Background: an optimization exercise with open tools, aiming at small area, a short achievable clock period and few clock cycles per item. Do not read the settings as production practice.
Where RTL was checked, it was by simulation tests only, not by an equivalence proof against the original.
The series may have gaps, and a smaller design here may also do less where the tests do not look.
Function not checked in runs 3 to 5: the RTL went through the layout flow alone.

**Run 1: sequential cells colored by netlist name**

Bar = 200 microns.
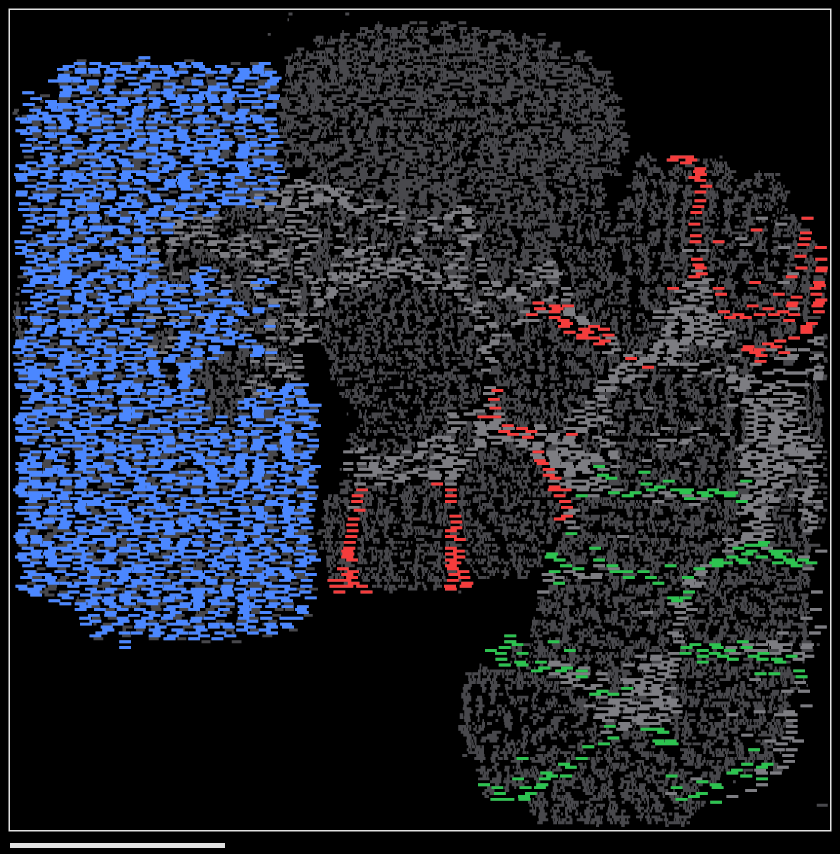
**Run 1: placement density heat map**

Bar = 200 microns. The die is cut into 38 by 38 equal tiles; black is low, pale yellow is high, 0 to 100% covered.
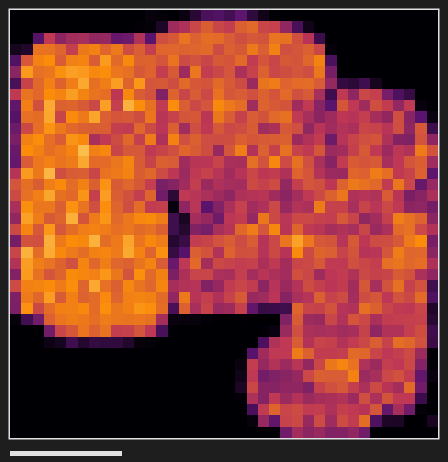
**Run 1: wires at chosen ports, followed through buffers**

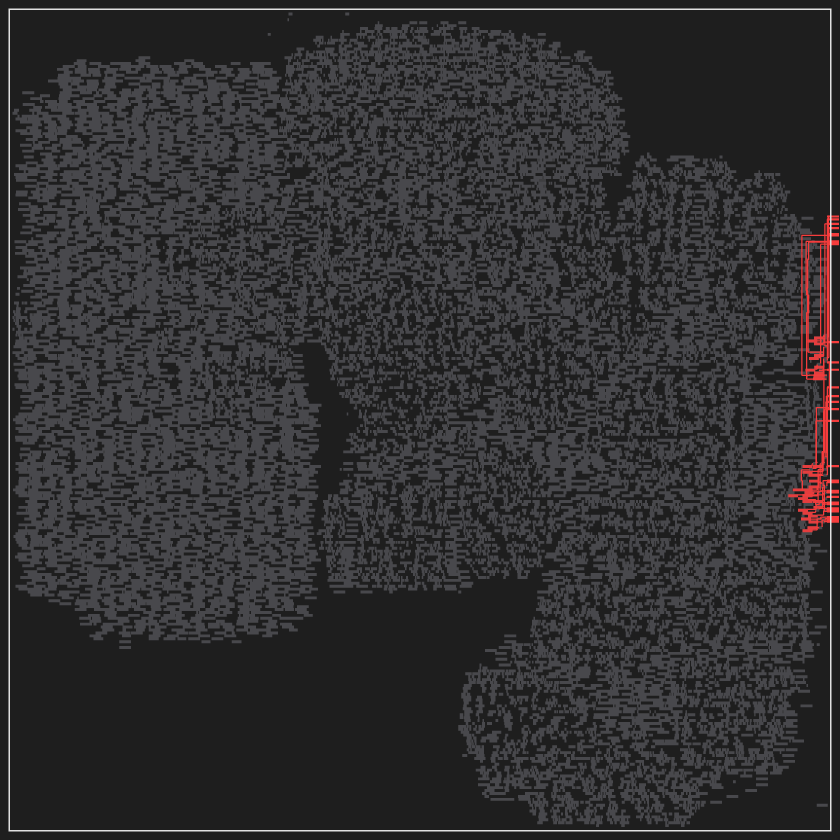
==> design.v <==
`timescale 1ns / 1ps
module fixed2float_32 (
    input aclk,
    input aclken,
    input aresetn,
    input s_axis_a_tvalid,
    input [31:0] s_axis_a_tdata,
    output reg m_axis_result_tvalid,
    output reg [31:0] m_axis_result_tdata
);
reg [31:0] mag;
reg [31:0] norm;
reg [5:0] lz;
reg [23:0] mant;
reg [7:0] expo;
reg rnd;
integer i;
always @(*) begin
    mag = s_axis_a_tdata[31] ? (~s_axis_a_tdata + 32'd1) : s_axis_a_tdata;
    lz = 6'd32;
    for (i = 0; i < 32; i = i + 1)
        if (mag[i]) lz = 6'd31 - i[5:0];
    norm = mag << lz[4:0];
    rnd = norm[7] & ((|norm[6:0]) | norm[8]);
    mant = {1'b0, norm[30:8]} + {23'd0, rnd};
    expo = 8'd158 - {2'b00, lz} + {7'd0, mant[23]};
end
always @(posedge aclk or negedge aresetn) begin
    if (~aresetn) begin
        m_axis_result_tvalid <= 0;
        m_axis_result_tdata <= 0;
    end else if (aclken) begin
        m_axis_result_tvalid <= s_axis_a_tvalid;
        if (mag == 32'd0)
            m_axis_result_tdata <= 32'd0;
        else
            m_axis_result_tdata <= {s_axis_a_tdata[31], expo, mant[22:0]};
    end
end
endmodule
module fixed2float_64 (
    input aclk,
    input aclken,
    input aresetn,
    input s_axis_a_tvalid,
    input [63:0] s_axis_a_tdata,
    output reg m_axis_result_tvalid,
    output reg [31:0] m_axis_result_tdata
);
reg [63:0] mag;
reg [63:0] norm;
reg [6:0] lz;
reg [23:0] mant;
reg [7:0] expo;
reg rnd;
integer i;
always @(*) begin
    mag = s_axis_a_tdata[63] ? (~s_axis_a_tdata + 64'd1) : s_axis_a_tdata;
    lz = 7'd64;
    for (i = 0; i < 64; i = i + 1)
        if (mag[i]) lz = 7'd63 - i[6:0];
    norm = mag << lz[5:0];
    rnd = norm[39] & ((|norm[38:0]) | norm[40]);
    mant = {1'b0, norm[62:40]} + {23'd0, rnd};
    expo = 8'd190 - {1'b0, lz} + {7'd0, mant[23]};
end
always @(posedge aclk or negedge aresetn) begin
    if (~aresetn) begin
        m_axis_result_tvalid <= 0;
        m_axis_result_tdata <= 0;
    end else if (aclken) begin
        m_axis_result_tvalid <= s_axis_a_tvalid;
        if (mag == 64'd0)
            m_axis_result_tdata <= 32'd0;
        else
            m_axis_result_tdata <= {s_axis_a_tdata[63], expo, mant[22:0]};
    end
end
endmodule
module sqrt (
    input aclk,
    input aclken,
    input aresetn,
    input s_axis_a_tvalid,
    input [31:0] s_axis_a_tdata,
    output reg m_axis_result_tvalid,
    output reg [31:0] m_axis_result_tdata
);
localparam NS = 7;
wire sgn = s_axis_a_tdata[31];
wire [7:0] ea = s_axis_a_tdata[30:23];
wire [22:0] fa = s_axis_a_tdata[22:0];
reg [49:0] x_r [0:NS-1];
reg [24:0] r_r [0:NS-1];
reg [27:0] rem_r [0:NS-1];
reg [7:0] e_r [0:NS-1];
reg [1:0] spc_r [0:NS-1];
reg v_r [0:NS-1];
reg [49:0] x;
reg [24:0] r;
reg [27:0] rem;
reg [27:0] trial;
reg [24:0] mant;
reg [7:0] expo;
reg [1:0] spc;
reg [31:0] res;
integer i, j;
always @(posedge aclk or negedge aresetn) begin
    if (~aresetn) begin
        for (j = 0; j < NS; j = j + 1) v_r[j] <= 0;
        m_axis_result_tvalid <= 0;
        m_axis_result_tdata <= 0;
    end else if (aclken) begin
        for (j = 0; j < NS; j = j + 1) begin
            if (j == 0) begin
                if (ea[0]) x = {1'b0, 1'b1, fa, 25'd0};
                else       x = {1'b1, fa, 26'd0};
                r = 25'd0;
                rem = 28'd0;
                expo = {1'b0, ea[7:1]} + 8'd63 + {7'd0, ea[0]};
                if (ea == 8'hff && fa != 0) spc = 2'd1;        
                else if (ea == 8'd0) spc = sgn ? 2'd3 : 2'd2;  
                else if (sgn) spc = 2'd1;                      
                else if (ea == 8'hff) spc = 2'd0;              
                else spc = 2'd0;
                if (ea == 8'hff && fa == 0 && !sgn) expo = 8'hff;
                v_r[0] <= s_axis_a_tvalid;
            end else begin
                x = x_r[j-1];
                r = r_r[j-1];
                rem = rem_r[j-1];
                expo = e_r[j-1];
                spc = spc_r[j-1];
                v_r[j] <= v_r[j-1];
            end
            for (i = 0; i < 4; i = i + 1) begin
                if (j * 4 + i < 25) begin
                    rem = {rem[25:0], x[49:48]};
                    x = {x[47:0], 2'b00};
                    trial = {1'b0, r, 2'b01};
                    if (rem >= trial) begin
                        rem = rem - trial;
                        r = {r[23:0], 1'b1};
                    end else begin
                        r = {r[23:0], 1'b0};
                    end
                end
            end
            x_r[j] <= x;
            r_r[j] <= r;
            rem_r[j] <= rem;
            e_r[j] <= expo;
            spc_r[j] <= spc;
        end
        mant = {1'b0, r_r[NS-1][24:1]} + {24'd0, r_r[NS-1][0] & ((rem_r[NS-1] != 28'd0) | r_r[NS-1][1])};
        if (spc_r[NS-1] == 2'd1)
            res = 32'h7fc00000;
        else if (spc_r[NS-1] == 2'd2)
            res = 32'd0;
        else if (spc_r[NS-1] == 2'd3)
            res = 32'h80000000;
        else if (e_r[NS-1] == 8'hff)
            res = 32'h7f800000;
        else
            res = {1'b0, e_r[NS-1] + {7'd0, mant[24]}, mant[22:0]};
        m_axis_result_tvalid <= v_r[NS-1];
        m_axis_result_tdata <= res;
    end
end
endmodule
module divide_float (
    input aclk,
    input aclken,
    input aresetn,
    input s_axis_a_tvalid,
    input [31:0] s_axis_a_tdata,
    input s_axis_b_tvalid,
    input [31:0] s_axis_b_tdata,
    output reg m_axis_result_tvalid,
    output reg [31:0] m_axis_result_tdata
);
localparam NS = 7;
wire sa = s_axis_a_tdata[31];
wire sb = s_axis_b_tdata[31];
wire [7:0] ea = s_axis_a_tdata[30:23];
wire [7:0] eb = s_axis_b_tdata[30:23];
wire [22:0] fa = s_axis_a_tdata[22:0];
wire [22:0] fb = s_axis_b_tdata[22:0];
wire a_zero = (ea == 8'd0);
wire b_zero = (eb == 8'd0);
wire a_inf = (ea == 8'hff) && (fa == 0);
wire b_inf = (eb == 8'hff) && (fb == 0);
wire a_nan = (ea == 8'hff) && (fa != 0);
wire b_nan = (eb == 8'hff) && (fb != 0);
reg [24:0] rem_r [0:NS-1];
reg [26:0] q_r [0:NS-1];
reg [23:0] mb_r [0:NS-1];
reg [9:0] e_r [0:NS-1];
reg sr_r [0:NS-1];
reg [1:0] spc_r [0:NS-1];
reg v_r [0:NS-1];
reg [24:0] rem;
reg [26:0] q;
reg [23:0] mb;
reg [9:0] e;
reg sr;
reg [1:0] spc;
reg [23:0] m;
reg g, st;
reg [24:0] mant;
reg [31:0] res;
integer i, j;
always @(posedge aclk or negedge aresetn) begin
    if (~aresetn) begin
        for (j = 0; j < NS; j = j + 1) v_r[j] <= 0;
        m_axis_result_tvalid <= 0;
        m_axis_result_tdata <= 0;
    end else if (aclken) begin
        for (j = 0; j < NS; j = j + 1) begin
            if (j == 0) begin
                rem = {2'b01, fa};
                q = 27'd0;
                mb = {1'b1, fb};
                e = {2'b00, ea} - {2'b00, eb} + 10'd127;
                sr = sa ^ sb;
                if (a_nan || b_nan || (a_zero && b_zero) || (a_inf && b_inf))
                    spc = 2'd1;                        
                else if (a_inf || b_zero)
                    spc = 2'd2;                        
                else if (a_zero || b_inf)
                    spc = 2'd3;                        
                else
                    spc = 2'd0;
                v_r[0] <= s_axis_a_tvalid & s_axis_b_tvalid;
            end else begin
                rem = rem_r[j-1];
                q = q_r[j-1];
                mb = mb_r[j-1];
                e = e_r[j-1];
                sr = sr_r[j-1];
                spc = spc_r[j-1];
                v_r[j] <= v_r[j-1];
            end
            for (i = 0; i < 4; i = i + 1) begin
                if (j * 4 + i < 27) begin
                    if (rem >= {1'b0, mb}) begin
                        rem = rem - {1'b0, mb};
                        q = {q[25:0], 1'b1};
                    end else begin
                        q = {q[25:0], 1'b0};
                    end
                    rem = {rem[23:0], 1'b0};
                end
            end
            rem_r[j] <= rem;
            q_r[j] <= q;
            mb_r[j] <= mb;
            e_r[j] <= e;
            sr_r[j] <= sr;
            spc_r[j] <= spc;
        end
        q = q_r[NS-1];
        e = e_r[NS-1];
        if (q[26]) begin
            m = q[26:3];
            g = q[2];
            st = (|q[1:0]) | (rem_r[NS-1] != 25'd0);
        end else begin
            m = q[25:2];
            g = q[1];
            st = q[0] | (rem_r[NS-1] != 25'd0);
            e = e - 10'd1;
        end
        mant = {1'b0, m} + {24'd0, g & (st | m[0])};
        if (mant[24]) e = e + 10'd1;
        sr = sr_r[NS-1];
        if (spc_r[NS-1] == 2'd1)
            res = 32'h7fc00000;
        else if (spc_r[NS-1] == 2'd2)
            res = {sr, 8'hff, 23'd0};
        else if (spc_r[NS-1] == 2'd3)
            res = {sr, 31'd0};
        else if (e[9] || e == 10'd0)
            res = {sr, 31'd0};
        else if (e >= 10'd255)
            res = {sr, 8'hff, 23'd0};
        else
            res = {sr, e[7:0], mant[22:0]};
        m_axis_result_tvalid <= v_r[NS-1];
        m_axis_result_tdata <= res;
    end
end
endmodule
`timescale 1ns / 1ps
module sub #(
    parameter BIT = 32
)
(
    input clk,
    input rst_n,
    input data_in_valid,
    output reg data_out_valid,
    input [BIT-1:0] A_in,
    input [BIT-1:0] B_in,
    output reg [BIT-1:0] C_out
    );
wire  signed [BIT-1:0] A_in_signed;
wire  signed [BIT-1:0] B_in_signed;
assign A_in_signed = A_in;
assign B_in_signed = B_in;
always @(posedge clk or negedge rst_n) begin
    if(~rst_n) begin
        C_out <= 0;
        data_out_valid <= 0;
    end
    else begin
        C_out <= A_in - B_in;
        data_out_valid <= data_in_valid;
    end
end
endmodule
`timescale 1ns / 1ps
module multiplier #(
    parameter BIT = 32
)
(
    input clk,
    input rst_n,
    input data_in_valid,
    output reg data_out_valid,
    input [BIT-1:0] A_in,
    input [BIT-1:0] B_in,
    output reg [2*BIT-1:0] C_out
    );
wire signed [BIT-1:0] A_in_signed = A_in;
wire signed [BIT-1:0] B_in_signed = B_in;
always @(posedge clk or negedge rst_n) begin
    if(~rst_n) begin
        C_out <= 0;
        data_out_valid <= 0;
    end
    else begin
        C_out <= A_in_signed * B_in_signed;
        data_out_valid <= data_in_valid;
    end
end
endmodule
`timescale 1ns / 1ps
module right_shift_N #(
    parameter N = 4,
    parameter BIT = 40
)
(
    input clk,
    input rst_n,
    input data_in_valid,
    input [BIT-1:0] data_in,
    output reg [BIT-1:0] data_out,
    output reg data_out_valid
    );
wire signed [BIT-1:0] data_in_signed;
assign data_in_signed = data_in;
always @(posedge clk or negedge rst_n) begin
    if(~rst_n) begin
        data_out <= 0;
        data_out_valid <= 0;
    end
    else if(data_in_valid) begin
        data_out_valid <= data_in_valid;
        data_out <= data_in_signed >>> N;
    end
    else begin
        data_out <= 0;
        data_out_valid <= 0;
    end
end
endmodule
`timescale 1ns / 1ps
module normalizer #(
    parameter CNT = 64,
    parameter N = 6
)
(
    input clk,
    input rst_n,
    input [31:0] data_in,
    input start_en,
    input data_in_valid,
    output process_end_flag,
    output [31:0] data_out,
    output data_out_valid
);
localparam STATE_IDLE = 6'b000000;
localparam STATE_STORE = 6'b000001;
localparam STATE_CAL_MU = 6'b000010;
localparam STATE_CAL_SIGMA = 6'b000100;
localparam STATE_WAIT_SIGMA = 6'b001000;
localparam STATE_DIVIDE = 6'b010000;
reg [5:0] current_STATE;
reg [6:0] data_cnt;
reg [6:0] rd_cnt;
reg rd_en;
reg rd_last;
reg [31:0] sum;
reg [31:0] mu;
reg [63:0] sq_sum;
reg [31:0] sigma;
(* ram_style="block" *) reg [31:0] MEM [0:CNT-1];
always @(posedge clk) begin
    if(data_in_valid && current_STATE == STATE_STORE) begin
        MEM[data_cnt[5:0]] <= data_in;
    end
end
reg [31:0] read_data;
reg read_valid_sigma;
reg read_valid_divide;
reg read_last;
always @(posedge clk or negedge rst_n) begin
    if(~rst_n) begin
        read_data <= 0;
        read_valid_sigma <= 0;
        read_valid_divide <= 0;
        read_last <= 0;
    end
    else begin
        read_data <= rd_en ? MEM[rd_cnt[5:0]] : 32'd0;
        read_valid_sigma <= rd_en && (current_STATE == STATE_CAL_SIGMA);
        read_valid_divide <= rd_en && (current_STATE == STATE_DIVIDE);
        read_last <= rd_en && rd_last && (current_STATE == STATE_CAL_SIGMA);
    end
end
wire sub_data_out_valid;
wire [31:0] sub_C_out;
sub #(
    .BIT(32)
)
sub_inst_0(
    .clk(clk),
    .rst_n(rst_n),
    .data_in_valid(read_valid_sigma),
    .data_out_valid(sub_data_out_valid),
    .A_in(read_data),
    .B_in(mu),
    .C_out(sub_C_out)
);
wire [63:0] multi_out;
wire multi_out_valid;
multiplier #(
    .BIT(32)
)
multipiler_inst_0(
    .clk(clk),
    .rst_n(rst_n),
    .data_in_valid(sub_data_out_valid),
    .data_out_valid(multi_out_valid),
    .A_in(sub_C_out),
    .B_in(sub_C_out),
    .C_out(multi_out)
);
reg sub_last, multi_last, acc_last;
always @(posedge clk or negedge rst_n) begin
    if(~rst_n) begin
        sub_last <= 0;
        multi_last <= 0;
        acc_last <= 0;
    end
    else begin
        sub_last <= read_last;
        multi_last <= sub_last;
        acc_last <= multi_last;
    end
end
always @(posedge clk or negedge rst_n) begin
    if(~rst_n) begin
        sq_sum <= 0;
    end
    else if (current_STATE == STATE_CAL_MU) begin
        sq_sum <= 0;
    end
    else if (multi_out_valid) begin
        sq_sum <= sq_sum + multi_out;
    end
end
wire [63:0] sigma2_data_out;
wire sigma2_data_out_valid;
right_shift_N #(
    .N(N),
    .BIT(64)
)
right_shift_N_inst_1(
    .clk(clk),
    .rst_n(rst_n),
    .data_in_valid(acc_last),
    .data_in(sq_sum),
    .data_out(sigma2_data_out),
    .data_out_valid(sigma2_data_out_valid)
);
wire [31:0] fixed2float_data_out;
wire fixed2float_data_out_valid;
fixed2float_64 fixed2float_64_inst (
  .aclk(clk),
  .aclken(1'b1),
  .aresetn(rst_n),
  .s_axis_a_tvalid(sigma2_data_out_valid),
  .s_axis_a_tdata(sigma2_data_out),
  .m_axis_result_tvalid(fixed2float_data_out_valid),
  .m_axis_result_tdata(fixed2float_data_out)
);
wire sqrt_data_out_valid;
wire [31:0] sqrt_data_out;
sqrt sqrt_inst (
  .aclk(clk),
  .aclken(1'b1),
  .aresetn(rst_n),
  .s_axis_a_tvalid(fixed2float_data_out_valid),
  .s_axis_a_tdata(fixed2float_data_out),
  .m_axis_result_tvalid(sqrt_data_out_valid),
  .m_axis_result_tdata(sqrt_data_out)
);
always @(posedge clk or negedge rst_n) begin
    if(~rst_n) begin
        sigma <= 0;
    end
    else if (sqrt_data_out_valid) begin
        sigma <= sqrt_data_out;
    end
end
wire [31:0] sub_C_out1;
wire sub1_data_out_valid;
sub #(
    .BIT(32)
)
sub_inst_1(
    .clk(clk),
    .rst_n(rst_n),
    .data_in_valid(read_valid_divide),
    .data_out_valid(sub1_data_out_valid),
    .A_in(read_data),
    .B_in(mu),
    .C_out(sub_C_out1)
);
wire [31:0] fixed2float_32_1_data_out;
wire fixed2float_32_1_data_out_valid;
fixed2float_32 fixed2float_32_inst_1 (
  .aclk(clk),
  .aclken(1'b1),
  .aresetn(rst_n),
  .s_axis_a_tvalid(sub1_data_out_valid),
  .s_axis_a_tdata(sub_C_out1),
  .m_axis_result_tvalid(fixed2float_32_1_data_out_valid),
  .m_axis_result_tdata(fixed2float_32_1_data_out)
);
wire [31:0] norm_data_out_float;
wire norm_data_out_float_valid;
divide_float divide_float_inst(
  .aclk(clk),
  .aclken(1'b1),
  .aresetn(rst_n),
  .s_axis_a_tvalid(fixed2float_32_1_data_out_valid),
  .s_axis_a_tdata(fixed2float_32_1_data_out),
  .s_axis_b_tvalid(1'b1),
  .s_axis_b_tdata(sigma),
  .m_axis_result_tvalid(norm_data_out_float_valid),
  .m_axis_result_tdata(norm_data_out_float)
);
assign data_out = norm_data_out_float;
assign data_out_valid = norm_data_out_float_valid;
reg data_out_valid_reg;
always @(posedge clk or negedge rst_n) begin
    if(~rst_n) begin
        data_out_valid_reg <= 0;
    end
    else begin
        data_out_valid_reg  <= data_out_valid;
    end
end
assign process_end_flag = data_out_valid_reg && ~data_out_valid;
always @(posedge clk or negedge rst_n) begin
    if(~rst_n) begin
        current_STATE <= STATE_IDLE;
        data_cnt <= 0;
        rd_cnt <= 0;
        rd_en <= 0;
        rd_last <= 0;
        sum <= 0;
        mu <= 0;
    end
    else begin
        case(current_STATE)
            STATE_IDLE: begin
                rd_en <= 0;
                if(start_en) begin
                    current_STATE <= STATE_STORE;
                    data_cnt <= 0;
                    sum <= 0;
                end
            end
            STATE_STORE: begin
                if(data_in_valid) begin
                    sum <= sum + data_in;
                    data_cnt <= data_cnt + 1;
                    if(data_cnt == CNT - 1) begin
                        current_STATE <= STATE_CAL_MU;
                    end
                end
            end
            STATE_CAL_MU: begin
                mu <= $signed(sum) >>> N;
                rd_cnt <= 0;
                rd_en <= 1;
                rd_last <= 0;
                current_STATE <= STATE_CAL_SIGMA;
            end
            STATE_CAL_SIGMA: begin
                if(rd_en) begin
                    rd_cnt <= rd_cnt + 1;
                    rd_last <= (rd_cnt == CNT - 2);
                    if(rd_last) begin
                        rd_en <= 0;
                        current_STATE <= STATE_WAIT_SIGMA;
                    end
                end
            end
            STATE_WAIT_SIGMA: begin
                if(sqrt_data_out_valid) begin
                    rd_cnt <= 0;
                    rd_en <= 1;
                    rd_last <= 0;
                    current_STATE <= STATE_DIVIDE;
                end
            end
            STATE_DIVIDE: begin
                if(rd_en) begin
                    rd_cnt <= rd_cnt + 1;
                    rd_last <= (rd_cnt == CNT - 2);
                    if(rd_last) begin
                        rd_en <= 0;
                    end
                end
                else if(process_end_flag) begin
                    if(start_en) begin
                        current_STATE <= STATE_STORE;
                        data_cnt <= 0;
                        sum <= 0;
                    end
                    else begin
                        current_STATE <= STATE_IDLE;
                    end
                end
            end
            default: current_STATE <= STATE_IDLE;
        endcase
    end
end
endmodule
==> run.sh <==
#!/bin/bash
# synth_recipe.tcl (not shown) runs the flow's synth.tcl, then flattens the netlist and writes it again
# the make line also repeats each setting of config.mk as NAME=value (left out here)
make -C /OpenROAD-flow-scripts/flow DESIGN_CONFIG=/design/flow/config.mk WORK_HOME=/design/flow/orfs CLKGATE_MAP_FILE= SYNTH_SCRIPT=/design/flow/synth_recipe.tcl finish
==> config.mk <==
export PLATFORM = sky130hd
export DESIGN_NAME = normalizer
export DESIGN_NICKNAME = normalizer
export VERILOG_FILES = /design/flow/design.v
export SDC_FILE = /design/flow/constraint.sdc
export NUM_CORES = 4
export LEC_CHECK = 0
export CAP_MARGIN = 20
export CORE_MARGIN = 2
export CORE_UTILIZATION = 40
export SLEW_MARGIN = 20
==> constraint.sdc <==
create_clock -name core_clock -period 20.0 [get_ports {clk}]
set_input_delay 4.0000 -clock core_clock [delete_from_list [all_inputs] [get_ports {clk}]]
set_output_delay 4.0000 -clock core_clock [all_outputs]
set_load 0.01 [all_outputs]
==> impl_results.md, run 1 <==
* Non-clock buffering overhead at under 10%
* Met1 Usage GRT at between 20% and 30%
* Die area at roughly 580,000 sq um
* Top sig layer: met5
* #MultiIn Comb at around 14,000
* Synth Area in XOR/XNOR at 4.598%
* 1st-pass router iterations at 8
* TAP cells at between 7,000 and 8,000
* Most frequent cell after synthesis: edfxtp_1
* Hold Startpoint: fixed2float_32_inst_1.m_axis_result_tvalid
* Prevailing post-synth register cell: edfxtp_1
* Most used cell, CP: o21ai_0
* Commonest cells after routing, fill and taps aside: edfxtp_1, inv_1, nand2_1
* Fraction of area in multi-input gates at between 40% and 50%
* Rows at around 280
* Final Hold Viols at 0
* Final setup vio count at 0
* Slew @ Worst Pin at ~1.2 ns
* Routability congestion estimate at about 0.9
* Largest net degree at the start of global routing at 179
* DR vias at between 150k and 200k
* Grt met2 use at roughly 36%
* H-tree depth at 5
* Die height at 763.9 microns
* Setup_tns at 0 ns
* Post-CTS sizing at 0
* Met2 wire length at around 310,000 microns
* Clock-pin slew on the worst setup and hold paths at roughly 0.07 ns
* Initial DRC Count at between 10,000 and 15,000
* Hold WS at 0.3370 ns
* Flop and latch count out of synthesis at approximately 3,500
* Beginning of the critical path: divide_float_inst.mb_r[4][1]
* Critical path depth at between 70 and 80
* Post-synth EDFFs at ~2,900
* # clk buffers at about 480
* Worst Setup Start Kind: register
* Num sequential at about 3,500
* Signal inverters at roughly 1,700
* Status: no timing/DRC/antenna violations
* Met3 Use GR at between 2 and 3%
* Post-synth top area share at 38.25%
* DP HPWL at approximately 440,000 microns
* Met1 wire length at between 200,000 and 300,000 microns
* N_diodes at 10
* Clk sinks at 3,459
* Post-CTS Setup Repair Bufs at 0
* Most crowded layer after global routing: met2
* RSZ-0062 raised after global routing: false
* Commonest non-fill, non-tap cell in the layout: edfxtp_1
* Total global-route track usage at between 20 and 25%
* CP arrival at 18.56 ns
* Synth Area in Compound Gates at about 11%
* Core footprint at 576,300 sq um
* Max Clock Freq at around 56 MHz
* Worst slack, placed at approximately 2.3 ns
* Critical path buffer and inverter count at 6
* TritonCTS clock tree: built
* Final Max Tran Viols at 0
* Clk buf depth at 4
* Post-Syn Area at between 200,000 and 250,000 sq um
* Finished Core Util at between 40% and 50%
* Worst Hold Endpoint: divide_float_inst.v_r[0]
* Mux contribution to synthesized area at 10.04%
* Routed length on met3 at between 30,000 and 40,000 microns
* Yosys warning count at 21
* Simple-gate area share of the yosys netlist at 10.78%
* Grt ovf at 0
* CTS Buf Count at 357
* Crit Path Class: register to register
* First-pass GRT wire length at slightly below 1,000,000 microns
* Post-Synth Adder-Cell Area at between 15 and 20%
* Reg2reg setup slack at ~2.1 ns
* Fill cells at around 53,000
* Clock network area share at about 4.6%
* Post-route ant nets at 0
* Area of the multi-input gates at about 120,000 sq um
* Inst Count DP at approximately 27,000
* DP Area at 241,200 sq um
* Initial core utilization at 40.08%
* Vias in the first global route at approximately 150k
* Main combinational cell family by area after synthesis: adder cells
* Final nets at roughly 22,000
* Async SR Flop Fraction at about 15%
* Non-CTS buffers at approximately 350
* Reg2reg path depth at 73
* Top cells by area, synth: edfxtp_1, fa_1, ha_1, mux4_2, dfrtp_1
* Yosys top cell by area: edfxtp_1
* Top Ports at 70
* DR DRC count at 0
* R2R Path End: divide_float_inst.rem_r[5][3]
* Max-Slew Margin vs Limit at 22.89%
* Initial antenna violation count at 28
* Register area share after synthesis at between 40% and 50%
* Critical Path End Type: register
* Min cycle time layout at 17.86 ns
* Seq/total area at 40.06%
* Layout cell share with drive strength beyond 1 at roughly 11%
* Port buffer count at slightly below 70
* Wirelength per Cell at ~23 microns
* Max reg flops at roughly 2,000
* Sequential cell area at ~100,000 sq um
* Top delay family on crit path: compound AO/OA/AOI/OAI gates
* Synth cell types at 142
* Gate Count Post-Synth at slightly below 20,000
* Clk Latency, worst-skew pair at approximately 1.1 ns
* Worst hold path stage count at 0
* Setup skew after layout at ~0.17 ns
* Horiz. Die Dim at 763.9 microns
* Vias/cell at 5.615
* Final WL at ~640,000 microns
* # hold bufs at CTS at 0
Testbench counts for the RTL of run 1, summed over its fixed seeds: cycles 28,040, batches 128.
Back to the opening pictures, 'sequential cells colored by netlist name':
Blue marks MEM, sequential cells 2,048. Red marks sqrt_inst.rem_r, sequential cells 180. Green marks divide_float_inst.rem_r, sequential cells 168, where bottom right.
Another 1,063 sequential cells are not colored.

Back to the opening pictures, 'placement density heat map':
The fullest tile reaches 86%. 3.9% of the tiles are over 75% full. 22% of the tiles are nearly empty.

Back to the opening pictures, 'wires at chosen ports, followed through buffers':
Red marks data_out, direction output, edge right, end cells 32, buffers 32, wire 2,200 microns.

==> run 2: a larger rewrite; changed files in full <==
==> design.v <==
`timescale 1ns / 1ps
module normalizer #(
    parameter CNT = 64,
    parameter N = 6
)
(
    input clk,
    input rst_n,
    input [31:0] data_in,
    input start_en,
    input data_in_valid,
    output process_end_flag,
    output [31:0] data_out,
    output data_out_valid
);
localparam SK = 4;                  
localparam NI = (25 + SK - 1) / SK;  
localparam RW = NI * SK;            
localparam DK = 4;                  
localparam ND = (25 + DK - 1) / DK;  
localparam ST_IDLE  = 3'd0;
localparam ST_STORE = 3'd1;
localparam ST_FIN   = 3'd2;
localparam ST_DEC   = 3'd3;
localparam ST_WAIT  = 3'd4;    
localparam ST_SQRT  = 3'd5;
localparam ST_OUT   = 3'd6;
reg [2:0] st;
reg [6:0] cnt;           
reg rot;                 
reg sh;                  
reg v1;                  
reg fb;                  
reg [31:0] S;
reg big;
reg [31:0] SR [0:CNT-1];
wire take = (st == ST_STORE) && data_in_valid;
integer k;
always @(posedge clk) begin
    if (take) SR[0] <= data_in;
    else if (rot) SR[0] <= SR[CNT-1];
    if (sh) begin
        for (k = 1; k < CNT; k = k + 1) SR[k] <= SR[k-1];
    end
end
wire [31:0] x_out = SR[CNT-1];
wire [31:0] mu = {{N{S[31]}}, S[31:N]};
wire sel_s = (st == ST_DEC) && !big;
wire [31:0] pa = v1 ? SR[0] : (sel_s ? S : x_out);
wire [31:0] pb = rot ? mu : 32'd0;
wire [31:0] dab = pa - pb;
wire [31:0] dba = pb - pa;
reg [31:0] mag_r;
reg mag_sgn;
reg m_add, m_first, m_fin, m_corr, m_dv;
reg first_pend;
always @(posedge clk) begin
    mag_r <= dab[31] ? dba : dab;
    mag_sgn <= dab[31];
end
always @(posedge clk or negedge rst_n) begin
    if (~rst_n) begin
        m_add <= 0; m_first <= 0; m_fin <= 0; m_corr <= 0; m_dv <= 0;
    end else begin
        m_add <= v1 || (rot && fb);
        m_first <= (v1 && (cnt == 1)) || (rot && fb && (cnt == 0));
        m_fin <= (rot && fb && (cnt == CNT-1)) || sel_s;
        m_corr <= sel_s;
        m_dv <= rot && !fb;
    end
end
reg [63:0] sq_r;
reg s_add, s_first, s_fin, s_corr;
wire [31:0] a = mag_r;
reg [63:0] sqv;
integer i;
always @(*) begin
    sqv = 64'd0;
    for (i = 0; i < 32; i = i + 1)
        sqv = sqv + (a[i] ? ((({32'd0, a} >> (i + 1)) << (2 * i + 2)) | (64'd1 << (2 * i))) : 64'd0);
end
always @(posedge clk) sq_r <= sqv;
always @(posedge clk or negedge rst_n) begin
    if (~rst_n) begin
        s_add <= 0; s_first <= 0; s_fin <= 0; s_corr <= 0;
    end else begin
        s_add <= m_add; s_first <= m_first; s_fin <= m_fin | m_corr; s_corr <= m_corr;
    end
end
reg [63:0] Q;
reg qdone;
wire [5:0] r = S[5:0];
wire [11:0] rr = r * r;
wire [63:0] addA = s_corr ? ~{6'd0, sq_r[63:6]} : sq_r;
wire [63:0] addB = s_corr ? {58'd0, rr[11:6]} : 64'd0;
always @(posedge clk) begin
    if (s_add || s_corr)
        Q <= (s_first ? 64'd0 : Q) + addA + addB + {63'd0, s_corr};
end
always @(posedge clk or negedge rst_n) begin
    if (~rst_n) qdone <= 0;
    else qdone <= s_fin;
end
wire nvar = qdone;
wire [57:0] nin = nvar ? Q[63:6] : {mag_r, 26'd0};
reg [5:0] lz;
integer j;
always @(*) begin
    lz = 6'd0;
    for (j = 0; j < 58; j = j + 1)
        if (nin[j]) lz = 6'd57 - j[5:0];
end
wire [57:0] nn = nin << lz;
wire nsticky = |nn[32:0];
wire nrnd = nn[33] & (nsticky | nn[34]);
wire [24:0] nm = {1'b0, nn[57:34]} + {24'd0, nrnd};
wire [5:0] np = 6'd57 - lz + {5'd0, nm[24]};
reg [23:0] n_m;       
reg [5:0] n_p;        
reg n_zero, n_sgn;
always @(posedge clk) begin
    n_m <= nm[24] ? 24'h800000 : nm[23:0];
    n_p <= np;
    n_zero <= (nin == 58'd0);
    n_sgn <= nvar ? Q[63] : mag_sgn;
end
reg n_dv, n_var;
always @(posedge clk or negedge rst_n) begin
    if (~rst_n) begin
        n_dv <= 0; n_var <= 0;
    end else begin
        n_dv <= m_dv;
        n_var <= nvar;
    end
end
reg [25:0] qx;       
reg [RW-1:0] qr;     
reg [RW+2:0] qrem;   
reg [3:0] qi;        
reg [7:0] q_e;       
reg q_nan, q_zero;
reg [25:0] tx;
reg [RW-1:0] tr;
reg [RW+2:0] trem;
reg [RW+2:0] ttr;
integer s;
always @(*) begin
    tx = qx; tr = qr; trem = qrem;
    for (s = 0; s < SK; s = s + 1) begin
        trem = {trem[RW:0], tx[25:24]};
        tx = {tx[23:0], 2'b00};
        ttr = {1'b0, tr, 2'b01};
        if (trem >= ttr) begin
            trem = trem - ttr;
            tr = {tr[RW-2:0], 1'b1};
        end else begin
            tr = {tr[RW-2:0], 1'b0};
        end
    end
end
always @(posedge clk) begin
    if (n_var) begin
        qx <= n_p[0] ? {n_m, 2'b00} : {1'b0, n_m, 1'b0};
        qr <= 0;
        qrem <= 0;
        q_e <= 8'd127 + {3'd0, n_p[5:1]};
        q_nan <= n_sgn;
        q_zero <= n_zero;
    end else begin
        qx <= tx;
        qr <= tr;
        qrem <= trem;
    end
end
reg [23:0] sB;
reg [7:0] sE;
reg s_nan, s_zero;
wire [RW-1:0] q_lowmask = (({{(RW-1){1'b0}}, 1'b1}) << (RW - 25)) - 1;
wire q_sticky = (qrem != 0) | ((qr & q_lowmask) != 0);
wire [24:0] sm = {1'b0, qr[RW-1:RW-24]} + {24'd0, qr[RW-25] & (q_sticky | qr[RW-24])};
always @(posedge clk) begin
    if (st == ST_SQRT && qi == NI + 1) begin
        sB <= sm[24] ? 24'h800000 : sm[23:0];
        sE <= q_e + {7'd0, sm[24]};
        s_nan <= q_nan;
        s_zero <= q_zero;
    end
end
reg [24:0] d_rem [0:ND-1];
reg [24:0] d_q [0:ND-1];
reg [7:0] d_e [0:ND-1];
reg d_sgn [0:ND-1];
reg d_zero [0:ND-1];
reg d_v [0:ND-1];
reg [24:0] vrem;
reg [24:0] vq;
reg [25:0] tdiff;
reg [7:0] ve;
reg vs, vz;
reg [25:0] t1, t2;
integer st_i, stp;
always @(posedge clk) begin
    for (st_i = 0; st_i < ND; st_i = st_i + 1) begin
        if (st_i == 0) begin
            t1 = {2'b00, n_m} - {2'b00, sB};
            t2 = {1'b0, n_m, 1'b0} - {2'b00, sB};
            vrem = t1[25] ? t2[24:0] : t1[24:0];
            vrem = {vrem[23:0], 1'b0};
            vq = 25'd1;
            ve = {2'b00, n_p} + 8'd228 - sE - {7'd0, t1[25]};
            vs = n_sgn;
            vz = n_zero;
        end else begin
            vrem = d_rem[st_i-1];
            vq = d_q[st_i-1];
            ve = d_e[st_i-1];
            vs = d_sgn[st_i-1];
            vz = d_zero[st_i-1];
        end
        for (stp = 0; stp < DK; stp = stp + 1) begin
            if (st_i * DK + stp >= 1 && st_i * DK + stp < 25) begin
                tdiff = {1'b0, vrem} - {2'b00, sB};
                if (!tdiff[25]) begin
                    vrem = {tdiff[23:0], 1'b0};
                    vq = {vq[23:0], 1'b1};
                end else begin
                    vrem = {vrem[23:0], 1'b0};
                    vq = {vq[23:0], 1'b0};
                end
            end
        end
        d_rem[st_i] <= vrem;
        d_q[st_i] <= vq;
        d_e[st_i] <= ve;
        d_sgn[st_i] <= vs;
        d_zero[st_i] <= vz;
    end
end
integer vi;
always @(posedge clk or negedge rst_n) begin
    if (~rst_n) begin
        for (vi = 0; vi < ND; vi = vi + 1) d_v[vi] <= 0;
    end else begin
        d_v[0] <= n_dv;
        for (vi = 1; vi < ND; vi = vi + 1) d_v[vi] <= d_v[vi-1];
    end
end
wire [24:0] fq = d_q[ND-1];
wire fst = (d_rem[ND-1] != 25'd0);
wire [23:0] fm = {1'b0, fq[23:1]} + {23'd0, fq[0] & (fst | fq[1])};
wire [7:0] fe = d_e[ND-1] + {7'd0, fm[23]};
wire fs = d_sgn[ND-1];
wire fz = d_zero[ND-1];
reg [31:0] out_r;
reg out_v, pef_r;
always @(posedge clk) begin
    if (s_nan || (fz && s_zero))
        out_r <= 32'h7fc00000;
    else if (s_zero)
        out_r <= {fs, 8'hff, 23'd0};
    else if (fz)
        out_r <= 32'd0;
    else
        out_r <= {fs, fe, fm[22:0]};
end
wire pef_d = out_v && !d_v[ND-1];
always @(posedge clk or negedge rst_n) begin
    if (~rst_n) begin
        out_v <= 0;
        pef_r <= 0;
    end else begin
        out_v <= d_v[ND-1];
        pef_r <= pef_d;
    end
end
assign data_out = out_r;
assign data_out_valid = out_v;
assign process_end_flag = pef_r;
always @(posedge clk or negedge rst_n) begin
    if (~rst_n) begin
        st <= ST_IDLE;
        cnt <= 0;
        rot <= 0;
        sh <= 0;
        v1 <= 0;
        fb <= 0;
        S <= 0;
        big <= 0;
        qi <= 0;
    end else begin
        v1 <= take;
        sh <= take && (cnt != CNT-1);
        if (v1) begin
            S <= S + SR[0];
            big <= big | ~((SR[0][31:25] == 7'h00) | (SR[0][31:25] == 7'h7f));
        end
        if (rot) begin
            cnt <= cnt + 1;
            if (cnt == CNT-1) rot <= 0;
            else sh <= 1;
        end
        case (st)
            ST_IDLE: begin
                if (start_en) begin
                    st <= ST_STORE;
                    cnt <= 0;
                    S <= 0;
                    big <= 0;
                end
            end
            ST_STORE: begin
                if (data_in_valid) begin
                    cnt <= cnt + 1;
                    if (cnt == CNT-1) st <= ST_FIN;
                end
            end
            ST_FIN: st <= ST_DEC;
            ST_DEC: begin
                st <= ST_WAIT;
                if (big) begin
                    fb <= 1;
                    rot <= 1;
                    sh <= 1;
                    cnt <= 0;
                end
            end
            ST_WAIT: begin
                if (qdone) begin
                    st <= ST_SQRT;
                    fb <= 0;
                    qi <= 0;
                end
            end
            ST_SQRT: begin
                qi <= qi + 1;
                if (qi == NI - 1) begin
                    rot <= 1;
                    sh <= 1;
                    cnt <= 0;
                end
                if (qi == NI + 1) st <= ST_OUT;
            end
            ST_OUT: begin
                if (pef_d) begin
                    st <= ST_IDLE;
                    if (start_en) begin
                    end
                end
            end
            default: st <= ST_IDLE;
        endcase
    end
end
endmodule
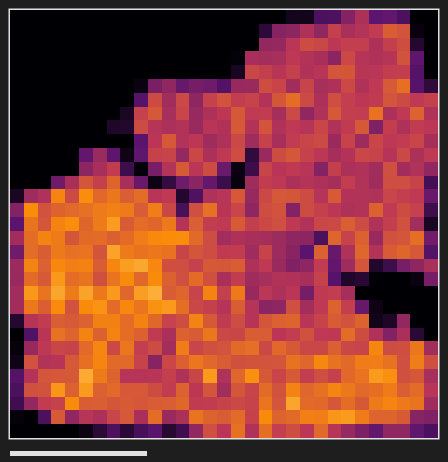
**Above:** run 2 (placement density heat map).
Bar = 200 microns. The die is cut into 31 by 31 equal tiles; black is low, pale yellow is high, 0 to 100% covered.
The emptiest ninth of the die: top left. 18% of the tiles are nearly empty. The mean over all tiles is 42%.

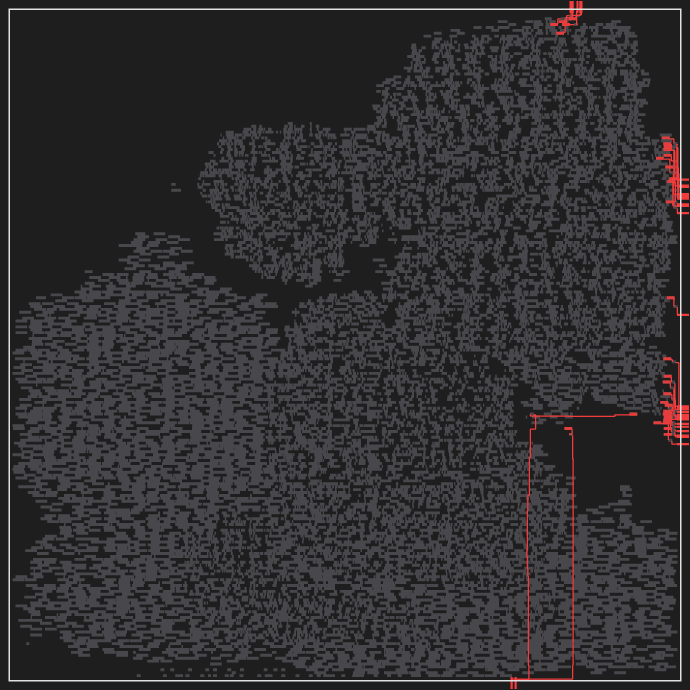
**Above:** run 2 (wires at chosen ports, followed through buffers).
Red marks data_out, direction output, edge 25 right, 5 top, 2 bottom, end cells 32, buffers 32, wire 1,400 microns.

==> impl_results.md, run 2 <==
* Fill cells at 35,540 (was 53,070)
* Final instance area at 172,100 sq um (was 252,900 sq um)
* Sequential cell area at 78,260 sq um (was 101,300 sq um)
* Routability congestion estimate at 0.8929 (was 0.9254)
* Clk sinks at 2,812 (was 3,459)
* Yosys warning count at 8 (was 21)
* Signal inverters at 835 (was 1,725)
* CTS Buf Count at 306 (was 357)
* Vias in the first global route at 97,050 (was 153,700)
* Die height at 627.0 microns (was 763.9 microns)
* Initial DRC Count at 7,411 (was 14,190)
* Initial core utilization at 40.22% (was 40.08%)
* Crit Path Max Fanout at 31 (unchanged)
* Largest stage delay on the critical path at 0.57 ns (was 0.75 ns)
* Horiz. Die Dim at 627.0 microns (was 763.9 microns)
* Top delay family on crit path: compound AO/OA/AOI/OAI gates (unchanged)
* Max-Slew Margin vs Limit at 16.30% (was 22.89%)
* Post-Synth Adder-Cell Area at 15.07% (was 15.75%)
* Critical path buffer and inverter count at 8 (was 6)
* Met3 Use GR at 1.911% (was 2.729%)
* # hold bufs at CTS at 0 (unchanged)
* Final period util at 82.03% (was 89.31%)
* Area of the multi-input gates at 72,200 sq um (was 121,000 sq um)
* Top post-synthesis cells by count: edfxtp_1, ha_1, nand2_1, nor2_1, a21oi_1 (was edfxtp_1, inv_1, nor2_1, nand2_1, ha_1)
* Area-dominant class: flip-flops and latches (was multi-input combinational cells)
* Most crowded layer after global routing: met2 (unchanged)
* Reg2reg path depth at 70 (was 73)
* Rows at 228 (was 279)
* # clk buffers at 379 (was 477)
* Final setup vio count at 0 (unchanged)
* Grt met2 use at 26.65% (was 35.84%)
* Synth Area in XOR/XNOR at 4.727% (was 4.598%)
* Final Max Tran Viols at 0 (unchanged)
* Register area share after synthesis at 50.40% (was 43.85%)
* Clock root cell: clkbuf_16 (unchanged)
* TAP cells at 5,175 (was 7,727)
* Beginning of the critical path: sB[1] (was divide_float_inst.mb_r[4][1])
* Flop and latch count out of synthesis at 2,812 (was 3,459)
* Post-synthesis average cell area at 11.50 sq um (was 11.62 sq um)
* Non-clock buffering overhead at 1.176% (was 1.080%)
* Post-route ant nets at 0 (unchanged)
* Clk Latency, worst-skew pair at 0.93 ns (was 1.08 ns)
* Wirelength per Cell at 18.34 microns (was 22.89 microns)
* Non-CTS buffers at 221 (was 346)
* Final nets at 15,250 (was 22,210)
* Area Growth Syn to Fin at 10.87% (was 9.482%)
* Status: no timing/DRC/antenna violations (unchanged)
* Setup skew after layout at 0.04646 ns (was 0.1732 ns)
* R2R Path End: d_rem[0][4] (was divide_float_inst.rem_r[5][3])
* Routed length on met3 at 15,380 microns (was 39,900 microns)
* Clock-pin slew on the worst setup and hold paths at 0.06 ns (was 0.07 ns)
* Prevailing post-synth register cell: edfxtp_1 (unchanged)
* 1st-pass router iterations at 6 (was 8)
* HP Class: register to register (unchanged)
* Worst slack, placed at 3.410 ns (was 2.323 ns)
* Fraction of area in multi-input gates at 41.95% (was 47.84%)
* Final Hold Viols at 0 (unchanged)
* DP Area at 162,000 sq um (was 241,200 sq um)
* Clk buf depth at 4 (unchanged)
* Synth Area in Compound Gates at 12.07% (was 10.93%)
* Core footprint at 386,000 sq um (was 576,300 sq um)
* CP Capture Point: d_rem[0][4] (was divide_float_inst.rem_r[5][3])
* Slew @ Worst Pin at 1.256 ns (was 1.157 ns)
* Met2 wire length at 150,000 microns (was 306,200 microns)
* Hold WS at 0.3087 ns (was 0.3370 ns)
* Max Clock Freq at 60.96 MHz (was 55.99 MHz)
* Post-Syn Area at 155,200 sq um (was 231,000 sq um)
* Num sequential at 2,812 (was 3,459)
* Commonest cells after routing, fill and taps aside: edfxtp_1, ha_1, nand2_1 (was edfxtp_1, inv_1, nand2_1)
* RSZ-0062 raised after global routing: false (unchanged)
* DR vias at 100,200 (was 156,800)
* Die area at 393,100 sq um (was 583,500 sq um)
* Seq/total area at 45.47% (was 40.06%)
* Total of max-cap violations at 0 (unchanged)
* Critical Path End Type: register (unchanged)
* Vias/cell at 5.264 (was 5.615)
* Met1 wire length at 174,800 microns (was 274,200 microns)
* Post-CTS Setup Repair Bufs at 0 (unchanged)
* Final worst slack at 3.595 ns (was 2.139 ns)
* Grt ovf at 0 (unchanged)
* Mux contribution to synthesized area at 3.885% (was 10.04%)
* Top Ports at 70 (unchanged)
* H-tree depth at 5 (unchanged)
* Worst hold path stage count at 0 (unchanged)
* Max reg flops at 2,048 (unchanged)
* Worst Hold Endpoint: d_e[1][2] (was divide_float_inst.v_r[0])
* Total global-route track usage at 17.52% (was 21.47%)
* Final WL at 349,200 microns (was 639,200 microns)
* Worst Setup Start Kind: register (unchanged)
* Critical path depth at 70 (was 73)
* Top sig layer: met4 (was met5)
* First-pass GRT wire length at 549,800 microns (was 965,900 microns)
* Finished Core Util at 44.59% (was 43.88%)
* N_diodes at 8 (was 10)
* Hold Startpoint: d_e[0][2] (was fixed2float_32_inst_1.m_axis_result_tvalid)
* Clock network area share at 5.811% (was 4.615%)
* Synth cell types at 115 (was 142)
* Most used cell, CP: a21oi_1 (was o21ai_0)
* Yosys top cell by area: edfxtp_1 (unchanged)
* Top cells by area, synth: edfxtp_1, ha_1, dfxtp_1, fa_1, xnor2_1 (was edfxtp_1, fa_1, ha_1, mux4_2, dfrtp_1)
* Gate Count Post-Synth at 13,500 (was 19,880)
* Post-synth top area share at 41.71% (was 38.25%)
* Async SR Flop Fraction at 2.560% (was 14.95%)
* Min cycle time layout at 16.41 ns (was 17.86 ns)
* Setup_tns at 0 ns (unchanged)
* Layout cell share with drive strength beyond 1 at 7.917% (was 11.38%)
* Post-synth EDFFs at 2,156 (was 2,942)
* Finished Layout Cells at 19,040 (was 27,920)
* Simple-gate area share of the yosys netlist at 10.68% (was 10.78%)
* Port buffer count at 69 (unchanged)
* Commonest non-fill, non-tap cell in the layout: edfxtp_1 (unchanged)
* Crit Path Class: register to register (unchanged)
* DR DRC count at 0 (unchanged)
* Reg2reg setup slack at 3.59 ns (was 2.14 ns)
* TritonCTS clock tree: built (unchanged)
* CP arrival at 17.20 ns (was 18.56 ns)
* Most frequent cell after synthesis: edfxtp_1 (unchanged)
* CP max stage cell: o41ai_1 (was a2111oi_0)
* Inst Count DP at 18,470 (was 27,250)
* #MultiIn Comb at 9,432 (was 13,990)
* RR Startpoint: sB[1] (was divide_float_inst.mb_r[4][1])
* Initial antenna violation count at 7 (was 28)
* CP required at 20.80 ns (was 20.70 ns)
* Main combinational cell family by area after synthesis: adder cells (unchanged)
* Largest net degree at the start of global routing at 196 (was 179)
* DP HPWL at 243,800 microns (was 444,800 microns)
* Post-CTS sizing at 0 (unchanged)
* Met1 Usage GRT at 26.33% (was 29.56%)
Testbench counts for the RTL of run 2, summed over its fixed seeds: cycles 19,336, batches 128.
==> run 3: too many edits to list; what changed since run 2 <==
design.v: 354 -> 1405 lines; modules unchanged: 0
  squarer_cs: new, 1004 lines
  normalizer: edited, 353 -> 399 lines
==> module normalizer as of run 3 <==
module normalizer #(
    parameter CNT = 64,
    parameter N = 6
)
(
    input clk,
    input rst_n,
    input [31:0] data_in,
    input start_en,
    input data_in_valid,
    output process_end_flag,
    output [31:0] data_out,
    output data_out_valid
);
localparam SK = 2;                  
localparam NI = (25 + SK - 1) / SK;  
localparam RW = NI * SK;            
localparam DK = 2;                  
localparam ND = (25 + DK - 1) / DK;  
function automatic ge32(input [31:0] a, input [31:0] b);
    reg [31:0] g, p, g2, p2;
    integer k, l;
    begin
        g = a & ~b;
        p = a | ~b;
        for (l = 1; l < 32; l = l * 2) begin
            g2 = g;
            p2 = p;
            for (k = 0; k < 32; k = k + 1)
                if (k >= l) begin
                    g2[k] = g[k] | (p[k] & g[k-l]);
                    p2[k] = p[k] & p[k-l];
                end
            g = g2;
            p = p2;
        end
        ge32 = g[31] | p[31];
    end
endfunction
localparam ST_IDLE  = 3'd0;
localparam ST_STORE = 3'd1;
localparam ST_FIN   = 3'd2;
localparam ST_DEC   = 3'd3;
localparam ST_WAIT  = 3'd4;    
localparam ST_SQRT  = 3'd5;
localparam ST_OUT   = 3'd6;
reg [2:0] st;
reg [6:0] cnt;           
reg rot;                 
reg sh;                  
reg v1;                  
reg fb;                  
reg [31:0] S;
reg big;
reg [31:0] SR [0:CNT-1];
wire take = (st == ST_STORE) && data_in_valid;
integer k;
always @(posedge clk) begin
    if (take) SR[0] <= data_in;
    else if (rot) SR[0] <= SR[CNT-1];
    if (sh) begin
        for (k = 1; k < CNT; k = k + 1) SR[k] <= SR[k-1];
    end
end
wire [31:0] x_out = SR[CNT-1];
wire [31:0] mu = {{N{S[31]}}, S[31:N]};
reg [31:0] dreg;
reg m1_add, m1_first, m1_fin, m1_dv;
always @(posedge clk) dreg <= x_out - mu;
always @(posedge clk or negedge rst_n) begin
    if (~rst_n) begin
        m1_add <= 0; m1_first <= 0; m1_fin <= 0; m1_dv <= 0;
    end else begin
        m1_add <= rot && fb;
        m1_first <= rot && fb && (cnt == 0);
        m1_fin <= rot && fb && (cnt == CNT-1);
        m1_dv <= rot && !fb;
    end
end
wire sel_s = (st == ST_DEC) && !big;
wire [31:0] op = v1 ? SR[0] : (sel_s ? S : dreg);
reg [31:0] mag_r;
reg mag_sgn;
reg m_add, m_first, m_fin, m_corr, m_dv;
always @(posedge clk) begin
    mag_r <= op[31] ? (~op + 32'd1) : op;
    mag_sgn <= op[31];
end
always @(posedge clk or negedge rst_n) begin
    if (~rst_n) begin
        m_add <= 0; m_first <= 0; m_fin <= 0; m_corr <= 0; m_dv <= 0;
    end else begin
        m_add <= v1 || m1_add;
        m_first <= (v1 && (cnt == 1)) || m1_first;
        m_fin <= m1_fin || sel_s;
        m_corr <= sel_s;
        m_dv <= m1_dv;
    end
end
wire [63:0] sq_s, sq_c;
squarer_cs sq_inst (.a(mag_r), .s(sq_s), .c(sq_c));
reg [63:0] s_r, c_r;
always @(posedge clk) begin
    s_r <= sq_s;
    c_r <= sq_c;
end
reg s_add, s_first, s_fin, s_corr;
always @(posedge clk or negedge rst_n) begin
    if (~rst_n) begin
        s_add <= 0; s_first <= 0; s_fin <= 0; s_corr <= 0;
    end else begin
        s_add <= m_add; s_first <= m_first; s_fin <= m_fin; s_corr <= m_corr;
    end
end
reg [63:0] Q;
reg qdone;
reg [5:0] rr6;
wire [11:0] rr = S[5:0] * S[5:0];
always @(posedge clk) rr6 <= rr[11:6];
wire [6:0] lo6 = {1'b0, s_r[5:0]} + {1'b0, c_r[5:0]};
wire [63:0] T1 = s_corr ? ~{6'd0, s_r[63:6]} : s_r;
wire [63:0] T2 = s_corr ? ~{6'd0, c_r[63:6]} : c_r;
wire [63:0] T3 = s_corr ? {57'd0, {1'b0, rr6} + 7'd2 - {6'd0, lo6[6]}} : 64'd0;
always @(posedge clk) begin
    if (s_add || s_corr)
        Q <= (s_first ? 64'd0 : Q) + T1 + T2 + T3;
end
always @(posedge clk or negedge rst_n) begin
    if (~rst_n) qdone <= 0;
    else qdone <= s_fin;
end
wire nvar = qdone;
wire [57:0] nin = nvar ? Q[63:6] : {mag_r, 26'd0};
reg [5:0] lz;
integer j;
always @(*) begin
    lz = 6'd0;
    for (j = 0; j < 58; j = j + 1)
        if (nin[j]) lz = 6'd57 - j[5:0];
end
wire [57:0] nn = nin << lz;
reg [24:0] n1_top;
reg n1_st;
reg [5:0] n1_p;
reg n1_zero, n1_sgn;
always @(posedge clk) begin
    n1_top <= nn[57:33];
    n1_st <= |nn[32:0];
    n1_p <= 6'd57 - lz;
    n1_zero <= (nin == 58'd0);
    n1_sgn <= nvar ? Q[63] : mag_sgn;
end
reg n1_dv, n1_var;
always @(posedge clk or negedge rst_n) begin
    if (~rst_n) begin
        n1_dv <= 0; n1_var <= 0;
    end else begin
        n1_dv <= m_dv;
        n1_var <= nvar;
    end
end
wire nrnd = n1_top[0] & (n1_st | n1_top[1]);
wire [24:0] nm = {1'b0, n1_top[24:1]} + {24'd0, nrnd};
wire [23:0] nmv = nm[24] ? 24'h800000 : nm[23:0];
wire [5:0] npv = n1_p + {5'd0, nm[24]};
reg [23:0] n_m;       
reg [5:0] n_p;        
reg n_zero, n_sgn;
always @(posedge clk) begin
    n_m <= nmv;
    n_p <= npv;
    n_zero <= n1_zero;
    n_sgn <= n1_sgn;
end
reg n_dv;
always @(posedge clk or negedge rst_n) begin
    if (~rst_n) n_dv <= 0;
    else n_dv <= n1_dv;
end
reg [25:0] qx;       
reg [RW-1:0] qr;     
reg [RW+2:0] qrem;   
reg [3:0] qi;        
reg [7:0] q_e;       
reg q_nan, q_zero;
reg [25:0] tx;
reg [RW-1:0] tr;
reg [RW+2:0] trem;
reg [RW+2:0] ttr;
integer s;
always @(*) begin
    tx = qx; tr = qr; trem = qrem;
    for (s = 0; s < SK; s = s + 1) begin
        trem = {trem[RW:0], tx[25:24]};
        tx = {tx[23:0], 2'b00};
        ttr = {1'b0, tr, 2'b01};
        if (ge32({{(31-RW-2){1'b0}}, trem}, {{(31-RW-2){1'b0}}, ttr})) begin
            trem = trem - ttr;
            tr = {tr[RW-2:0], 1'b1};
        end else begin
            tr = {tr[RW-2:0], 1'b0};
        end
    end
end
always @(posedge clk) begin
    if (n1_var) begin
        qx <= npv[0] ? {nmv, 2'b00} : {1'b0, nmv, 1'b0};
        qr <= 0;
        qrem <= 0;
        q_e <= 8'd127 + {3'd0, npv[5:1]};
        q_nan <= n1_sgn;
        q_zero <= n1_zero;
    end else begin
        qx <= tx;
        qr <= tr;
        qrem <= trem;
    end
end
reg [23:0] sB;
reg [7:0] sE;
reg s_nan, s_zero;
wire [RW-1:0] q_lowmask = (({{(RW-1){1'b0}}, 1'b1}) << (RW - 25)) - 1;
wire q_sticky = (qrem != 0) | ((qr & q_lowmask) != 0);
wire [24:0] sm = {1'b0, qr[RW-1:RW-24]} + {24'd0, qr[RW-25] & (q_sticky | qr[RW-24])};
always @(posedge clk) begin
    if (st == ST_SQRT && qi == NI + 1) begin
        sB <= sm[24] ? 24'h800000 : sm[23:0];
        sE <= q_e + {7'd0, sm[24]};
        s_nan <= q_nan;
        s_zero <= q_zero;
    end
end
reg [24:0] d_rem [0:ND-1];
reg [24:0] d_q [0:ND-1];
reg [7:0] d_e [0:ND-1];
reg d_sgn [0:ND-1];
reg d_zero [0:ND-1];
reg d_v [0:ND-1];
reg [24:0] vrem;
reg [24:0] vq;
reg [25:0] tdiff;
reg [7:0] ve;
reg vs, vz, cge;
reg [25:0] t1, t2;
integer st_i, stp;
always @(posedge clk) begin
    for (st_i = 0; st_i < ND; st_i = st_i + 1) begin
        if (st_i == 0) begin
            cge = ge32({8'd0, n_m}, {8'd0, sB});
            t1 = {2'b00, n_m} - {2'b00, sB};
            t2 = {1'b0, n_m, 1'b0} - {2'b00, sB};
            vrem = cge ? t1[24:0] : t2[24:0];
            vrem = {vrem[23:0], 1'b0};
            vq = 25'd1;
            ve = {2'b00, n_p} + 8'd228 - sE - {7'd0, ~cge};
            vs = n_sgn;
            vz = n_zero;
        end else begin
            vrem = d_rem[st_i-1];
            vq = d_q[st_i-1];
            ve = d_e[st_i-1];
            vs = d_sgn[st_i-1];
            vz = d_zero[st_i-1];
        end
        for (stp = 0; stp < DK; stp = stp + 1) begin
            if (st_i * DK + stp >= 1 && st_i * DK + stp < 25) begin
                tdiff = {1'b0, vrem} - {2'b00, sB};
                if (ge32({7'd0, vrem}, {8'd0, sB})) begin
                    vrem = {tdiff[23:0], 1'b0};
                    vq = {vq[23:0], 1'b1};
                end else begin
                    vrem = {vrem[23:0], 1'b0};
                    vq = {vq[23:0], 1'b0};
                end
            end
        end
        d_rem[st_i] <= vrem;
        d_q[st_i] <= vq;
        d_e[st_i] <= ve;
        d_sgn[st_i] <= vs;
        d_zero[st_i] <= vz;
    end
end
integer vi;
always @(posedge clk or negedge rst_n) begin
    if (~rst_n) begin
        for (vi = 0; vi < ND; vi = vi + 1) d_v[vi] <= 0;
    end else begin
        d_v[0] <= n_dv;
        for (vi = 1; vi < ND; vi = vi + 1) d_v[vi] <= d_v[vi-1];
    end
end
wire [24:0] fq = d_q[ND-1];
wire fst = (d_rem[ND-1] != 25'd0);
wire [23:0] fm = {1'b0, fq[23:1]} + {23'd0, fq[0] & (fst | fq[1])};
wire [7:0] fe = d_e[ND-1] + {7'd0, fm[23]};
wire fs = d_sgn[ND-1];
wire fz = d_zero[ND-1];
reg [31:0] out_r;
reg out_v, pef_r;
always @(posedge clk) begin
    if (s_nan || (fz && s_zero))
        out_r <= 32'h7fc00000;
    else if (s_zero)
        out_r <= {fs, 8'hff, 23'd0};
    else if (fz)
        out_r <= 32'd0;
    else
        out_r <= {fs, fe, fm[22:0]};
end
wire pef_d = out_v && !d_v[ND-1];
always @(posedge clk or negedge rst_n) begin
    if (~rst_n) begin
        out_v <= 0;
        pef_r <= 0;
    end else begin
        out_v <= d_v[ND-1];
        pef_r <= pef_d;
    end
end
assign data_out = out_r;
assign data_out_valid = out_v;
assign process_end_flag = pef_r;
always @(posedge clk or negedge rst_n) begin
    if (~rst_n) begin
        st <= ST_IDLE;
        cnt <= 0;
        rot <= 0;
        sh <= 0;
        v1 <= 0;
        fb <= 0;
        S <= 0;
        big <= 0;
        qi <= 0;
    end else begin
        v1 <= take;
        sh <= take && (cnt != CNT-1);
        if (v1) begin
            S <= S + SR[0];
            big <= big | ~((SR[0][31:25] == 7'h00) | (SR[0][31:25] == 7'h7f));
        end
        if (rot) begin
            cnt <= cnt + 1;
            if (cnt == CNT-1) rot <= 0;
            else sh <= 1;
        end
        case (st)
            ST_IDLE: begin
                if (start_en) begin
                    st <= ST_STORE;
                    cnt <= 0;
                    S <= 0;
                    big <= 0;
                end
            end
            ST_STORE: begin
                if (data_in_valid) begin
                    cnt <= cnt + 1;
                    if (cnt == CNT-1) st <= ST_FIN;
                end
            end
            ST_FIN: st <= ST_DEC;
            ST_DEC: begin
                st <= ST_WAIT;
                if (big) begin
                    fb <= 1;
                    rot <= 1;
                    sh <= 1;
                    cnt <= 0;
                end
            end
            ST_WAIT: begin
                if (qdone) begin
                    st <= ST_SQRT;
                    fb <= 0;
                    qi <= 0;
                end
            end
            ST_SQRT: begin
                qi <= qi + 1;
                if (qi == NI - 3) begin
                    rot <= 1;
                    sh <= 1;
                    cnt <= 0;
                end
                if (qi == NI + 1) st <= ST_OUT;
            end
            ST_OUT: begin
                if (pef_d) begin
                    st <= ST_IDLE;
                    if (start_en) begin
                    end
                end
            end
            default: st <= ST_IDLE;
        endcase
    end
end
endmodule
--- a/config.mk
+++ b/config.mk
@@ -6,4 +6,5 @@
 export NUM_CORES = 4
 export LEC_CHECK = 0
+export ABC_AREA = 1
 export CAP_MARGIN = 20
 export CORE_MARGIN = 2
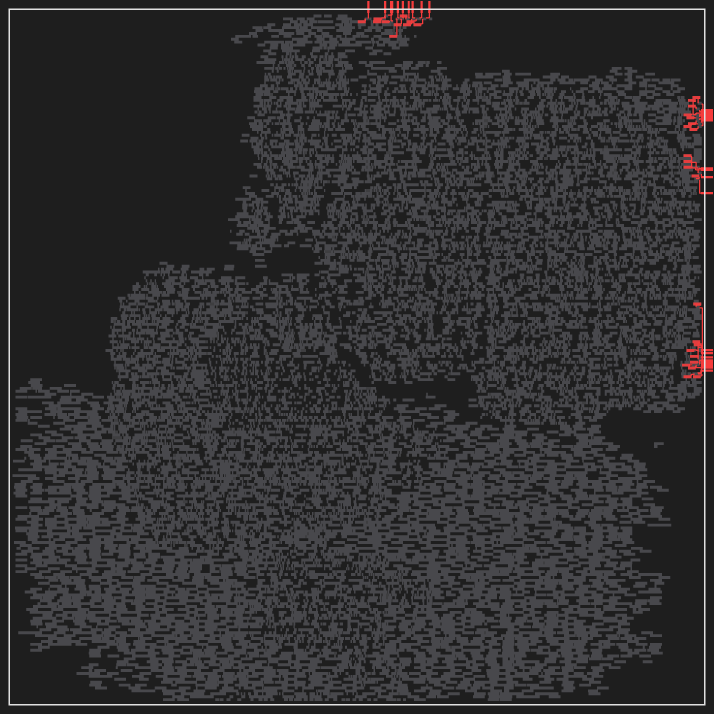
**Above:** run 3 (wires at chosen ports, followed through buffers).
Red marks data_out, direction output, edge 22 right, 10 top, end cells 32, buffers 32, wire 474 microns.

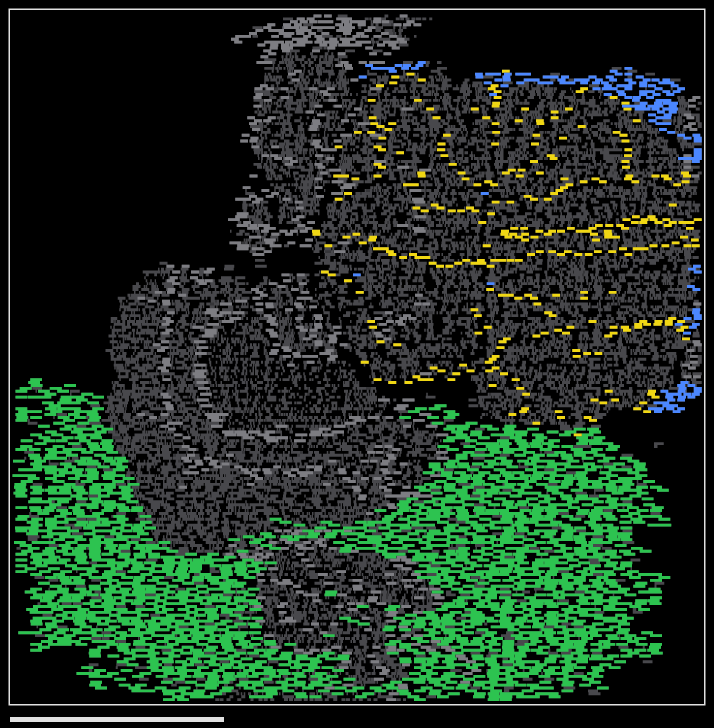
**Above:** run 3 (sequential cells colored by netlist name).
Bar = 200 microns.
Yellow marks d_rem, sequential cells 312. Green marks SR, sequential cells 2,048. Blue marks d_q, sequential cells 168.

==> impl_results.md, run 3 <==
* Initial core utilization at 40.21% (was 40.22%)
* Max reg flops at 2,048 (unchanged)
* Clk buf depth at 4 (unchanged)
* Final period util at 40.59% (was 82.03%)
* Post-synthesis average cell area at 10.27 sq um (was 11.50 sq um)
* Gate Count Post-Synth at 16,190 (was 13,500)
* Main combinational cell family by area after synthesis: adder cells (unchanged)
* Prevailing post-synth register cell: edfxtp_1 (unchanged)
* Met2 wire length at 172,400 microns (was 150,000 microns)
* Commonest non-fill, non-tap cell in the layout: inv_1 (was edfxtp_1)
* Post-Synth Adder-Cell Area at 17.10% (was 15.07%)
* Hold Startpoint: d_q[4][5] (was d_e[0][2])
* Yosys top cell by area: edfxtp_1 (unchanged)
* CTS Buf Count at 341 (was 306)
* Critical path buffer and inverter count at 5 (was 8)
* 1st-pass router iterations at 6 (unchanged)
* Largest net degree at the start of global routing at 202 (was 196)
* Clk Latency, worst-skew pair at 0.96 ns (was 0.93 ns)
* Finished Core Util at 44.83% (was 44.59%)
* Synth Area in XOR/XNOR at 3.391% (was 4.727%)
* Most frequent cell after synthesis: inv_1 (was edfxtp_1)
* Area-dominant class: flip-flops and latches (unchanged)
* Post-synth top area share at 38.92% (was 41.71%)
* Initial DRC Count at 8,135 (was 7,411)
* Total global-route track usage at 17.80% (was 17.52%)
* Final worst slack at 11.88 ns (was 3.595 ns)
* Flop and latch count out of synthesis at 3,220 (was 2,812)
* CP arrival at 8.78 ns (was 17.20 ns)
* Wirelength per Cell at 17.18 microns (was 18.34 microns)
* Yosys warning count at 8 (unchanged)
* Non-CTS buffers at 264 (was 221)
* Hold WS at 0.3005 ns (was 0.3087 ns)
* Final Hold Viols at 0 (unchanged)
* Crit Path Max Fanout at 3 (was 31)
* Most used cell, CP: nand2_1 (was a21oi_1)
* Area Growth Syn to Fin at 11.48% (was 10.87%)
* Finished Layout Cells at 22,170 (was 19,040)
* Vias/cell at 4.887 (was 5.264)
* HP Class: register to register (unchanged)
* Die area at 421,000 sq um (was 393,100 sq um)
* Top delay family on crit path: compound AO/OA/AOI/OAI gates (unchanged)
* Top sig layer: met4 (unchanged)
* Final instance area at 185,400 sq um (was 172,100 sq um)
* Setup skew after layout at 0.08395 ns (was 0.04646 ns)
* Post-synth EDFFs at 2,156 (unchanged)
* Critical Path End Type: register (unchanged)
* Non-clock buffering overhead at 1.220% (was 1.176%)
* DR vias at 108,400 (was 100,200)
* Clk sinks at 3,220 (was 2,812)
* Post-CTS Setup Repair Bufs at 0 (unchanged)
* Met3 Use GR at 2.144% (was 1.911%)
* Critical path depth at 54 (was 70)
* DR DRC count at 0 (unchanged)
* Top cells by area, synth: edfxtp_1, dfxtp_1, ha_1, inv_1, fa_1 (was edfxtp_1, ha_1, dfxtp_1, fa_1, xnor2_1)
* DP Area at 173,900 sq um (was 162,000 sq um)
* CP Capture Point: Q[61] (was d_rem[0][4])
* Met1 Usage GRT at 25.22% (was 26.33%)
* Setup_tns at 0 ns (unchanged)
* Fraction of area in multi-input gates at 36.86% (was 41.95%)
* Routed length on met3 at 17,210 microns (was 15,380 microns)
* #MultiIn Comb at 9,902 (was 9,432)
* RR Startpoint: s_r[5] (was sB[1])
* Max Clock Freq at 123.2 MHz (was 60.96 MHz)
* Synth cell types at 68 (was 115)
* Grt ovf at 0 (unchanged)
* Worst Setup Start Kind: register (unchanged)
* Routability congestion estimate at 0.9029 (was 0.8929)
* First-pass GRT wire length at 598,000 microns (was 549,800 microns)
* Die height at 648.9 microns (was 627.0 microns)
* Clock network area share at 6.170% (was 5.811%)
* Async SR Flop Fraction at 2.578% (was 2.560%)
* Clock root cell: clkbuf_16 (unchanged)
* Sequential cell area at 86,470 sq um (was 78,260 sq um)
* H-tree depth at 5 (unchanged)
* Final nets at 18,420 (was 15,250)
* Worst Hold Endpoint: d_q[5][7] (was d_e[1][2])
* Worst hold path stage count at 0 (unchanged)
* Most crowded layer after global routing: met2 (unchanged)
* Reg2reg path depth at 54 (was 70)
* Top post-synthesis cells by count: inv_1, nand2_1, edfxtp_1, ha_1, o21ai_0 (was edfxtp_1, ha_1, nand2_1, nor2_1, a21oi_1)
* Area of the multi-input gates at 68,350 sq um (was 72,200 sq um)
* TritonCTS clock tree: built (unchanged)
* Simple-gate area share of the yosys netlist at 11.52% (was 10.68%)
* Rows at 236 (was 228)
* Top Ports at 70 (unchanged)
* R2R Path End: Q[61] (was d_rem[0][4])
* Port buffer count at 69 (unchanged)
* RSZ-0062 raised after global routing: false (unchanged)
* Total of max-cap violations at 0 (unchanged)
* Synth Area in Compound Gates at 9.004% (was 12.07%)
* Beginning of the critical path: s_r[5] (was sB[1])
* Mux contribution to synthesized area at 0.02407% (was 3.885%)
* Status: no timing/DRC/antenna violations (unchanged)
* Grt met2 use at 28.72% (was 26.65%)
* Post-route ant nets at 0 (unchanged)
* Clock-pin slew on the worst setup and hold paths at 0.06 ns (about the same)
* # hold bufs at CTS at 0 (unchanged)
* Fill cells at 38,560 (was 35,540)
* Inst Count DP at 21,530 (was 18,470)
* Commonest cells after routing, fill and taps aside: inv_1, nand2_1, edfxtp_1 (was edfxtp_1, ha_1, nand2_1)
* Final Max Tran Viols at 0 (unchanged)
## Run 4: what changed since run 3
--- a/design.v
+++ b/design.v
@@ -1024,14 +1024,15 @@
 localparam DK = 2;                  
 localparam ND = (25 + DK - 1) / DK;  
-function automatic ge32(input [31:0] a, input [31:0] b);
-    reg [31:0] g, p, g2, p2;
+function automatic [63:0] padd64(input [63:0] a, input [63:0] b, input cin);
+    reg [63:0] g, p, g2, p2, c;
     integer k, l;
     begin
-        g = a & ~b;
-        p = a | ~b;
-        for (l = 1; l < 32; l = l * 2) begin
+        g = a & b;
+        p = a | b;
+        g[0] = g[0] | (p[0] & cin);
+        for (l = 1; l < 64; l = l * 2) begin
             g2 = g;
             p2 = p;
-            for (k = 0; k < 32; k = k + 1)
+            for (k = 0; k < 64; k = k + 1)
                 if (k >= l) begin
                     g2[k] = g[k] | (p[k] & g[k-l]);
@@ -1041,5 +1042,6 @@
             p = p2;
         end
-        ge32 = g[31] | p[31];
+        c = {g[62:0], cin};
+        padd64 = (a ^ c) ^ b;
     end
 endfunction
@@ -1061,4 +1063,6 @@
 reg [31:0] SR [0:CNT-1];
 wire take = (st == ST_STORE) && data_in_valid;
+wire [63:0] sum_w = padd64({32'd0, S}, {32'd0, SR[0]}, 1'b0);
+wire [31:0] sum_next = sum_w[31:0];
 integer k;
 always @(posedge clk) begin
@@ -1073,5 +1077,6 @@
 reg [31:0] dreg;
 reg m1_add, m1_first, m1_fin, m1_dv;
-always @(posedge clk) dreg <= x_out - mu;
+wire [63:0] dreg_w = padd64({32'd0, x_out}, {32'd0, ~mu}, 1'b1);
+always @(posedge clk) dreg <= dreg_w[31:0];
 always @(posedge clk or negedge rst_n) begin
     if (~rst_n) begin
@@ -1086,9 +1091,10 @@
 wire sel_s = (st == ST_DEC) && !big;
 wire [31:0] op = v1 ? SR[0] : (sel_s ? S : dreg);
+wire [63:0] neg_op = padd64({32'd0, ~op}, 64'd0, 1'b1);
 reg [31:0] mag_r;
 reg mag_sgn;
 reg m_add, m_first, m_fin, m_corr, m_dv;
 always @(posedge clk) begin
-    mag_r <= op[31] ? (~op + 32'd1) : op;
+    mag_r <= op[31] ? neg_op[31:0] : op;
     mag_sgn <= op[31];
 end
@@ -1128,7 +1134,13 @@
 wire [63:0] T2 = s_corr ? ~{6'd0, c_r[63:6]} : c_r;
 wire [63:0] T3 = s_corr ? {57'd0, {1'b0, rr6} + 7'd2 - {6'd0, lo6[6]}} : 64'd0;
+wire [63:0] T0 = s_first ? 64'd0 : Q;
+wire [63:0] u1 = T0 ^ T1 ^ T2;
+wire [63:0] v1c = {(T0[62:0] & T1[62:0]) | (T0[62:0] & T2[62:0]) | (T1[62:0] & T2[62:0]), 1'b0};
+wire [63:0] u2 = u1 ^ v1c ^ T3;
+wire [63:0] v2c = {(u1[62:0] & v1c[62:0]) | (u1[62:0] & T3[62:0]) | (v1c[62:0] & T3[62:0]), 1'b0};
+wire [63:0] q_next = padd64(u2, v2c, 1'b0);
 always @(posedge clk) begin
     if (s_add || s_corr)
-        Q <= (s_first ? 64'd0 : Q) + T1 + T2 + T3;
+        Q <= q_next;
 end
 always @(posedge clk or negedge rst_n) begin
@@ -1167,5 +1179,6 @@
 end
 wire nrnd = n1_top[0] & (n1_st | n1_top[1]);
-wire [24:0] nm = {1'b0, n1_top[24:1]} + {24'd0, nrnd};
+wire [63:0] nm_w = padd64({40'd0, n1_top[24:1]}, 64'd0, nrnd);
+wire [24:0] nm = nm_w[24:0];
 wire [23:0] nmv = nm[24] ? 24'h800000 : nm[23:0];
 wire [5:0] npv = n1_p + {5'd0, nm[24]};
@@ -1194,4 +1207,5 @@
 reg [RW+2:0] trem;
 reg [RW+2:0] ttr;
+reg [63:0] tsub;
 integer s;
 always @(*) begin
@@ -1201,6 +1215,7 @@
         tx = {tx[23:0], 2'b00};
         ttr = {1'b0, tr, 2'b01};
-        if (ge32({{(31-RW-2){1'b0}}, trem}, {{(31-RW-2){1'b0}}, ttr})) begin
-            trem = trem - ttr;
+        tsub = padd64({{(63-RW-2){1'b0}}, trem}, ~{{(63-RW-2){1'b0}}, ttr}, 1'b1);
+        if (!tsub[63]) begin
+            trem = tsub[RW+2:0];
             tr = {tr[RW-2:0], 1'b1};
         end else begin
@@ -1228,5 +1243,6 @@
 wire [RW-1:0] q_lowmask = (({{(RW-1){1'b0}}, 1'b1}) << (RW - 25)) - 1;
 wire q_sticky = (qrem != 0) | ((qr & q_lowmask) != 0);
-wire [24:0] sm = {1'b0, qr[RW-1:RW-24]} + {24'd0, qr[RW-25] & (q_sticky | qr[RW-24])};
+wire [63:0] sm_w = padd64({40'd0, qr[RW-1:RW-24]}, 64'd0, qr[RW-25] & (q_sticky | qr[RW-24]));
+wire [24:0] sm = sm_w[24:0];
 always @(posedge clk) begin
     if (st == ST_SQRT && qi == NI + 1) begin
@@ -1248,4 +1264,5 @@
 reg [7:0] ve;
 reg vs, vz, cge;
+reg [63:0] t1w, t2w, tdw;
 reg [25:0] t1, t2;
 integer st_i, stp;
@@ -1253,8 +1270,8 @@
     for (st_i = 0; st_i < ND; st_i = st_i + 1) begin
         if (st_i == 0) begin
-            cge = ge32({8'd0, n_m}, {8'd0, sB});
-            t1 = {2'b00, n_m} - {2'b00, sB};
-            t2 = {1'b0, n_m, 1'b0} - {2'b00, sB};
-            vrem = cge ? t1[24:0] : t2[24:0];
+            t1w = padd64({40'd0, n_m}, ~{40'd0, sB}, 1'b1);
+            t2w = padd64({39'd0, n_m, 1'b0}, ~{40'd0, sB}, 1'b1);
+            cge = !t1w[63];
+            vrem = cge ? t1w[24:0] : t2w[24:0];
             vrem = {vrem[23:0], 1'b0};
             vq = 25'd1;
@@ -1271,7 +1288,7 @@
         for (stp = 0; stp < DK; stp = stp + 1) begin
             if (st_i * DK + stp >= 1 && st_i * DK + stp < 25) begin
-                tdiff = {1'b0, vrem} - {2'b00, sB};
-                if (ge32({7'd0, vrem}, {8'd0, sB})) begin
-                    vrem = {tdiff[23:0], 1'b0};
+                tdw = padd64({39'd0, vrem}, ~{40'd0, sB}, 1'b1);
+                if (!tdw[63]) begin
+                    vrem = {tdw[23:0], 1'b0};
                     vq = {vq[23:0], 1'b1};
                 end else begin
@@ -1299,5 +1316,6 @@
 wire [24:0] fq = d_q[ND-1];
 wire fst = (d_rem[ND-1] != 25'd0);
-wire [23:0] fm = {1'b0, fq[23:1]} + {23'd0, fq[0] & (fst | fq[1])};
+wire [63:0] fm_w = padd64({41'd0, fq[23:1]}, 64'd0, fq[0] & (fst | fq[1]));
+wire [23:0] fm = fm_w[23:0];
 wire [7:0] fe = d_e[ND-1] + {7'd0, fm[23]};
 wire fs = d_sgn[ND-1];
@@ -1343,5 +1361,5 @@
         sh <= take && (cnt != CNT-1);
         if (v1) begin
-            S <= S + SR[0];
+            S <= sum_next;
             big <= big | ~((SR[0][31:25] == 7'h00) | (SR[0][31:25] == 7'h7f));
         end
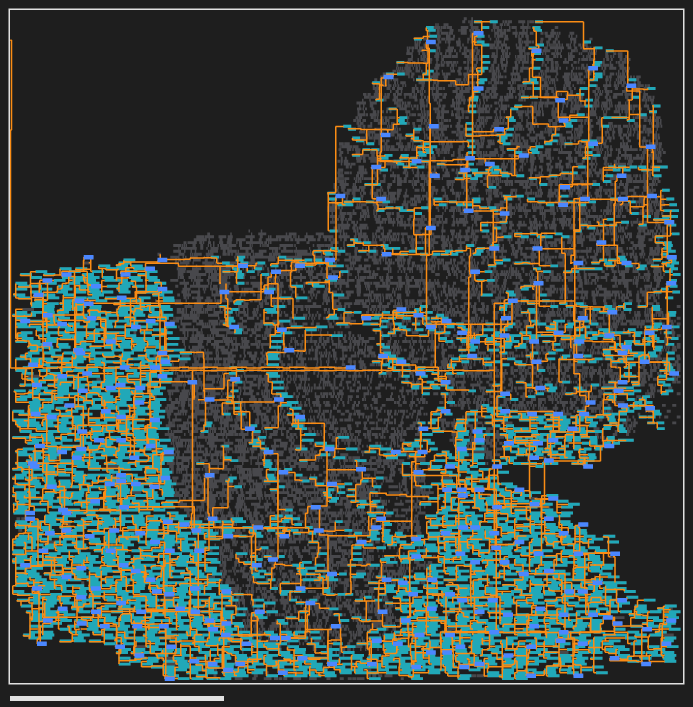
**Above:** run 4 (clock network drawn from the DEF).
Bar = 200 microns.
Cyan marks flip-flops, count 3,220. Blue marks cells driving clock nets, count 337. Orange marks clock wires, length 39.7 mm.
There are 338 routed clock nets.

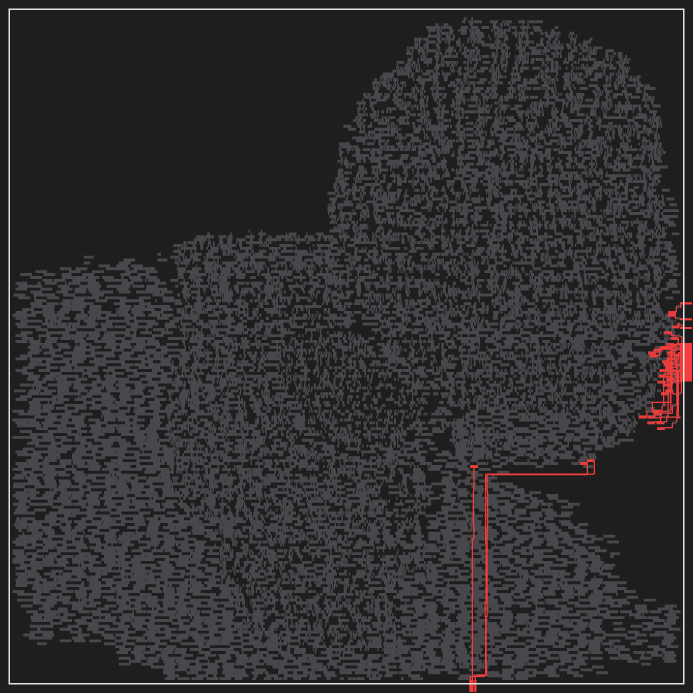
**Above:** run 4 (wires at chosen ports, followed through buffers).
Red marks data_out, direction output, edge 29 right, 3 bottom, end cells 32, buffers 32, wire 1,760 microns.

==> impl_results.md, run 4 <==
* Status: no timing/DRC/antenna violations (unchanged)
* RSZ-0062 raised after global routing: false (unchanged)
* # hold bufs at CTS at 0 (unchanged)
* CP required at 20.62 ns (was 20.66 ns)
* Commonest cells after routing, fill and taps aside: nand2_1, inv_1, edfxtp_1 (was inv_1, nand2_1, edfxtp_1)
* Worst slack, placed at 12.39 ns (was 11.86 ns)
* Critical path depth at 45 (was 54)
* Clk buf depth at 4 (unchanged)
* Critical path buffer and inverter count at 13 (was 5)
* Met3 Use GR at 2.100% (was 2.144%)
* Setup_tns at 0 ns (unchanged)
* Area of the multi-input gates at 57,120 sq um (was 68,350 sq um)
* Vias/cell at 4.806 (was 4.887)
* Final period util at 38.13% (was 40.59%)
* First-pass GRT wire length at 545,900 microns (was 598,000 microns)
* Synth cell types at 91 (was 68)
* Die area at 396,600 sq um (was 421,000 sq um)
* Initial DRC Count at 7,566 (was 8,135)
* Setup skew after layout at 0.09165 ns (was 0.08395 ns)
* Async SR Flop Fraction at 2.578% (unchanged)
* Grt met2 use at 27.28% (was 28.72%)
* Gate Count Post-Synth at 16,480 (was 16,190)
* Post-route ant nets at 0 (unchanged)
* Total of max-cap violations at 0 (unchanged)
* #MultiIn Comb at 9,888 (was 9,902)
* Total global-route track usage at 17.17% (was 17.80%)
* Post-CTS Setup Repair Bufs at 0 (unchanged)
* Max Clock Freq at 131.1 MHz (was 123.2 MHz)
* Area Growth Syn to Fin at 11.06% (was 11.48%)
* Flop and latch count out of synthesis at 3,220 (unchanged)
* Worst Hold Endpoint: d_q[6][12] (was d_q[5][7])
* Sequential cell area at 86,470 sq um (about the same)
* Largest stage delay on the critical path at 0.41 ns (was 0.53 ns)
* Layout cell share with drive strength beyond 1 at 6.308% (was 5.776%)
* Met2 wire length at 154,300 microns (was 172,400 microns)
* Routability congestion estimate at 0.8893 (was 0.9029)
* R2R Path End: Q[63] (was Q[61])
* Clock root cell: clkbuf_16 (unchanged)
* Post-synth top area share at 41.34% (was 38.92%)
* Prevailing post-synth register cell: edfxtp_1 (unchanged)
* Hold Startpoint: d_q[5][10] (was d_q[4][5])
* Final Max Tran Viols at 0 (unchanged)
* Top cells by area, synth: edfxtp_1, dfxtp_1, nand2_1, inv_1, fa_1 (was edfxtp_1, dfxtp_1, ha_1, inv_1, fa_1)
* Mux contribution to synthesized area at 0.1278% (was 0.02407%)
* Initial core utilization at 40.22% (was 40.21%)
* Most used cell, CP: inv_2 (was nand2_1)
* Register area share after synthesis at 55.20% (was 51.98%)
* RR Startpoint: s_corr (was s_r[5])
* Reg2reg setup slack at 12.38 ns (was 11.88 ns)
* H-tree depth at 5 (unchanged)
* Yosys warning count at 8 (unchanged)
* Post-Syn Area at 156,600 sq um (was 166,300 sq um)
* Clk Latency, worst-skew pair at 0.93 ns (was 0.96 ns)
* Crit Path Class: register to register (unchanged)
* Min cycle time layout at 7.625 ns (was 8.117 ns)
* Finished Core Util at 44.67% (was 44.83%)
* Final worst slack at 12.38 ns (was 11.88 ns)
* CP max stage cell: fa_1 (unchanged)
* Synth Area in XOR/XNOR at 4.038% (was 3.391%)
* Non-clock buffering overhead at 1.050% (was 1.220%)
* TritonCTS clock tree: built (unchanged)
* Initial antenna violation count at 14 (was 16)
## Run 5: what changed since run 4
--- a/design.v
+++ b/design.v
@@ -1019,7 +1019,8 @@
     output data_out_valid
 );
+localparam SI = 3;                  
 localparam SK = 2;                  
-localparam NI = (25 + SK - 1) / SK;  
-localparam RW = NI * SK;            
+localparam NI = (25 - SI + SK - 1) / SK;  
+localparam RW = SI + NI * SK;       
 localparam DK = 2;                  
 localparam ND = (25 + DK - 1) / DK;  
@@ -1125,6 +1126,6 @@
     end
 end
-reg [63:0] Q;
-reg qdone;
+reg [63:0] Q_s, Q_c, Qv;
+reg qfin, qdone;
 reg [5:0] rr6;
 wire [11:0] rr = S[5:0] * S[5:0];
@@ -1134,20 +1135,31 @@
 wire [63:0] T2 = s_corr ? ~{6'd0, c_r[63:6]} : c_r;
 wire [63:0] T3 = s_corr ? {57'd0, {1'b0, rr6} + 7'd2 - {6'd0, lo6[6]}} : 64'd0;
-wire [63:0] T0 = s_first ? 64'd0 : Q;
-wire [63:0] u1 = T0 ^ T1 ^ T2;
-wire [63:0] v1c = {(T0[62:0] & T1[62:0]) | (T0[62:0] & T2[62:0]) | (T1[62:0] & T2[62:0]), 1'b0};
-wire [63:0] u2 = u1 ^ v1c ^ T3;
-wire [63:0] v2c = {(u1[62:0] & v1c[62:0]) | (u1[62:0] & T3[62:0]) | (v1c[62:0] & T3[62:0]), 1'b0};
-wire [63:0] q_next = padd64(u2, v2c, 1'b0);
+wire [63:0] A0 = s_first ? 64'd0 : Q_s;
+wire [63:0] B0 = s_first ? 64'd0 : Q_c;
+wire [63:0] u1 = A0 ^ B0 ^ T1;
+wire [63:0] v1c = {(A0[62:0] & B0[62:0]) | (A0[62:0] & T1[62:0]) | (B0[62:0] & T1[62:0]), 1'b0};
+wire [63:0] u2 = u1 ^ v1c ^ T2;
+wire [63:0] v2c = {(u1[62:0] & v1c[62:0]) | (u1[62:0] & T2[62:0]) | (v1c[62:0] & T2[62:0]), 1'b0};
+wire [63:0] u3 = u2 ^ v2c ^ T3;
+wire [63:0] v3c = {(u2[62:0] & v2c[62:0]) | (u2[62:0] & T3[62:0]) | (v2c[62:0] & T3[62:0]), 1'b0};
 always @(posedge clk) begin
-    if (s_add || s_corr)
-        Q <= q_next;
+    if (s_add || s_corr) begin
+        Q_s <= u3;
+        Q_c <= v3c;
+    end
 end
+wire [63:0] qv_w = padd64(Q_s, Q_c, 1'b0);
+always @(posedge clk) Qv <= qv_w;
 always @(posedge clk or negedge rst_n) begin
-    if (~rst_n) qdone <= 0;
-    else qdone <= s_fin;
+    if (~rst_n) begin
+        qfin <= 0;
+        qdone <= 0;
+    end else begin
+        qfin <= s_fin;
+        qdone <= qfin;
+    end
 end
 wire nvar = qdone;
-wire [57:0] nin = nvar ? Q[63:6] : {mag_r, 26'd0};
+wire [57:0] nin = nvar ? Qv[63:6] : {mag_r, 26'd0};
 reg [5:0] lz;
 integer j;
@@ -1167,5 +1179,5 @@
     n1_p <= 6'd57 - lz;
     n1_zero <= (nin == 58'd0);
-    n1_sgn <= nvar ? Q[63] : mag_sgn;
+    n1_sgn <= nvar ? Qv[63] : mag_sgn;
 end
 reg n1_dv, n1_var;
@@ -1208,6 +1220,24 @@
 reg [RW+2:0] ttr;
 reg [63:0] tsub;
+reg [25:0] ix;
+reg [RW-1:0] ir;
+reg [RW+2:0] irem;
 integer s;
 always @(*) begin
+    ix = npv[0] ? {nmv, 2'b00} : {1'b0, nmv, 1'b0};
+    ir = 0;
+    irem = 0;
+    for (s = 0; s < SI; s = s + 1) begin
+        irem = {irem[RW:0], ix[25:24]};
+        ix = {ix[23:0], 2'b00};
+        ttr = {1'b0, ir, 2'b01};
+        tsub = padd64({{(63-RW-2){1'b0}}, irem}, ~{{(63-RW-2){1'b0}}, ttr}, 1'b1);
+        if (!tsub[63]) begin
+            irem = tsub[RW+2:0];
+            ir = {ir[RW-2:0], 1'b1};
+        end else begin
+            ir = {ir[RW-2:0], 1'b0};
+        end
+    end
     tx = qx; tr = qr; trem = qrem;
     for (s = 0; s < SK; s = s + 1) begin
@@ -1226,7 +1256,7 @@
 always @(posedge clk) begin
     if (n1_var) begin
-        qx <= npv[0] ? {nmv, 2'b00} : {1'b0, nmv, 1'b0};
-        qr <= 0;
-        qrem <= 0;
+        qx <= ix;
+        qr <= ir;
+        qrem <= irem;
         q_e <= 8'd127 + {3'd0, npv[5:1]};
         q_nan <= n1_sgn;
@@ -1241,6 +1271,6 @@
 reg [7:0] sE;
 reg s_nan, s_zero;
-wire [RW-1:0] q_lowmask = (({{(RW-1){1'b0}}, 1'b1}) << (RW - 25)) - 1;
-wire q_sticky = (qrem != 0) | ((qr & q_lowmask) != 0);
+wire [RW:0] q_lowmask = (({{RW{1'b0}}, 1'b1}) << (RW - 25)) - 1;
+wire q_sticky = (qrem != 0) | (({1'b0, qr} & q_lowmask) != 0);
 wire [63:0] sm_w = padd64({40'd0, qr[RW-1:RW-24]}, 64'd0, qr[RW-25] & (q_sticky | qr[RW-24]));
 wire [24:0] sm = sm_w[24:0];
@@ -1253,10 +1283,20 @@
     end
 end
-reg [24:0] d_rem [0:ND-1];
-reg [24:0] d_q [0:ND-1];
-reg [7:0] d_e [0:ND-1];
-reg d_sgn [0:ND-1];
-reg d_zero [0:ND-1];
-reg d_v [0:ND-1];
+localparam NR = ND - 1;
+localparam GS = 3;
+localparam NC = (ND + GS - 1) / GS;
+reg [23:0] sBd [1:NC-1];
+integer ci;
+always @(posedge clk) begin
+    sBd[1] <= sB;
+    for (ci = 2; ci < NC; ci = ci + 1) sBd[ci] <= sBd[ci-1];
+end
+reg [23:0] bsel;
+reg [24:0] d_rem [0:NR-1];
+reg [24:0] d_q [0:NR-1];
+reg [7:0] d_e [0:NR-1];
+reg d_sgn [0:NR-1];
+reg d_zero [0:NR-1];
+reg d_v [0:NR-1];
 reg [24:0] vrem;
 reg [24:0] vq;
@@ -1268,5 +1308,5 @@
 integer st_i, stp;
 always @(posedge clk) begin
-    for (st_i = 0; st_i < ND; st_i = st_i + 1) begin
+    for (st_i = 0; st_i < NR; st_i = st_i + 1) begin
         if (st_i == 0) begin
             t1w = padd64({40'd0, n_m}, ~{40'd0, sB}, 1'b1);
@@ -1288,5 +1328,6 @@
         for (stp = 0; stp < DK; stp = stp + 1) begin
             if (st_i * DK + stp >= 1 && st_i * DK + stp < 25) begin
-                tdw = padd64({39'd0, vrem}, ~{40'd0, sB}, 1'b1);
+                bsel = (st_i < GS) ? sB : sBd[st_i / GS];
+                tdw = padd64({39'd0, vrem}, ~{40'd0, bsel}, 1'b1);
                 if (!tdw[63]) begin
                     vrem = {tdw[23:0], 1'b0};
@@ -1308,17 +1349,36 @@
 always @(posedge clk or negedge rst_n) begin
     if (~rst_n) begin
-        for (vi = 0; vi < ND; vi = vi + 1) d_v[vi] <= 0;
+        for (vi = 0; vi < NR; vi = vi + 1) d_v[vi] <= 0;
     end else begin
         d_v[0] <= n_dv;
-        for (vi = 1; vi < ND; vi = vi + 1) d_v[vi] <= d_v[vi-1];
+        for (vi = 1; vi < NR; vi = vi + 1) d_v[vi] <= d_v[vi-1];
+    end
+end
+reg [24:0] lrem, lq;
+reg [63:0] ldw;
+integer lstp;
+always @(*) begin
+    lrem = d_rem[NR-1];
+    lq = d_q[NR-1];
+    for (lstp = 0; lstp < DK; lstp = lstp + 1) begin
+        if (NR * DK + lstp < 25) begin
+            ldw = padd64({39'd0, lrem}, ~{40'd0, (NR < GS) ? sB : sBd[NR / GS]}, 1'b1);
+            if (!ldw[63]) begin
+                lrem = {ldw[23:0], 1'b0};
+                lq = {lq[23:0], 1'b1};
+            end else begin
+                lrem = {lrem[23:0], 1'b0};
+                lq = {lq[23:0], 1'b0};
+            end
+        end
     end
 end
-wire [24:0] fq = d_q[ND-1];
-wire fst = (d_rem[ND-1] != 25'd0);
+wire [24:0] fq = lq;
+wire fst = (lrem != 25'd0);
 wire [63:0] fm_w = padd64({41'd0, fq[23:1]}, 64'd0, fq[0] & (fst | fq[1]));
 wire [23:0] fm = fm_w[23:0];
-wire [7:0] fe = d_e[ND-1] + {7'd0, fm[23]};
-wire fs = d_sgn[ND-1];
-wire fz = d_zero[ND-1];
+wire [7:0] fe = d_e[NR-1] + {7'd0, fm[23]};
+wire fs = d_sgn[NR-1];
+wire fz = d_zero[NR-1];
 reg [31:0] out_r;
 reg out_v, pef_r;
@@ -1333,5 +1393,5 @@
         out_r <= {fs, fe, fm[22:0]};
 end
-wire pef_d = out_v && !d_v[ND-1];
+wire pef_d = out_v && !d_v[NR-1];
 always @(posedge clk or negedge rst_n) begin
     if (~rst_n) begin
@@ -1339,5 +1399,5 @@
         pef_r <= 0;
     end else begin
-        out_v <= d_v[ND-1];
+        out_v <= d_v[NR-1];
         pef_r <= pef_d;
     end
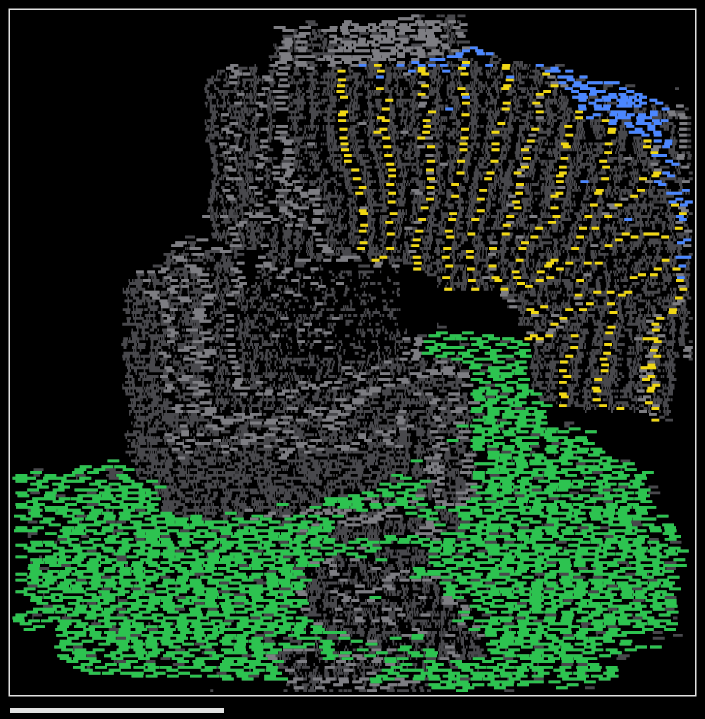
**Above:** run 5 (sequential cells colored by netlist name).
Bar = 200 microns.
Yellow marks d_rem, sequential cells 288. Green marks SR, sequential cells 2,048. Blue marks d_q, sequential cells 144, where top right.

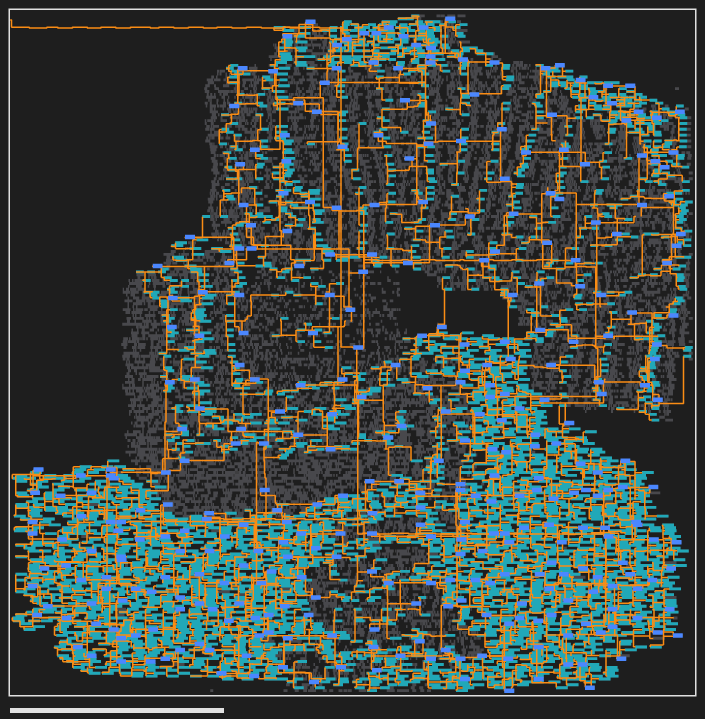
**Above:** run 5 (clock network drawn from the DEF).
Bar = 200 microns.
Orange marks clock wires, length 42.3 mm. Cyan marks flip-flops, count 3,371. Blue marks cells driving clock nets, count 359.
Position of the flops: widely spread.

==> impl_results.md, run 5 <==
* Num sequential at 3,371 (was 3,220)
* Worst Setup Start Kind: register (unchanged)
* Mux contribution to synthesized area at 0.1482% (was 0.1278%)
* Non-CTS buffers at 172 (was 212)
* 1st-pass router iterations at 6 (was 8)
* Critical path buffer and inverter count at 1 (was 13)
* Max Clock Freq at 151.7 MHz (was 131.1 MHz)
* Commonest cells after routing, fill and taps aside: nand2_1, inv_1, edfxtp_1 (unchanged)
* Worst hold path stage count at 0 (unchanged)
* Total global-route track usage at 16.64% (was 17.17%)
* Final setup vio count at 0 (unchanged)
* Final worst slack at 13.41 ns (was 12.38 ns)
* Top cells by area, synth: edfxtp_1, dfxtp_1, nand2_1, inv_1, fa_1 (unchanged)
* Post-CTS Setup Repair Bufs at 0 (unchanged)
* Most crowded layer after global routing: met2 (unchanged)
* Area-dominant class: flip-flops and latches (unchanged)
* CTS Buf Count at 359 (was 337)
* Inst Count DP at 22,020 (was 21,390)
* Gate Count Post-Synth at 16,890 (was 16,480)
* Largest net degree at the start of global routing at 197 (was 214)
* Wirelength per Cell at 15.13 microns (was 15.74 microns)
* Status: no timing/DRC/antenna violations (unchanged)
* Die height at 640.6 microns (was 629.7 microns)
* Reg2reg setup slack at 13.41 ns (was 12.38 ns)
* Most frequent cell after synthesis: nand2_1 (unchanged)
* Min cycle time layout at 6.593 ns (was 7.625 ns)
* Horiz. Die Dim at 640.6 microns (was 629.7 microns)
* Routability congestion estimate at 0.8683 (was 0.8893)
* Finished Layout Cells at 22,700 (was 22,010)
* Port buffer count at 69 (unchanged)
* #MultiIn Comb at 10,020 (was 9,888)
* Top delay family on crit path: simple AND/OR/NAND/NOR gates (was compound AO/OA/AOI/OAI gates)
* Grt met2 use at 27.70% (was 27.28%)
* Post-synthesis average cell area at 9.599 sq um (was 9.504 sq um)
* Final period util at 32.97% (was 38.13%)
* Synth Area in XOR/XNOR at 3.895% (was 4.038%)
* Top post-synthesis cells by count: nand2_1, inv_1, edfxtp_1, nor2_1, dfxtp_1 (was nand2_1, inv_1, edfxtp_1, nor2_1, o21ai_0)
* Clock root cell: clkbuf_16 (unchanged)
* Top sig layer: met4 (was met5)
* HP Class: register to register (unchanged)
* Post-Synth Adder-Cell Area at 8.034% (was 7.516%)
* Crit Path Max Fanout at 43 (was 61)
* Yosys top cell by area: edfxtp_1 (unchanged)
* CP arrival at 7.39 ns (was 8.25 ns)
* Rows at 233 (was 229)
* Commonest non-fill, non-tap cell in the layout: nand2_1 (unchanged)
* Routed length on met3 at 15,230 microns (was 16,520 microns)
* Sequential cell area at 90,130 sq um (was 86,470 sq um)
* CP Capture Point: d_rem[1][19] (was Q[63])
* Met1 Usage GRT at 22.84% (was 24.20%)
* Total of max-cap violations at 0 (unchanged)
* Seq/total area at 49.87% (was 49.71%)
* Post-Syn Area at 162,100 sq um (was 156,600 sq um)
* # hold bufs at CTS at 0 (unchanged)
* Synth cell types at 88 (was 91)
* Met1 wire length at 159,900 microns (was 163,100 microns)
* Register area share after synthesis at 55.58% (was 55.20%)
* TAP cells at 5,405 (was 5,197)
* Yosys warning count at 9 (was 8)
* Critical Path End Type: register (unchanged)
* Core footprint at 403,200 sq um (was 389,400 sq um)
* Slew @ Worst Pin at 1.058 ns (was 1.028 ns)
## Run 6: what changed since run 5
--- a/design.v
+++ b/design.v
@@ -1049,5 +1049,4 @@
 localparam ST_IDLE  = 3'd0;
 localparam ST_STORE = 3'd1;
-localparam ST_FIN   = 3'd2;
 localparam ST_DEC   = 3'd3;
 localparam ST_WAIT  = 3'd4;    
@@ -1057,22 +1056,24 @@
 reg [6:0] cnt;           
 reg rot;                 
-reg sh;                  
 reg v1;                  
 reg fb;                  
 reg [31:0] S;
 reg big;
-reg [31:0] SR [0:CNT-1];
-wire take = (st == ST_STORE) && data_in_valid;
-wire [63:0] sum_w = padd64({32'd0, S}, {32'd0, SR[0]}, 1'b0);
+reg [31:0] SR [0:CNT];
+wire first = v1 && (cnt == 0);
+wire last_in = v1 && (cnt == CNT-1);
+wire store_open = (st == ST_STORE) && !last_in;
+reg sh;                  
+wire [63:0] sum_w = padd64({32'd0, first ? 32'd0 : S}, {32'd0, SR[0]}, 1'b0);
 wire [31:0] sum_next = sum_w[31:0];
 integer k;
 always @(posedge clk) begin
-    if (take) SR[0] <= data_in;
-    else if (rot) SR[0] <= SR[CNT-1];
+    SR[0] <= data_in;
     if (sh) begin
-        for (k = 1; k < CNT; k = k + 1) SR[k] <= SR[k-1];
+        SR[1] <= v1 ? SR[0] : SR[CNT];
+        for (k = 2; k <= CNT; k = k + 1) SR[k] <= SR[k-1];
     end
 end
-wire [31:0] x_out = SR[CNT-1];
+wire [31:0] x_out = SR[CNT];
 wire [31:0] mu = {{N{S[31]}}, S[31:N]};
 reg [31:0] dreg;
@@ -1105,5 +1106,5 @@
     end else begin
         m_add <= v1 || m1_add;
-        m_first <= (v1 && (cnt == 1)) || m1_first;
+        m_first <= first || m1_first;
         m_fin <= m1_fin || sel_s;
         m_corr <= sel_s;
@@ -1406,4 +1407,5 @@
 assign data_out_valid = out_v;
 assign process_end_flag = pef_r;
+wire rot_d = (rot && cnt != CNT-1) || (st == ST_DEC && big) || (st == ST_SQRT && qi == NI - 3);
 always @(posedge clk or negedge rst_n) begin
     if (~rst_n) begin
@@ -1418,37 +1420,24 @@
         qi <= 0;
     end else begin
-        v1 <= take;
-        sh <= take && (cnt != CNT-1);
+        v1 <= data_in_valid && store_open;
+        sh <= (data_in_valid && store_open) || rot_d;
         if (v1) begin
             S <= sum_next;
-            big <= big | ~((SR[0][31:25] == 7'h00) | (SR[0][31:25] == 7'h7f));
-        end
-        if (rot) begin
-            cnt <= cnt + 1;
-            if (cnt == CNT-1) rot <= 0;
-            else sh <= 1;
+            big <= (big && !first) | ~((SR[0][31:25] == 7'h00) | (SR[0][31:25] == 7'h7f));
         end
+        if (rot || v1) cnt <= cnt + 1;
+        rot <= rot_d;
         case (st)
             ST_IDLE: begin
-                if (start_en) begin
-                    st <= ST_STORE;
-                    cnt <= 0;
-                    S <= 0;
-                    big <= 0;
-                end
+                cnt <= 0;
+                if (start_en) st <= ST_STORE;
             end
             ST_STORE: begin
-                if (data_in_valid) begin
-                    cnt <= cnt + 1;
-                    if (cnt == CNT-1) st <= ST_FIN;
-                end
+                if (last_in) st <= ST_DEC;
             end
-            ST_FIN: st <= ST_DEC;
             ST_DEC: begin
                 st <= ST_WAIT;
                 if (big) begin
                     fb <= 1;
-                    rot <= 1;
-                    sh <= 1;
                     cnt <= 0;
                 end
@@ -1463,9 +1452,5 @@
             ST_SQRT: begin
                 qi <= qi + 1;
-                if (qi == NI - 3) begin
-                    rot <= 1;
-                    sh <= 1;
-                    cnt <= 0;
-                end
+                if (qi == NI - 3) cnt <= 0;
                 if (qi == NI + 1) st <= ST_OUT;
             end
--- a/config.mk
+++ b/config.mk
@@ -10,3 +10,4 @@
 export CORE_MARGIN = 2
 export CORE_UTILIZATION = 40
+export CTS_BUF_LIST = sky130_fd_sc_hd__clkbuf_8
 export SLEW_MARGIN = 20
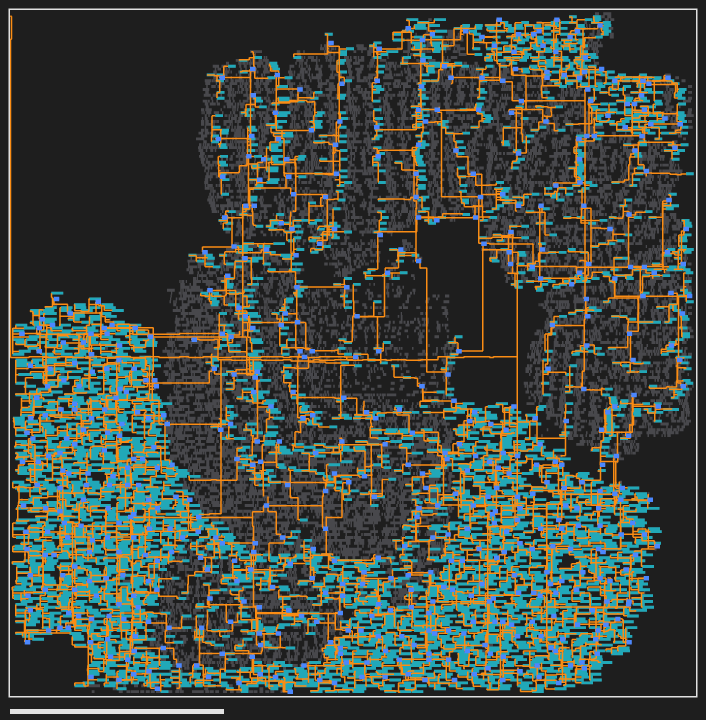
**Above:** run 6 (clock network drawn from the DEF).
Bar = 200 microns.
Blue marks cells driving clock nets, count 575. Cyan marks flip-flops, count 3,403. Orange marks clock wires, length 46.2 mm.
Position of the flops: widely spread. There are 576 routed clock nets.

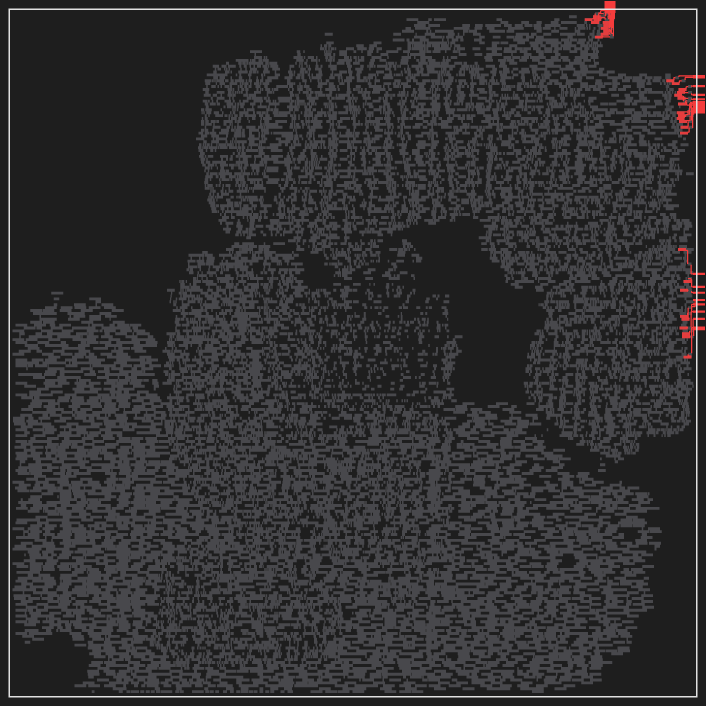
**Above:** run 6 (wires at chosen ports, followed through buffers).
Red marks data_out, direction output, edge 22 right, 10 top, end cells 32, buffers 32, wire 527 microns.

==> impl_results.md, run 6 <==
* Final Hold Viols at 0 (unchanged)
* Status: no timing/DRC/antenna violations (unchanged)
* Critical path depth at 69 (was 35)
* CP arrival at 8.08 ns (was 7.39 ns)
* Num sequential at 3,403 (was 3,371)
* Top cells by area, synth: edfxtp_1, dfxtp_1, nand2_1, fa_1, inv_1 (was edfxtp_1, dfxtp_1, nand2_1, inv_1, fa_1)
* Critical Path End Type: register (unchanged)
* Die height at 641.4 microns (was 640.6 microns)
* TritonCTS clock tree: built (unchanged)
* RR Startpoint: qdone (was sB[0])
* Register area share after synthesis at 55.84% (was 55.58%)
* Synth Area in Compound Gates at 8.199% (was 8.552%)
* Horiz. Die Dim at 641.4 microns (was 640.6 microns)
* Final setup vio count at 0 (unchanged)
* CTS Buf Count at 575 (was 359)
* Post-Synth Adder-Cell Area at 8.007% (was 8.034%)
* Most crowded layer after global routing: met2 (unchanged)
* CP required at 21.03 ns (was 20.79 ns)
* First-pass GRT wire length at 565,600 microns (was 553,000 microns)
* Post-route ant nets at 0 (unchanged)
* Initial core utilization at 40.08% (was 40.21%)
* Synth Area in XOR/XNOR at 4.107% (was 3.895%)
* Setup_tns at 0 ns (unchanged)
* Top sig layer: met4 (unchanged)
* Wirelength per Cell at 15.40 microns (was 15.13 microns)
* Die area at 411,400 sq um (was 410,400 sq um)
* Initial DRC Count at 7,302 (was 7,769)
* Routed length on met3 at 15,340 microns (was 15,230 microns)
* Commonest cells after routing, fill and taps aside: nand2_1, inv_1, edfxtp_1 (unchanged)
* Area of the multi-input gates at 58,490 sq um (was 58,650 sq um)
* Signal inverters at 3,007 (was 3,053)
* Max reg flops at 2,080 (was 2,048)
* Area-dominant class: flip-flops and latches (unchanged)
* CP max stage cell: buf_4 (was nand2_1)
* Top post-synthesis cells by count: nand2_1, inv_1, edfxtp_1, nor2_1, dfxtp_1 (unchanged)
* N_diodes at 8 (was 6)
* Crit Path Max Fanout at 85 (was 43)
* R2R Path End: n1_st (was d_rem[1][19])
* Yosys top cell by area: edfxtp_1 (unchanged)
* Finished Layout Cells at 23,070 (was 22,700)
* Inst Count DP at 22,020 (about the same)
* Synth cell types at 98 (was 88)
* # clk buffers at 641 (was 449)
* DR vias at 108,300 (was 107,700)
* Total global-route track usage at 17.12% (was 16.64%)
* Rows at 234 (was 233)
* Grt met2 use at 27.41% (was 27.70%)
* TAP cells at 5,428 (was 5,405)
* Clock network area share at 6.218% (was 6.747%)
* Min cycle time layout at 7.054 ns (was 6.593 ns)
* Post-Syn Area at 162,500 sq um (was 162,100 sq um)
* Reg2reg path depth at 69 (was 35)
* Final WL at 355,400 microns (was 343,500 microns)
* CP Capture Point: n1_st (was d_rem[1][19])
* Fraction of area in multi-input gates at 32.46% (was 32.45%)
* Clock-pin slew on the worst setup and hold paths at 0.06 ns (about the same)
* H-tree depth at 6 (was 5)
* Prevailing post-synth register cell: edfxtp_1 (unchanged)
* Post-synthesis average cell area at 9.652 sq um (was 9.599 sq um)
* Worst hold path stage count at 0 (unchanged)
* Flop and latch count out of synthesis at 3,403 (was 3,371)
* Async SR Flop Fraction at 2.439% (was 2.462%)
* Area Growth Syn to Fin at 10.86% (was 11.48%)
* Most frequent cell after synthesis: nand2_1 (unchanged)
* Final instance area at 180,200 sq um (was 180,700 sq um)
* Crit Path Class: register to register (unchanged)
* Layout cell share with drive strength beyond 1 at 7.633% (was 6.132%)
* Grt ovf at 0 (unchanged)
* Max Clock Freq at 141.8 MHz (was 151.7 MHz)
* Finished Core Util at 44.43% (was 44.83%)
* Post-CTS sizing at 0 (unchanged)
* Mux contribution to synthesized area at 0.1178% (was 0.1482%)
* Total of max-cap violations at 0 (unchanged)
* 1st-pass router iterations at 6 (unchanged)
* Beginning of the critical path: qdone (was sB[0])
* Critical path buffer and inverter count at 2 (was 1)
* Top delay family on crit path: simple AND/OR/NAND/NOR gates (unchanged)
* Reg2reg setup slack at 12.95 ns (was 13.41 ns)
* # hold bufs at CTS at 0 (unchanged)
* Post-synth top area share at 41.00% (was 41.10%)
* Routability congestion estimate at 0.8889 (was 0.8683)
* Non-CTS buffers at 179 (was 172)
* Vias/cell at 4.692 (was 4.744)
* Port buffer count at 69 (unchanged)
* Final worst slack at 12.95 ns (was 13.41 ns)
* Hold Startpoint: d_q[10][17] (was d_e[4][4])
* Core footprint at 405,500 sq um (was 403,200 sq um)
* Yosys warning count at 9 (unchanged)
* Largest stage delay on the critical path at 0.61 ns (was 0.73 ns)
* Worst Setup Start Kind: register (unchanged)
* Largest net degree at the start of global routing at 193 (was 197)
* Final period util at 35.27% (was 32.97%)
* Main combinational cell family by area after synthesis: simple AND/OR/NAND/NOR gates (unchanged)
* Slew @ Worst Pin at 1.083 ns (was 1.058 ns)
* Met3 Use GR at 2.354% (was 2.202%)
* Vias in the first global route at 105,300 (was 104,400)
* Clk sinks at 3,403 (was 3,371)
* DR DRC count at 0 (unchanged)
Testbench counts for the RTL of run 6, summed over its fixed seeds: cycles 20,616, batches 128.
## Run 7: what changed since run 6
--- a/config.mk
+++ b/config.mk
@@ -10,4 +10,3 @@
 export CORE_MARGIN = 2
 export CORE_UTILIZATION = 40
-export CTS_BUF_LIST = sky130_fd_sc_hd__clkbuf_8
 export SLEW_MARGIN = 20
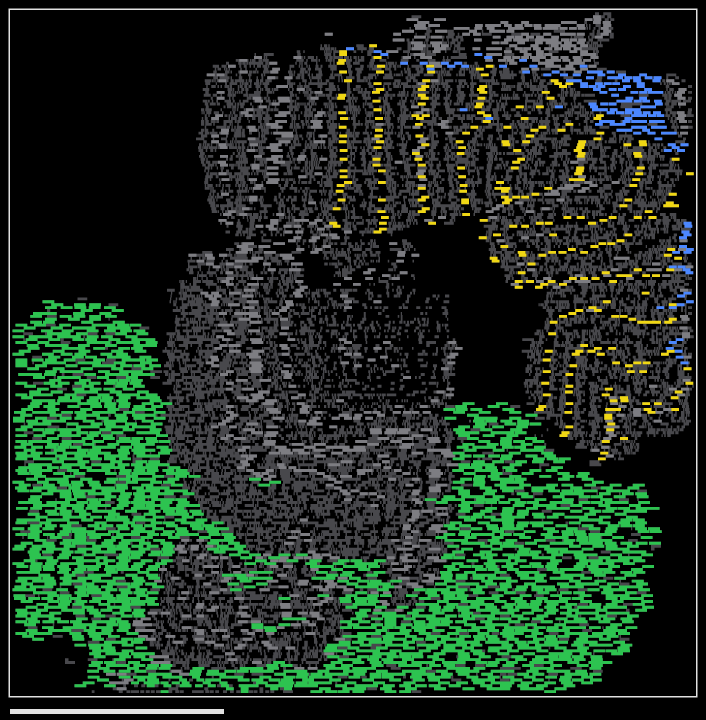
**Above:** run 7 (sequential cells colored by netlist name).
Bar = 200 microns.
Green marks SR, sequential cells 2,080. Blue marks d_q, sequential cells 144, where top right. Yellow marks d_rem, sequential cells 288.
Another 891 sequential cells are not colored.

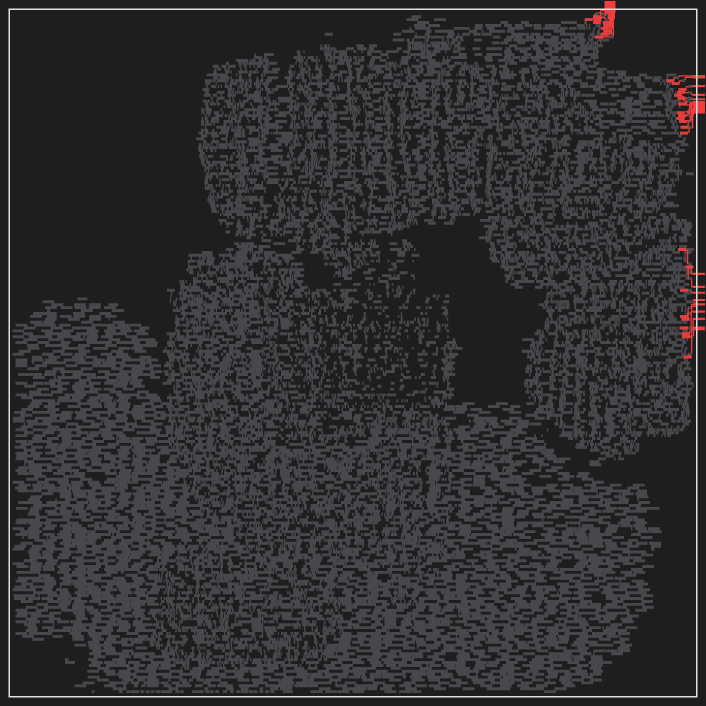
**Above:** run 7 (wires at chosen ports, followed through buffers).
Red marks data_out, direction output, edge 22 right, 10 top, end cells 32, buffers 32, wire 536 microns.

==> impl_results.md, run 7 <==
* Status: no timing/DRC/antenna violations (unchanged)
* Worst slack, placed at 12.87 ns (unchanged)
* Clock network area share at 6.618% (was 6.218%)
* Hold WS at 0.2796 ns (was 0.3176 ns)
* Largest stage delay on the critical path at 0.63 ns (was 0.61 ns)
* Async SR Flop Fraction at 2.439% (unchanged)
* Finished Layout Cells at 22,690 (was 23,070)
* Commonest non-fill, non-tap cell in the layout: nand2_1 (unchanged)
* Fraction of area in multi-input gates at 32.33% (was 32.46%)
* RSZ-0062 raised after global routing: false (unchanged)
* Horiz. Die Dim at 641.4 microns (unchanged)
* Post-synth EDFFs at 2,219 (unchanged)
* RR Startpoint: qdone (unchanged)
* TritonCTS clock tree: built (unchanged)
* # hold bufs at CTS at 0 (unchanged)
* Post-synthesis average cell area at 9.652 sq um (unchanged)
* Largest net degree at the start of global routing at 193 (unchanged)
* HP Class: register to register (unchanged)
* Prevailing post-synth register cell: edfxtp_1 (unchanged)
* Reg2reg setup slack at 12.75 ns (was 12.95 ns)
* Yosys warning count at 9 (unchanged)
* Port buffer count at 69 (unchanged)
* Final period util at 36.27% (was 35.27%)
* CTS Buf Count at 359 (was 575)
* Top post-synthesis cells by count: nand2_1, inv_1, edfxtp_1, nor2_1, dfxtp_1 (unchanged)
* Top sig layer: met4 (unchanged)
* Post-CTS Setup Repair Bufs at 0 (unchanged)
* DR DRC count at 0 (unchanged)
* Critical path buffer and inverter count at 2 (unchanged)
* Most frequent cell after synthesis: nand2_1 (unchanged)
* Vias/cell at 4.719 (was 4.692)
* Seq/total area at 50.16% (was 50.38%)
* Total global-route track usage at 16.98% (was 17.12%)
* Clk sinks at 3,403 (unchanged)
* Non-CTS buffers at 179 (unchanged)
* Crit Path Class: register to register (unchanged)
* Yosys top cell by area: edfxtp_1 (unchanged)
* Register area share after synthesis at 55.84% (unchanged)
* Met3 Use GR at 2.324% (was 2.354%)
* Critical path depth at 69 (unchanged)
* Rows at 234 (unchanged)
* N_diodes at 5 (was 8)
* Total of max-cap violations at 0 (unchanged)
* CP required at 20.78 ns (was 21.03 ns)
* R2R Path End: n1_st (unchanged)
* Max Clock Freq at 137.9 MHz (was 141.8 MHz)
* Final setup vio count at 0 (unchanged)
* Wirelength per Cell at 15.54 microns (was 15.40 microns)
* Met2 wire length at 159,300 microns (was 160,700 microns)
* Final nets at 17,700 (was 17,910)
* Max-Slew Margin vs Limit at 28.68% (was 27.79%)
* Fill cells at 38,030 (was 38,290)
* Vias in the first global route at 103,400 (was 105,300)
* Worst hold path stage count at 0 (unchanged)
* Crit Path Max Fanout at 85 (unchanged)
* # clk buffers at 465 (was 641)
* Setup skew after layout at 0.08294 ns (was 0.09440 ns)
* Post-synth top area share at 41.00% (unchanged)
* Sequential cell area at 90,760 sq um (unchanged)
* Top cells by area, synth: edfxtp_1, dfxtp_1, nand2_1, fa_1, inv_1 (unchanged)
* Final WL at 352,500 microns (was 355,400 microns)
* Area Growth Syn to Fin at 11.33% (was 10.86%)
* #MultiIn Comb at 10,000 (unchanged)
* Mux contribution to synthesized area at 0.1178% (unchanged)
* Initial antenna violation count at 9 (was 8)
* Main combinational cell family by area after synthesis: simple AND/OR/NAND/NOR gates (unchanged)
* DR vias at 107,100 (was 108,300)
* Post-Synth Adder-Cell Area at 8.007% (unchanged)
* Layout cell share with drive strength beyond 1 at 6.399% (was 7.633%)
* Worst Hold Endpoint: d_q[3][3] (was d_q[11][19])
* Final instance area at 180,900 sq um (was 180,200 sq um)
* Signal inverters at 3,007 (unchanged)
* Most crowded layer after global routing: met2 (unchanged)
* H-tree depth at 5 (was 6)
* Min cycle time layout at 7.254 ns (was 7.054 ns)
* Final worst slack at 12.75 ns (was 12.95 ns)
* Final Hold Viols at 0 (unchanged)
* Top Ports at 70 (unchanged)
* Core footprint at 405,500 sq um (unchanged)
* Die area at 411,400 sq um (unchanged)
* Most used cell, CP: nand2_1 (unchanged)
* Reg2reg path depth at 69 (unchanged)
* Synth Area in Compound Gates at 8.199% (unchanged)
* Commonest cells after routing, fill and taps aside: nand2_1, inv_1, edfxtp_1 (unchanged)
* Clk Latency, worst-skew pair at 0.97 ns (was 1.16 ns)
* First-pass GRT wire length at 560,400 microns (was 565,600 microns)
* TAP cells at 5,428 (unchanged)
* DP HPWL at 248,800 microns (unchanged)
* Grt met2 use at 27.40% (was 27.41%)
* Hold Startpoint: d_q[2][1] (was d_q[10][17])
* Area of the multi-input gates at 58,490 sq um (unchanged)
* Num sequential at 3,403 (unchanged)
* Initial DRC Count at 7,340 (was 7,302)
* Max reg flops at 2,080 (unchanged)
* Post-Syn Area at 162,500 sq um (unchanged)
* 1st-pass router iterations at 6 (unchanged)
* Routed length on met3 at 15,270 microns (was 15,340 microns)
* Die height at 641.4 microns (unchanged)
* Area-dominant class: flip-flops and latches (unchanged)
* CP max stage cell: buf_4 (unchanged)
* Inst Count DP at 22,020 (unchanged)
* Setup_tns at 0 ns (unchanged)
* Clk buf depth at 4 (unchanged)
* CP arrival at 8.03 ns (was 8.08 ns)
* CP Capture Point: n1_st (unchanged)
* Routability congestion estimate at 0.8889 (unchanged)
* Met1 Usage GRT at 23.67% (was 23.70%)
* Initial core utilization at 40.08% (unchanged)
* Post-CTS sizing at 0 (unchanged)
* Slew @ Worst Pin at 1.070 ns (was 1.083 ns)
* Worst Setup Start Kind: register (unchanged)
* Clock-pin slew on the worst setup and hold paths at 0.06 ns (about the same)
* Clock root cell: clkbuf_16 (was clkbuf_8)
* Met1 wire length at 166,700 microns (was 167,100 microns)
* Non-clock buffering overhead at 0.8796% (was 0.8813%)
* Simple-gate area share of the yosys netlist at 15.53% (unchanged)
* Synth cell types at 98 (unchanged)
* Finished Core Util at 44.62% (was 44.43%)
* Critical Path End Type: register (unchanged)
* Gate Count Post-Synth at 16,840 (unchanged)
* Final Max Tran Viols at 0 (unchanged)
* Post-route ant nets at 0 (unchanged)
* Top delay family on crit path: simple AND/OR/NAND/NOR gates (unchanged)
* Synth Area in XOR/XNOR at 4.107% (unchanged)
* Beginning of the critical path: qdone (unchanged)
* Grt ovf at 0 (unchanged)
* DP Area at 168,900 sq um (unchanged)
* Flop and latch count out of synthesis at 3,403 (unchanged)

==> gallery <==
Clock network drawn from the DEF.
Bar = 200 microns.
(a)
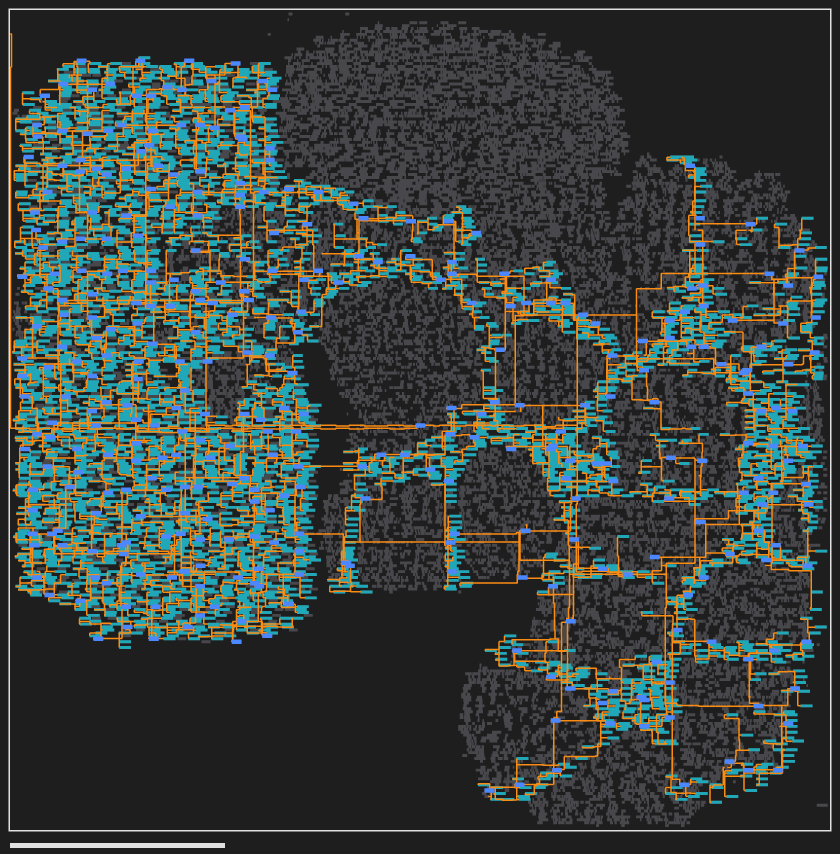
(b)
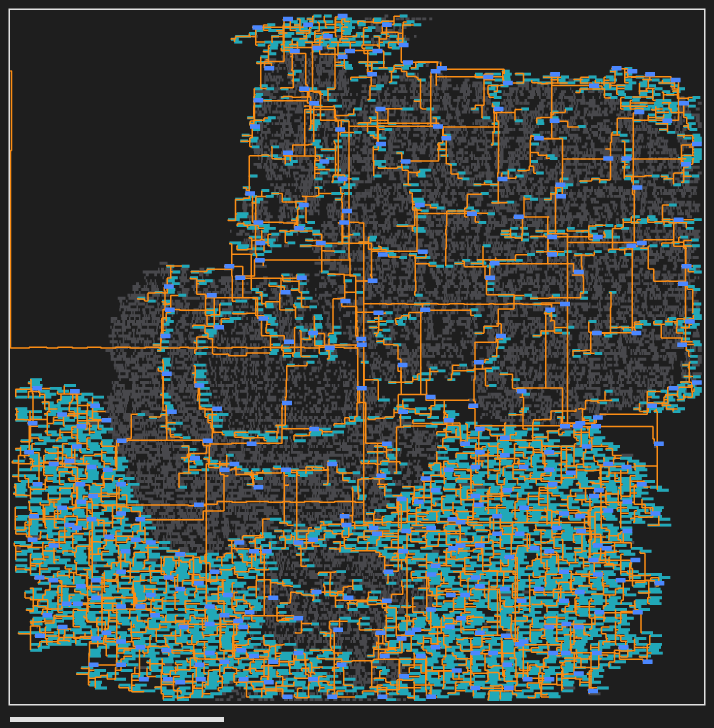
(c)
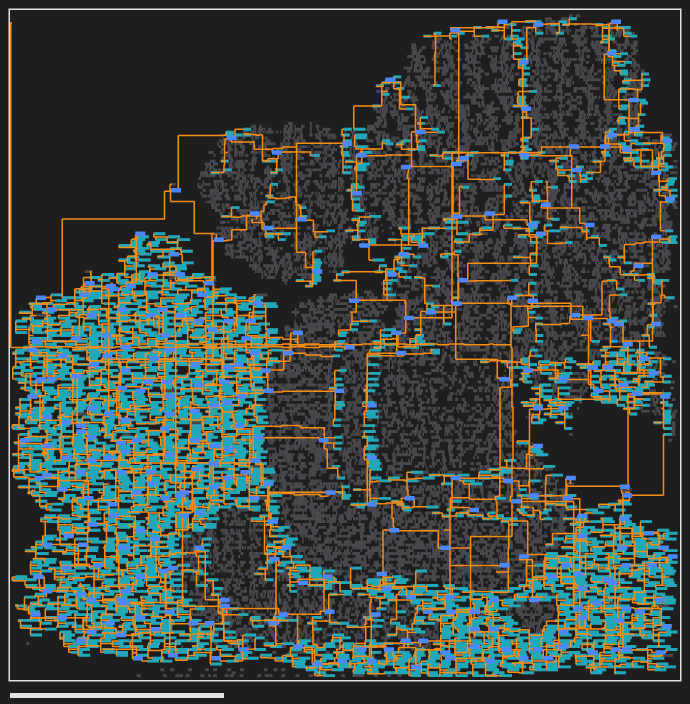
(d)
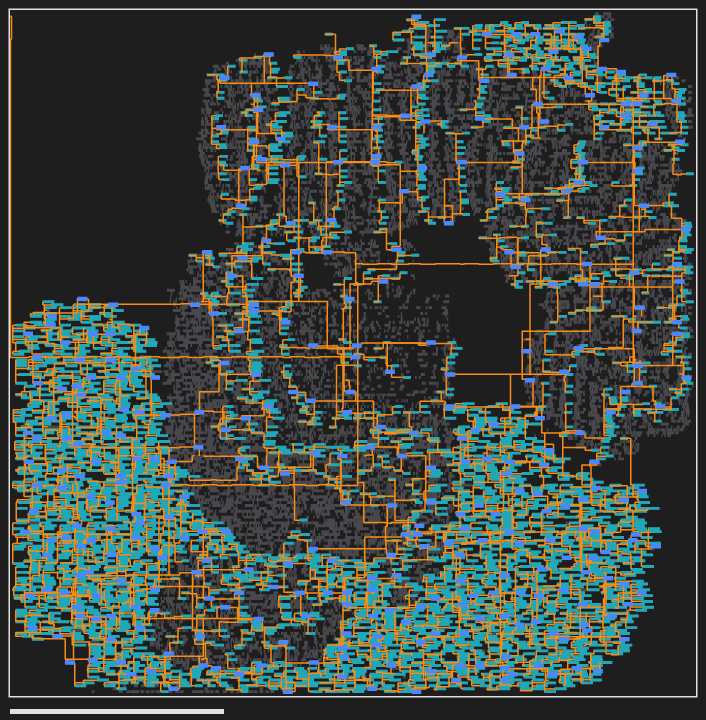
(b): run 3
(d): run 7
(c): run 2
(a): run 1
- largest die: (a)

Key to (d):
Orange marks clock wires, length 43.1 mm. Cyan marks flip-flops, count 3,403. Blue marks cells driving clock nets, count 359.
Position of the flops: widely spread. There are 360 routed clock nets.

==> afterwards: timing with drivers on the ports <==
How much do the figures lean on ideal ports? The routed layouts below were timed once more, with nothing changed but the port constraints. Step 1: set_driving_cell puts a clkbuf_16 on clk and a buf_2 on each other input, an assumption about the parent block. Step 2 also shifts input and output timing later by t, the mid clock arrival at the registers, as if the neighbouring blocks saw the same clock. a / b / c = ideal ports / drivers / drivers and shift; a / b = the first two.
| run | t, ns | setup slack, ns | worst register clock-pin slew, ns |
|---|---|---|---|
| run 1 | 1.116 | 2.139 / 2.139 / 2.139 | 0.07 / 0.07 |
| run 2 | 0.994 | 3.595 / 3.595 / 3.595 | 0.08 / 0.08 |
| run 3 | 1.021 | 11.883 / 11.883 / 11.883 | 0.07 / 0.07 |
| run 4 | 0.996 | 12.375 / 12.375 / 12.375 | 0.07 / 0.07 |
| run 5 | 1.026 | 13.407 / 13.407 / 12.691 | 0.07 / 0.07 |
| run 6 | 1.224 | 12.946 / 12.946 / 12.946 | 0.07 / 0.07 |
| run 7 | 1.031 | 12.746 / 12.746 / 12.746 | 0.07 / 0.07 |
After both steps every run listed still meets setup and hold. For run 5, which loses most, drivers alone change the setup slack by 0.000 ns; drivers and shift together by -0.716 ns.
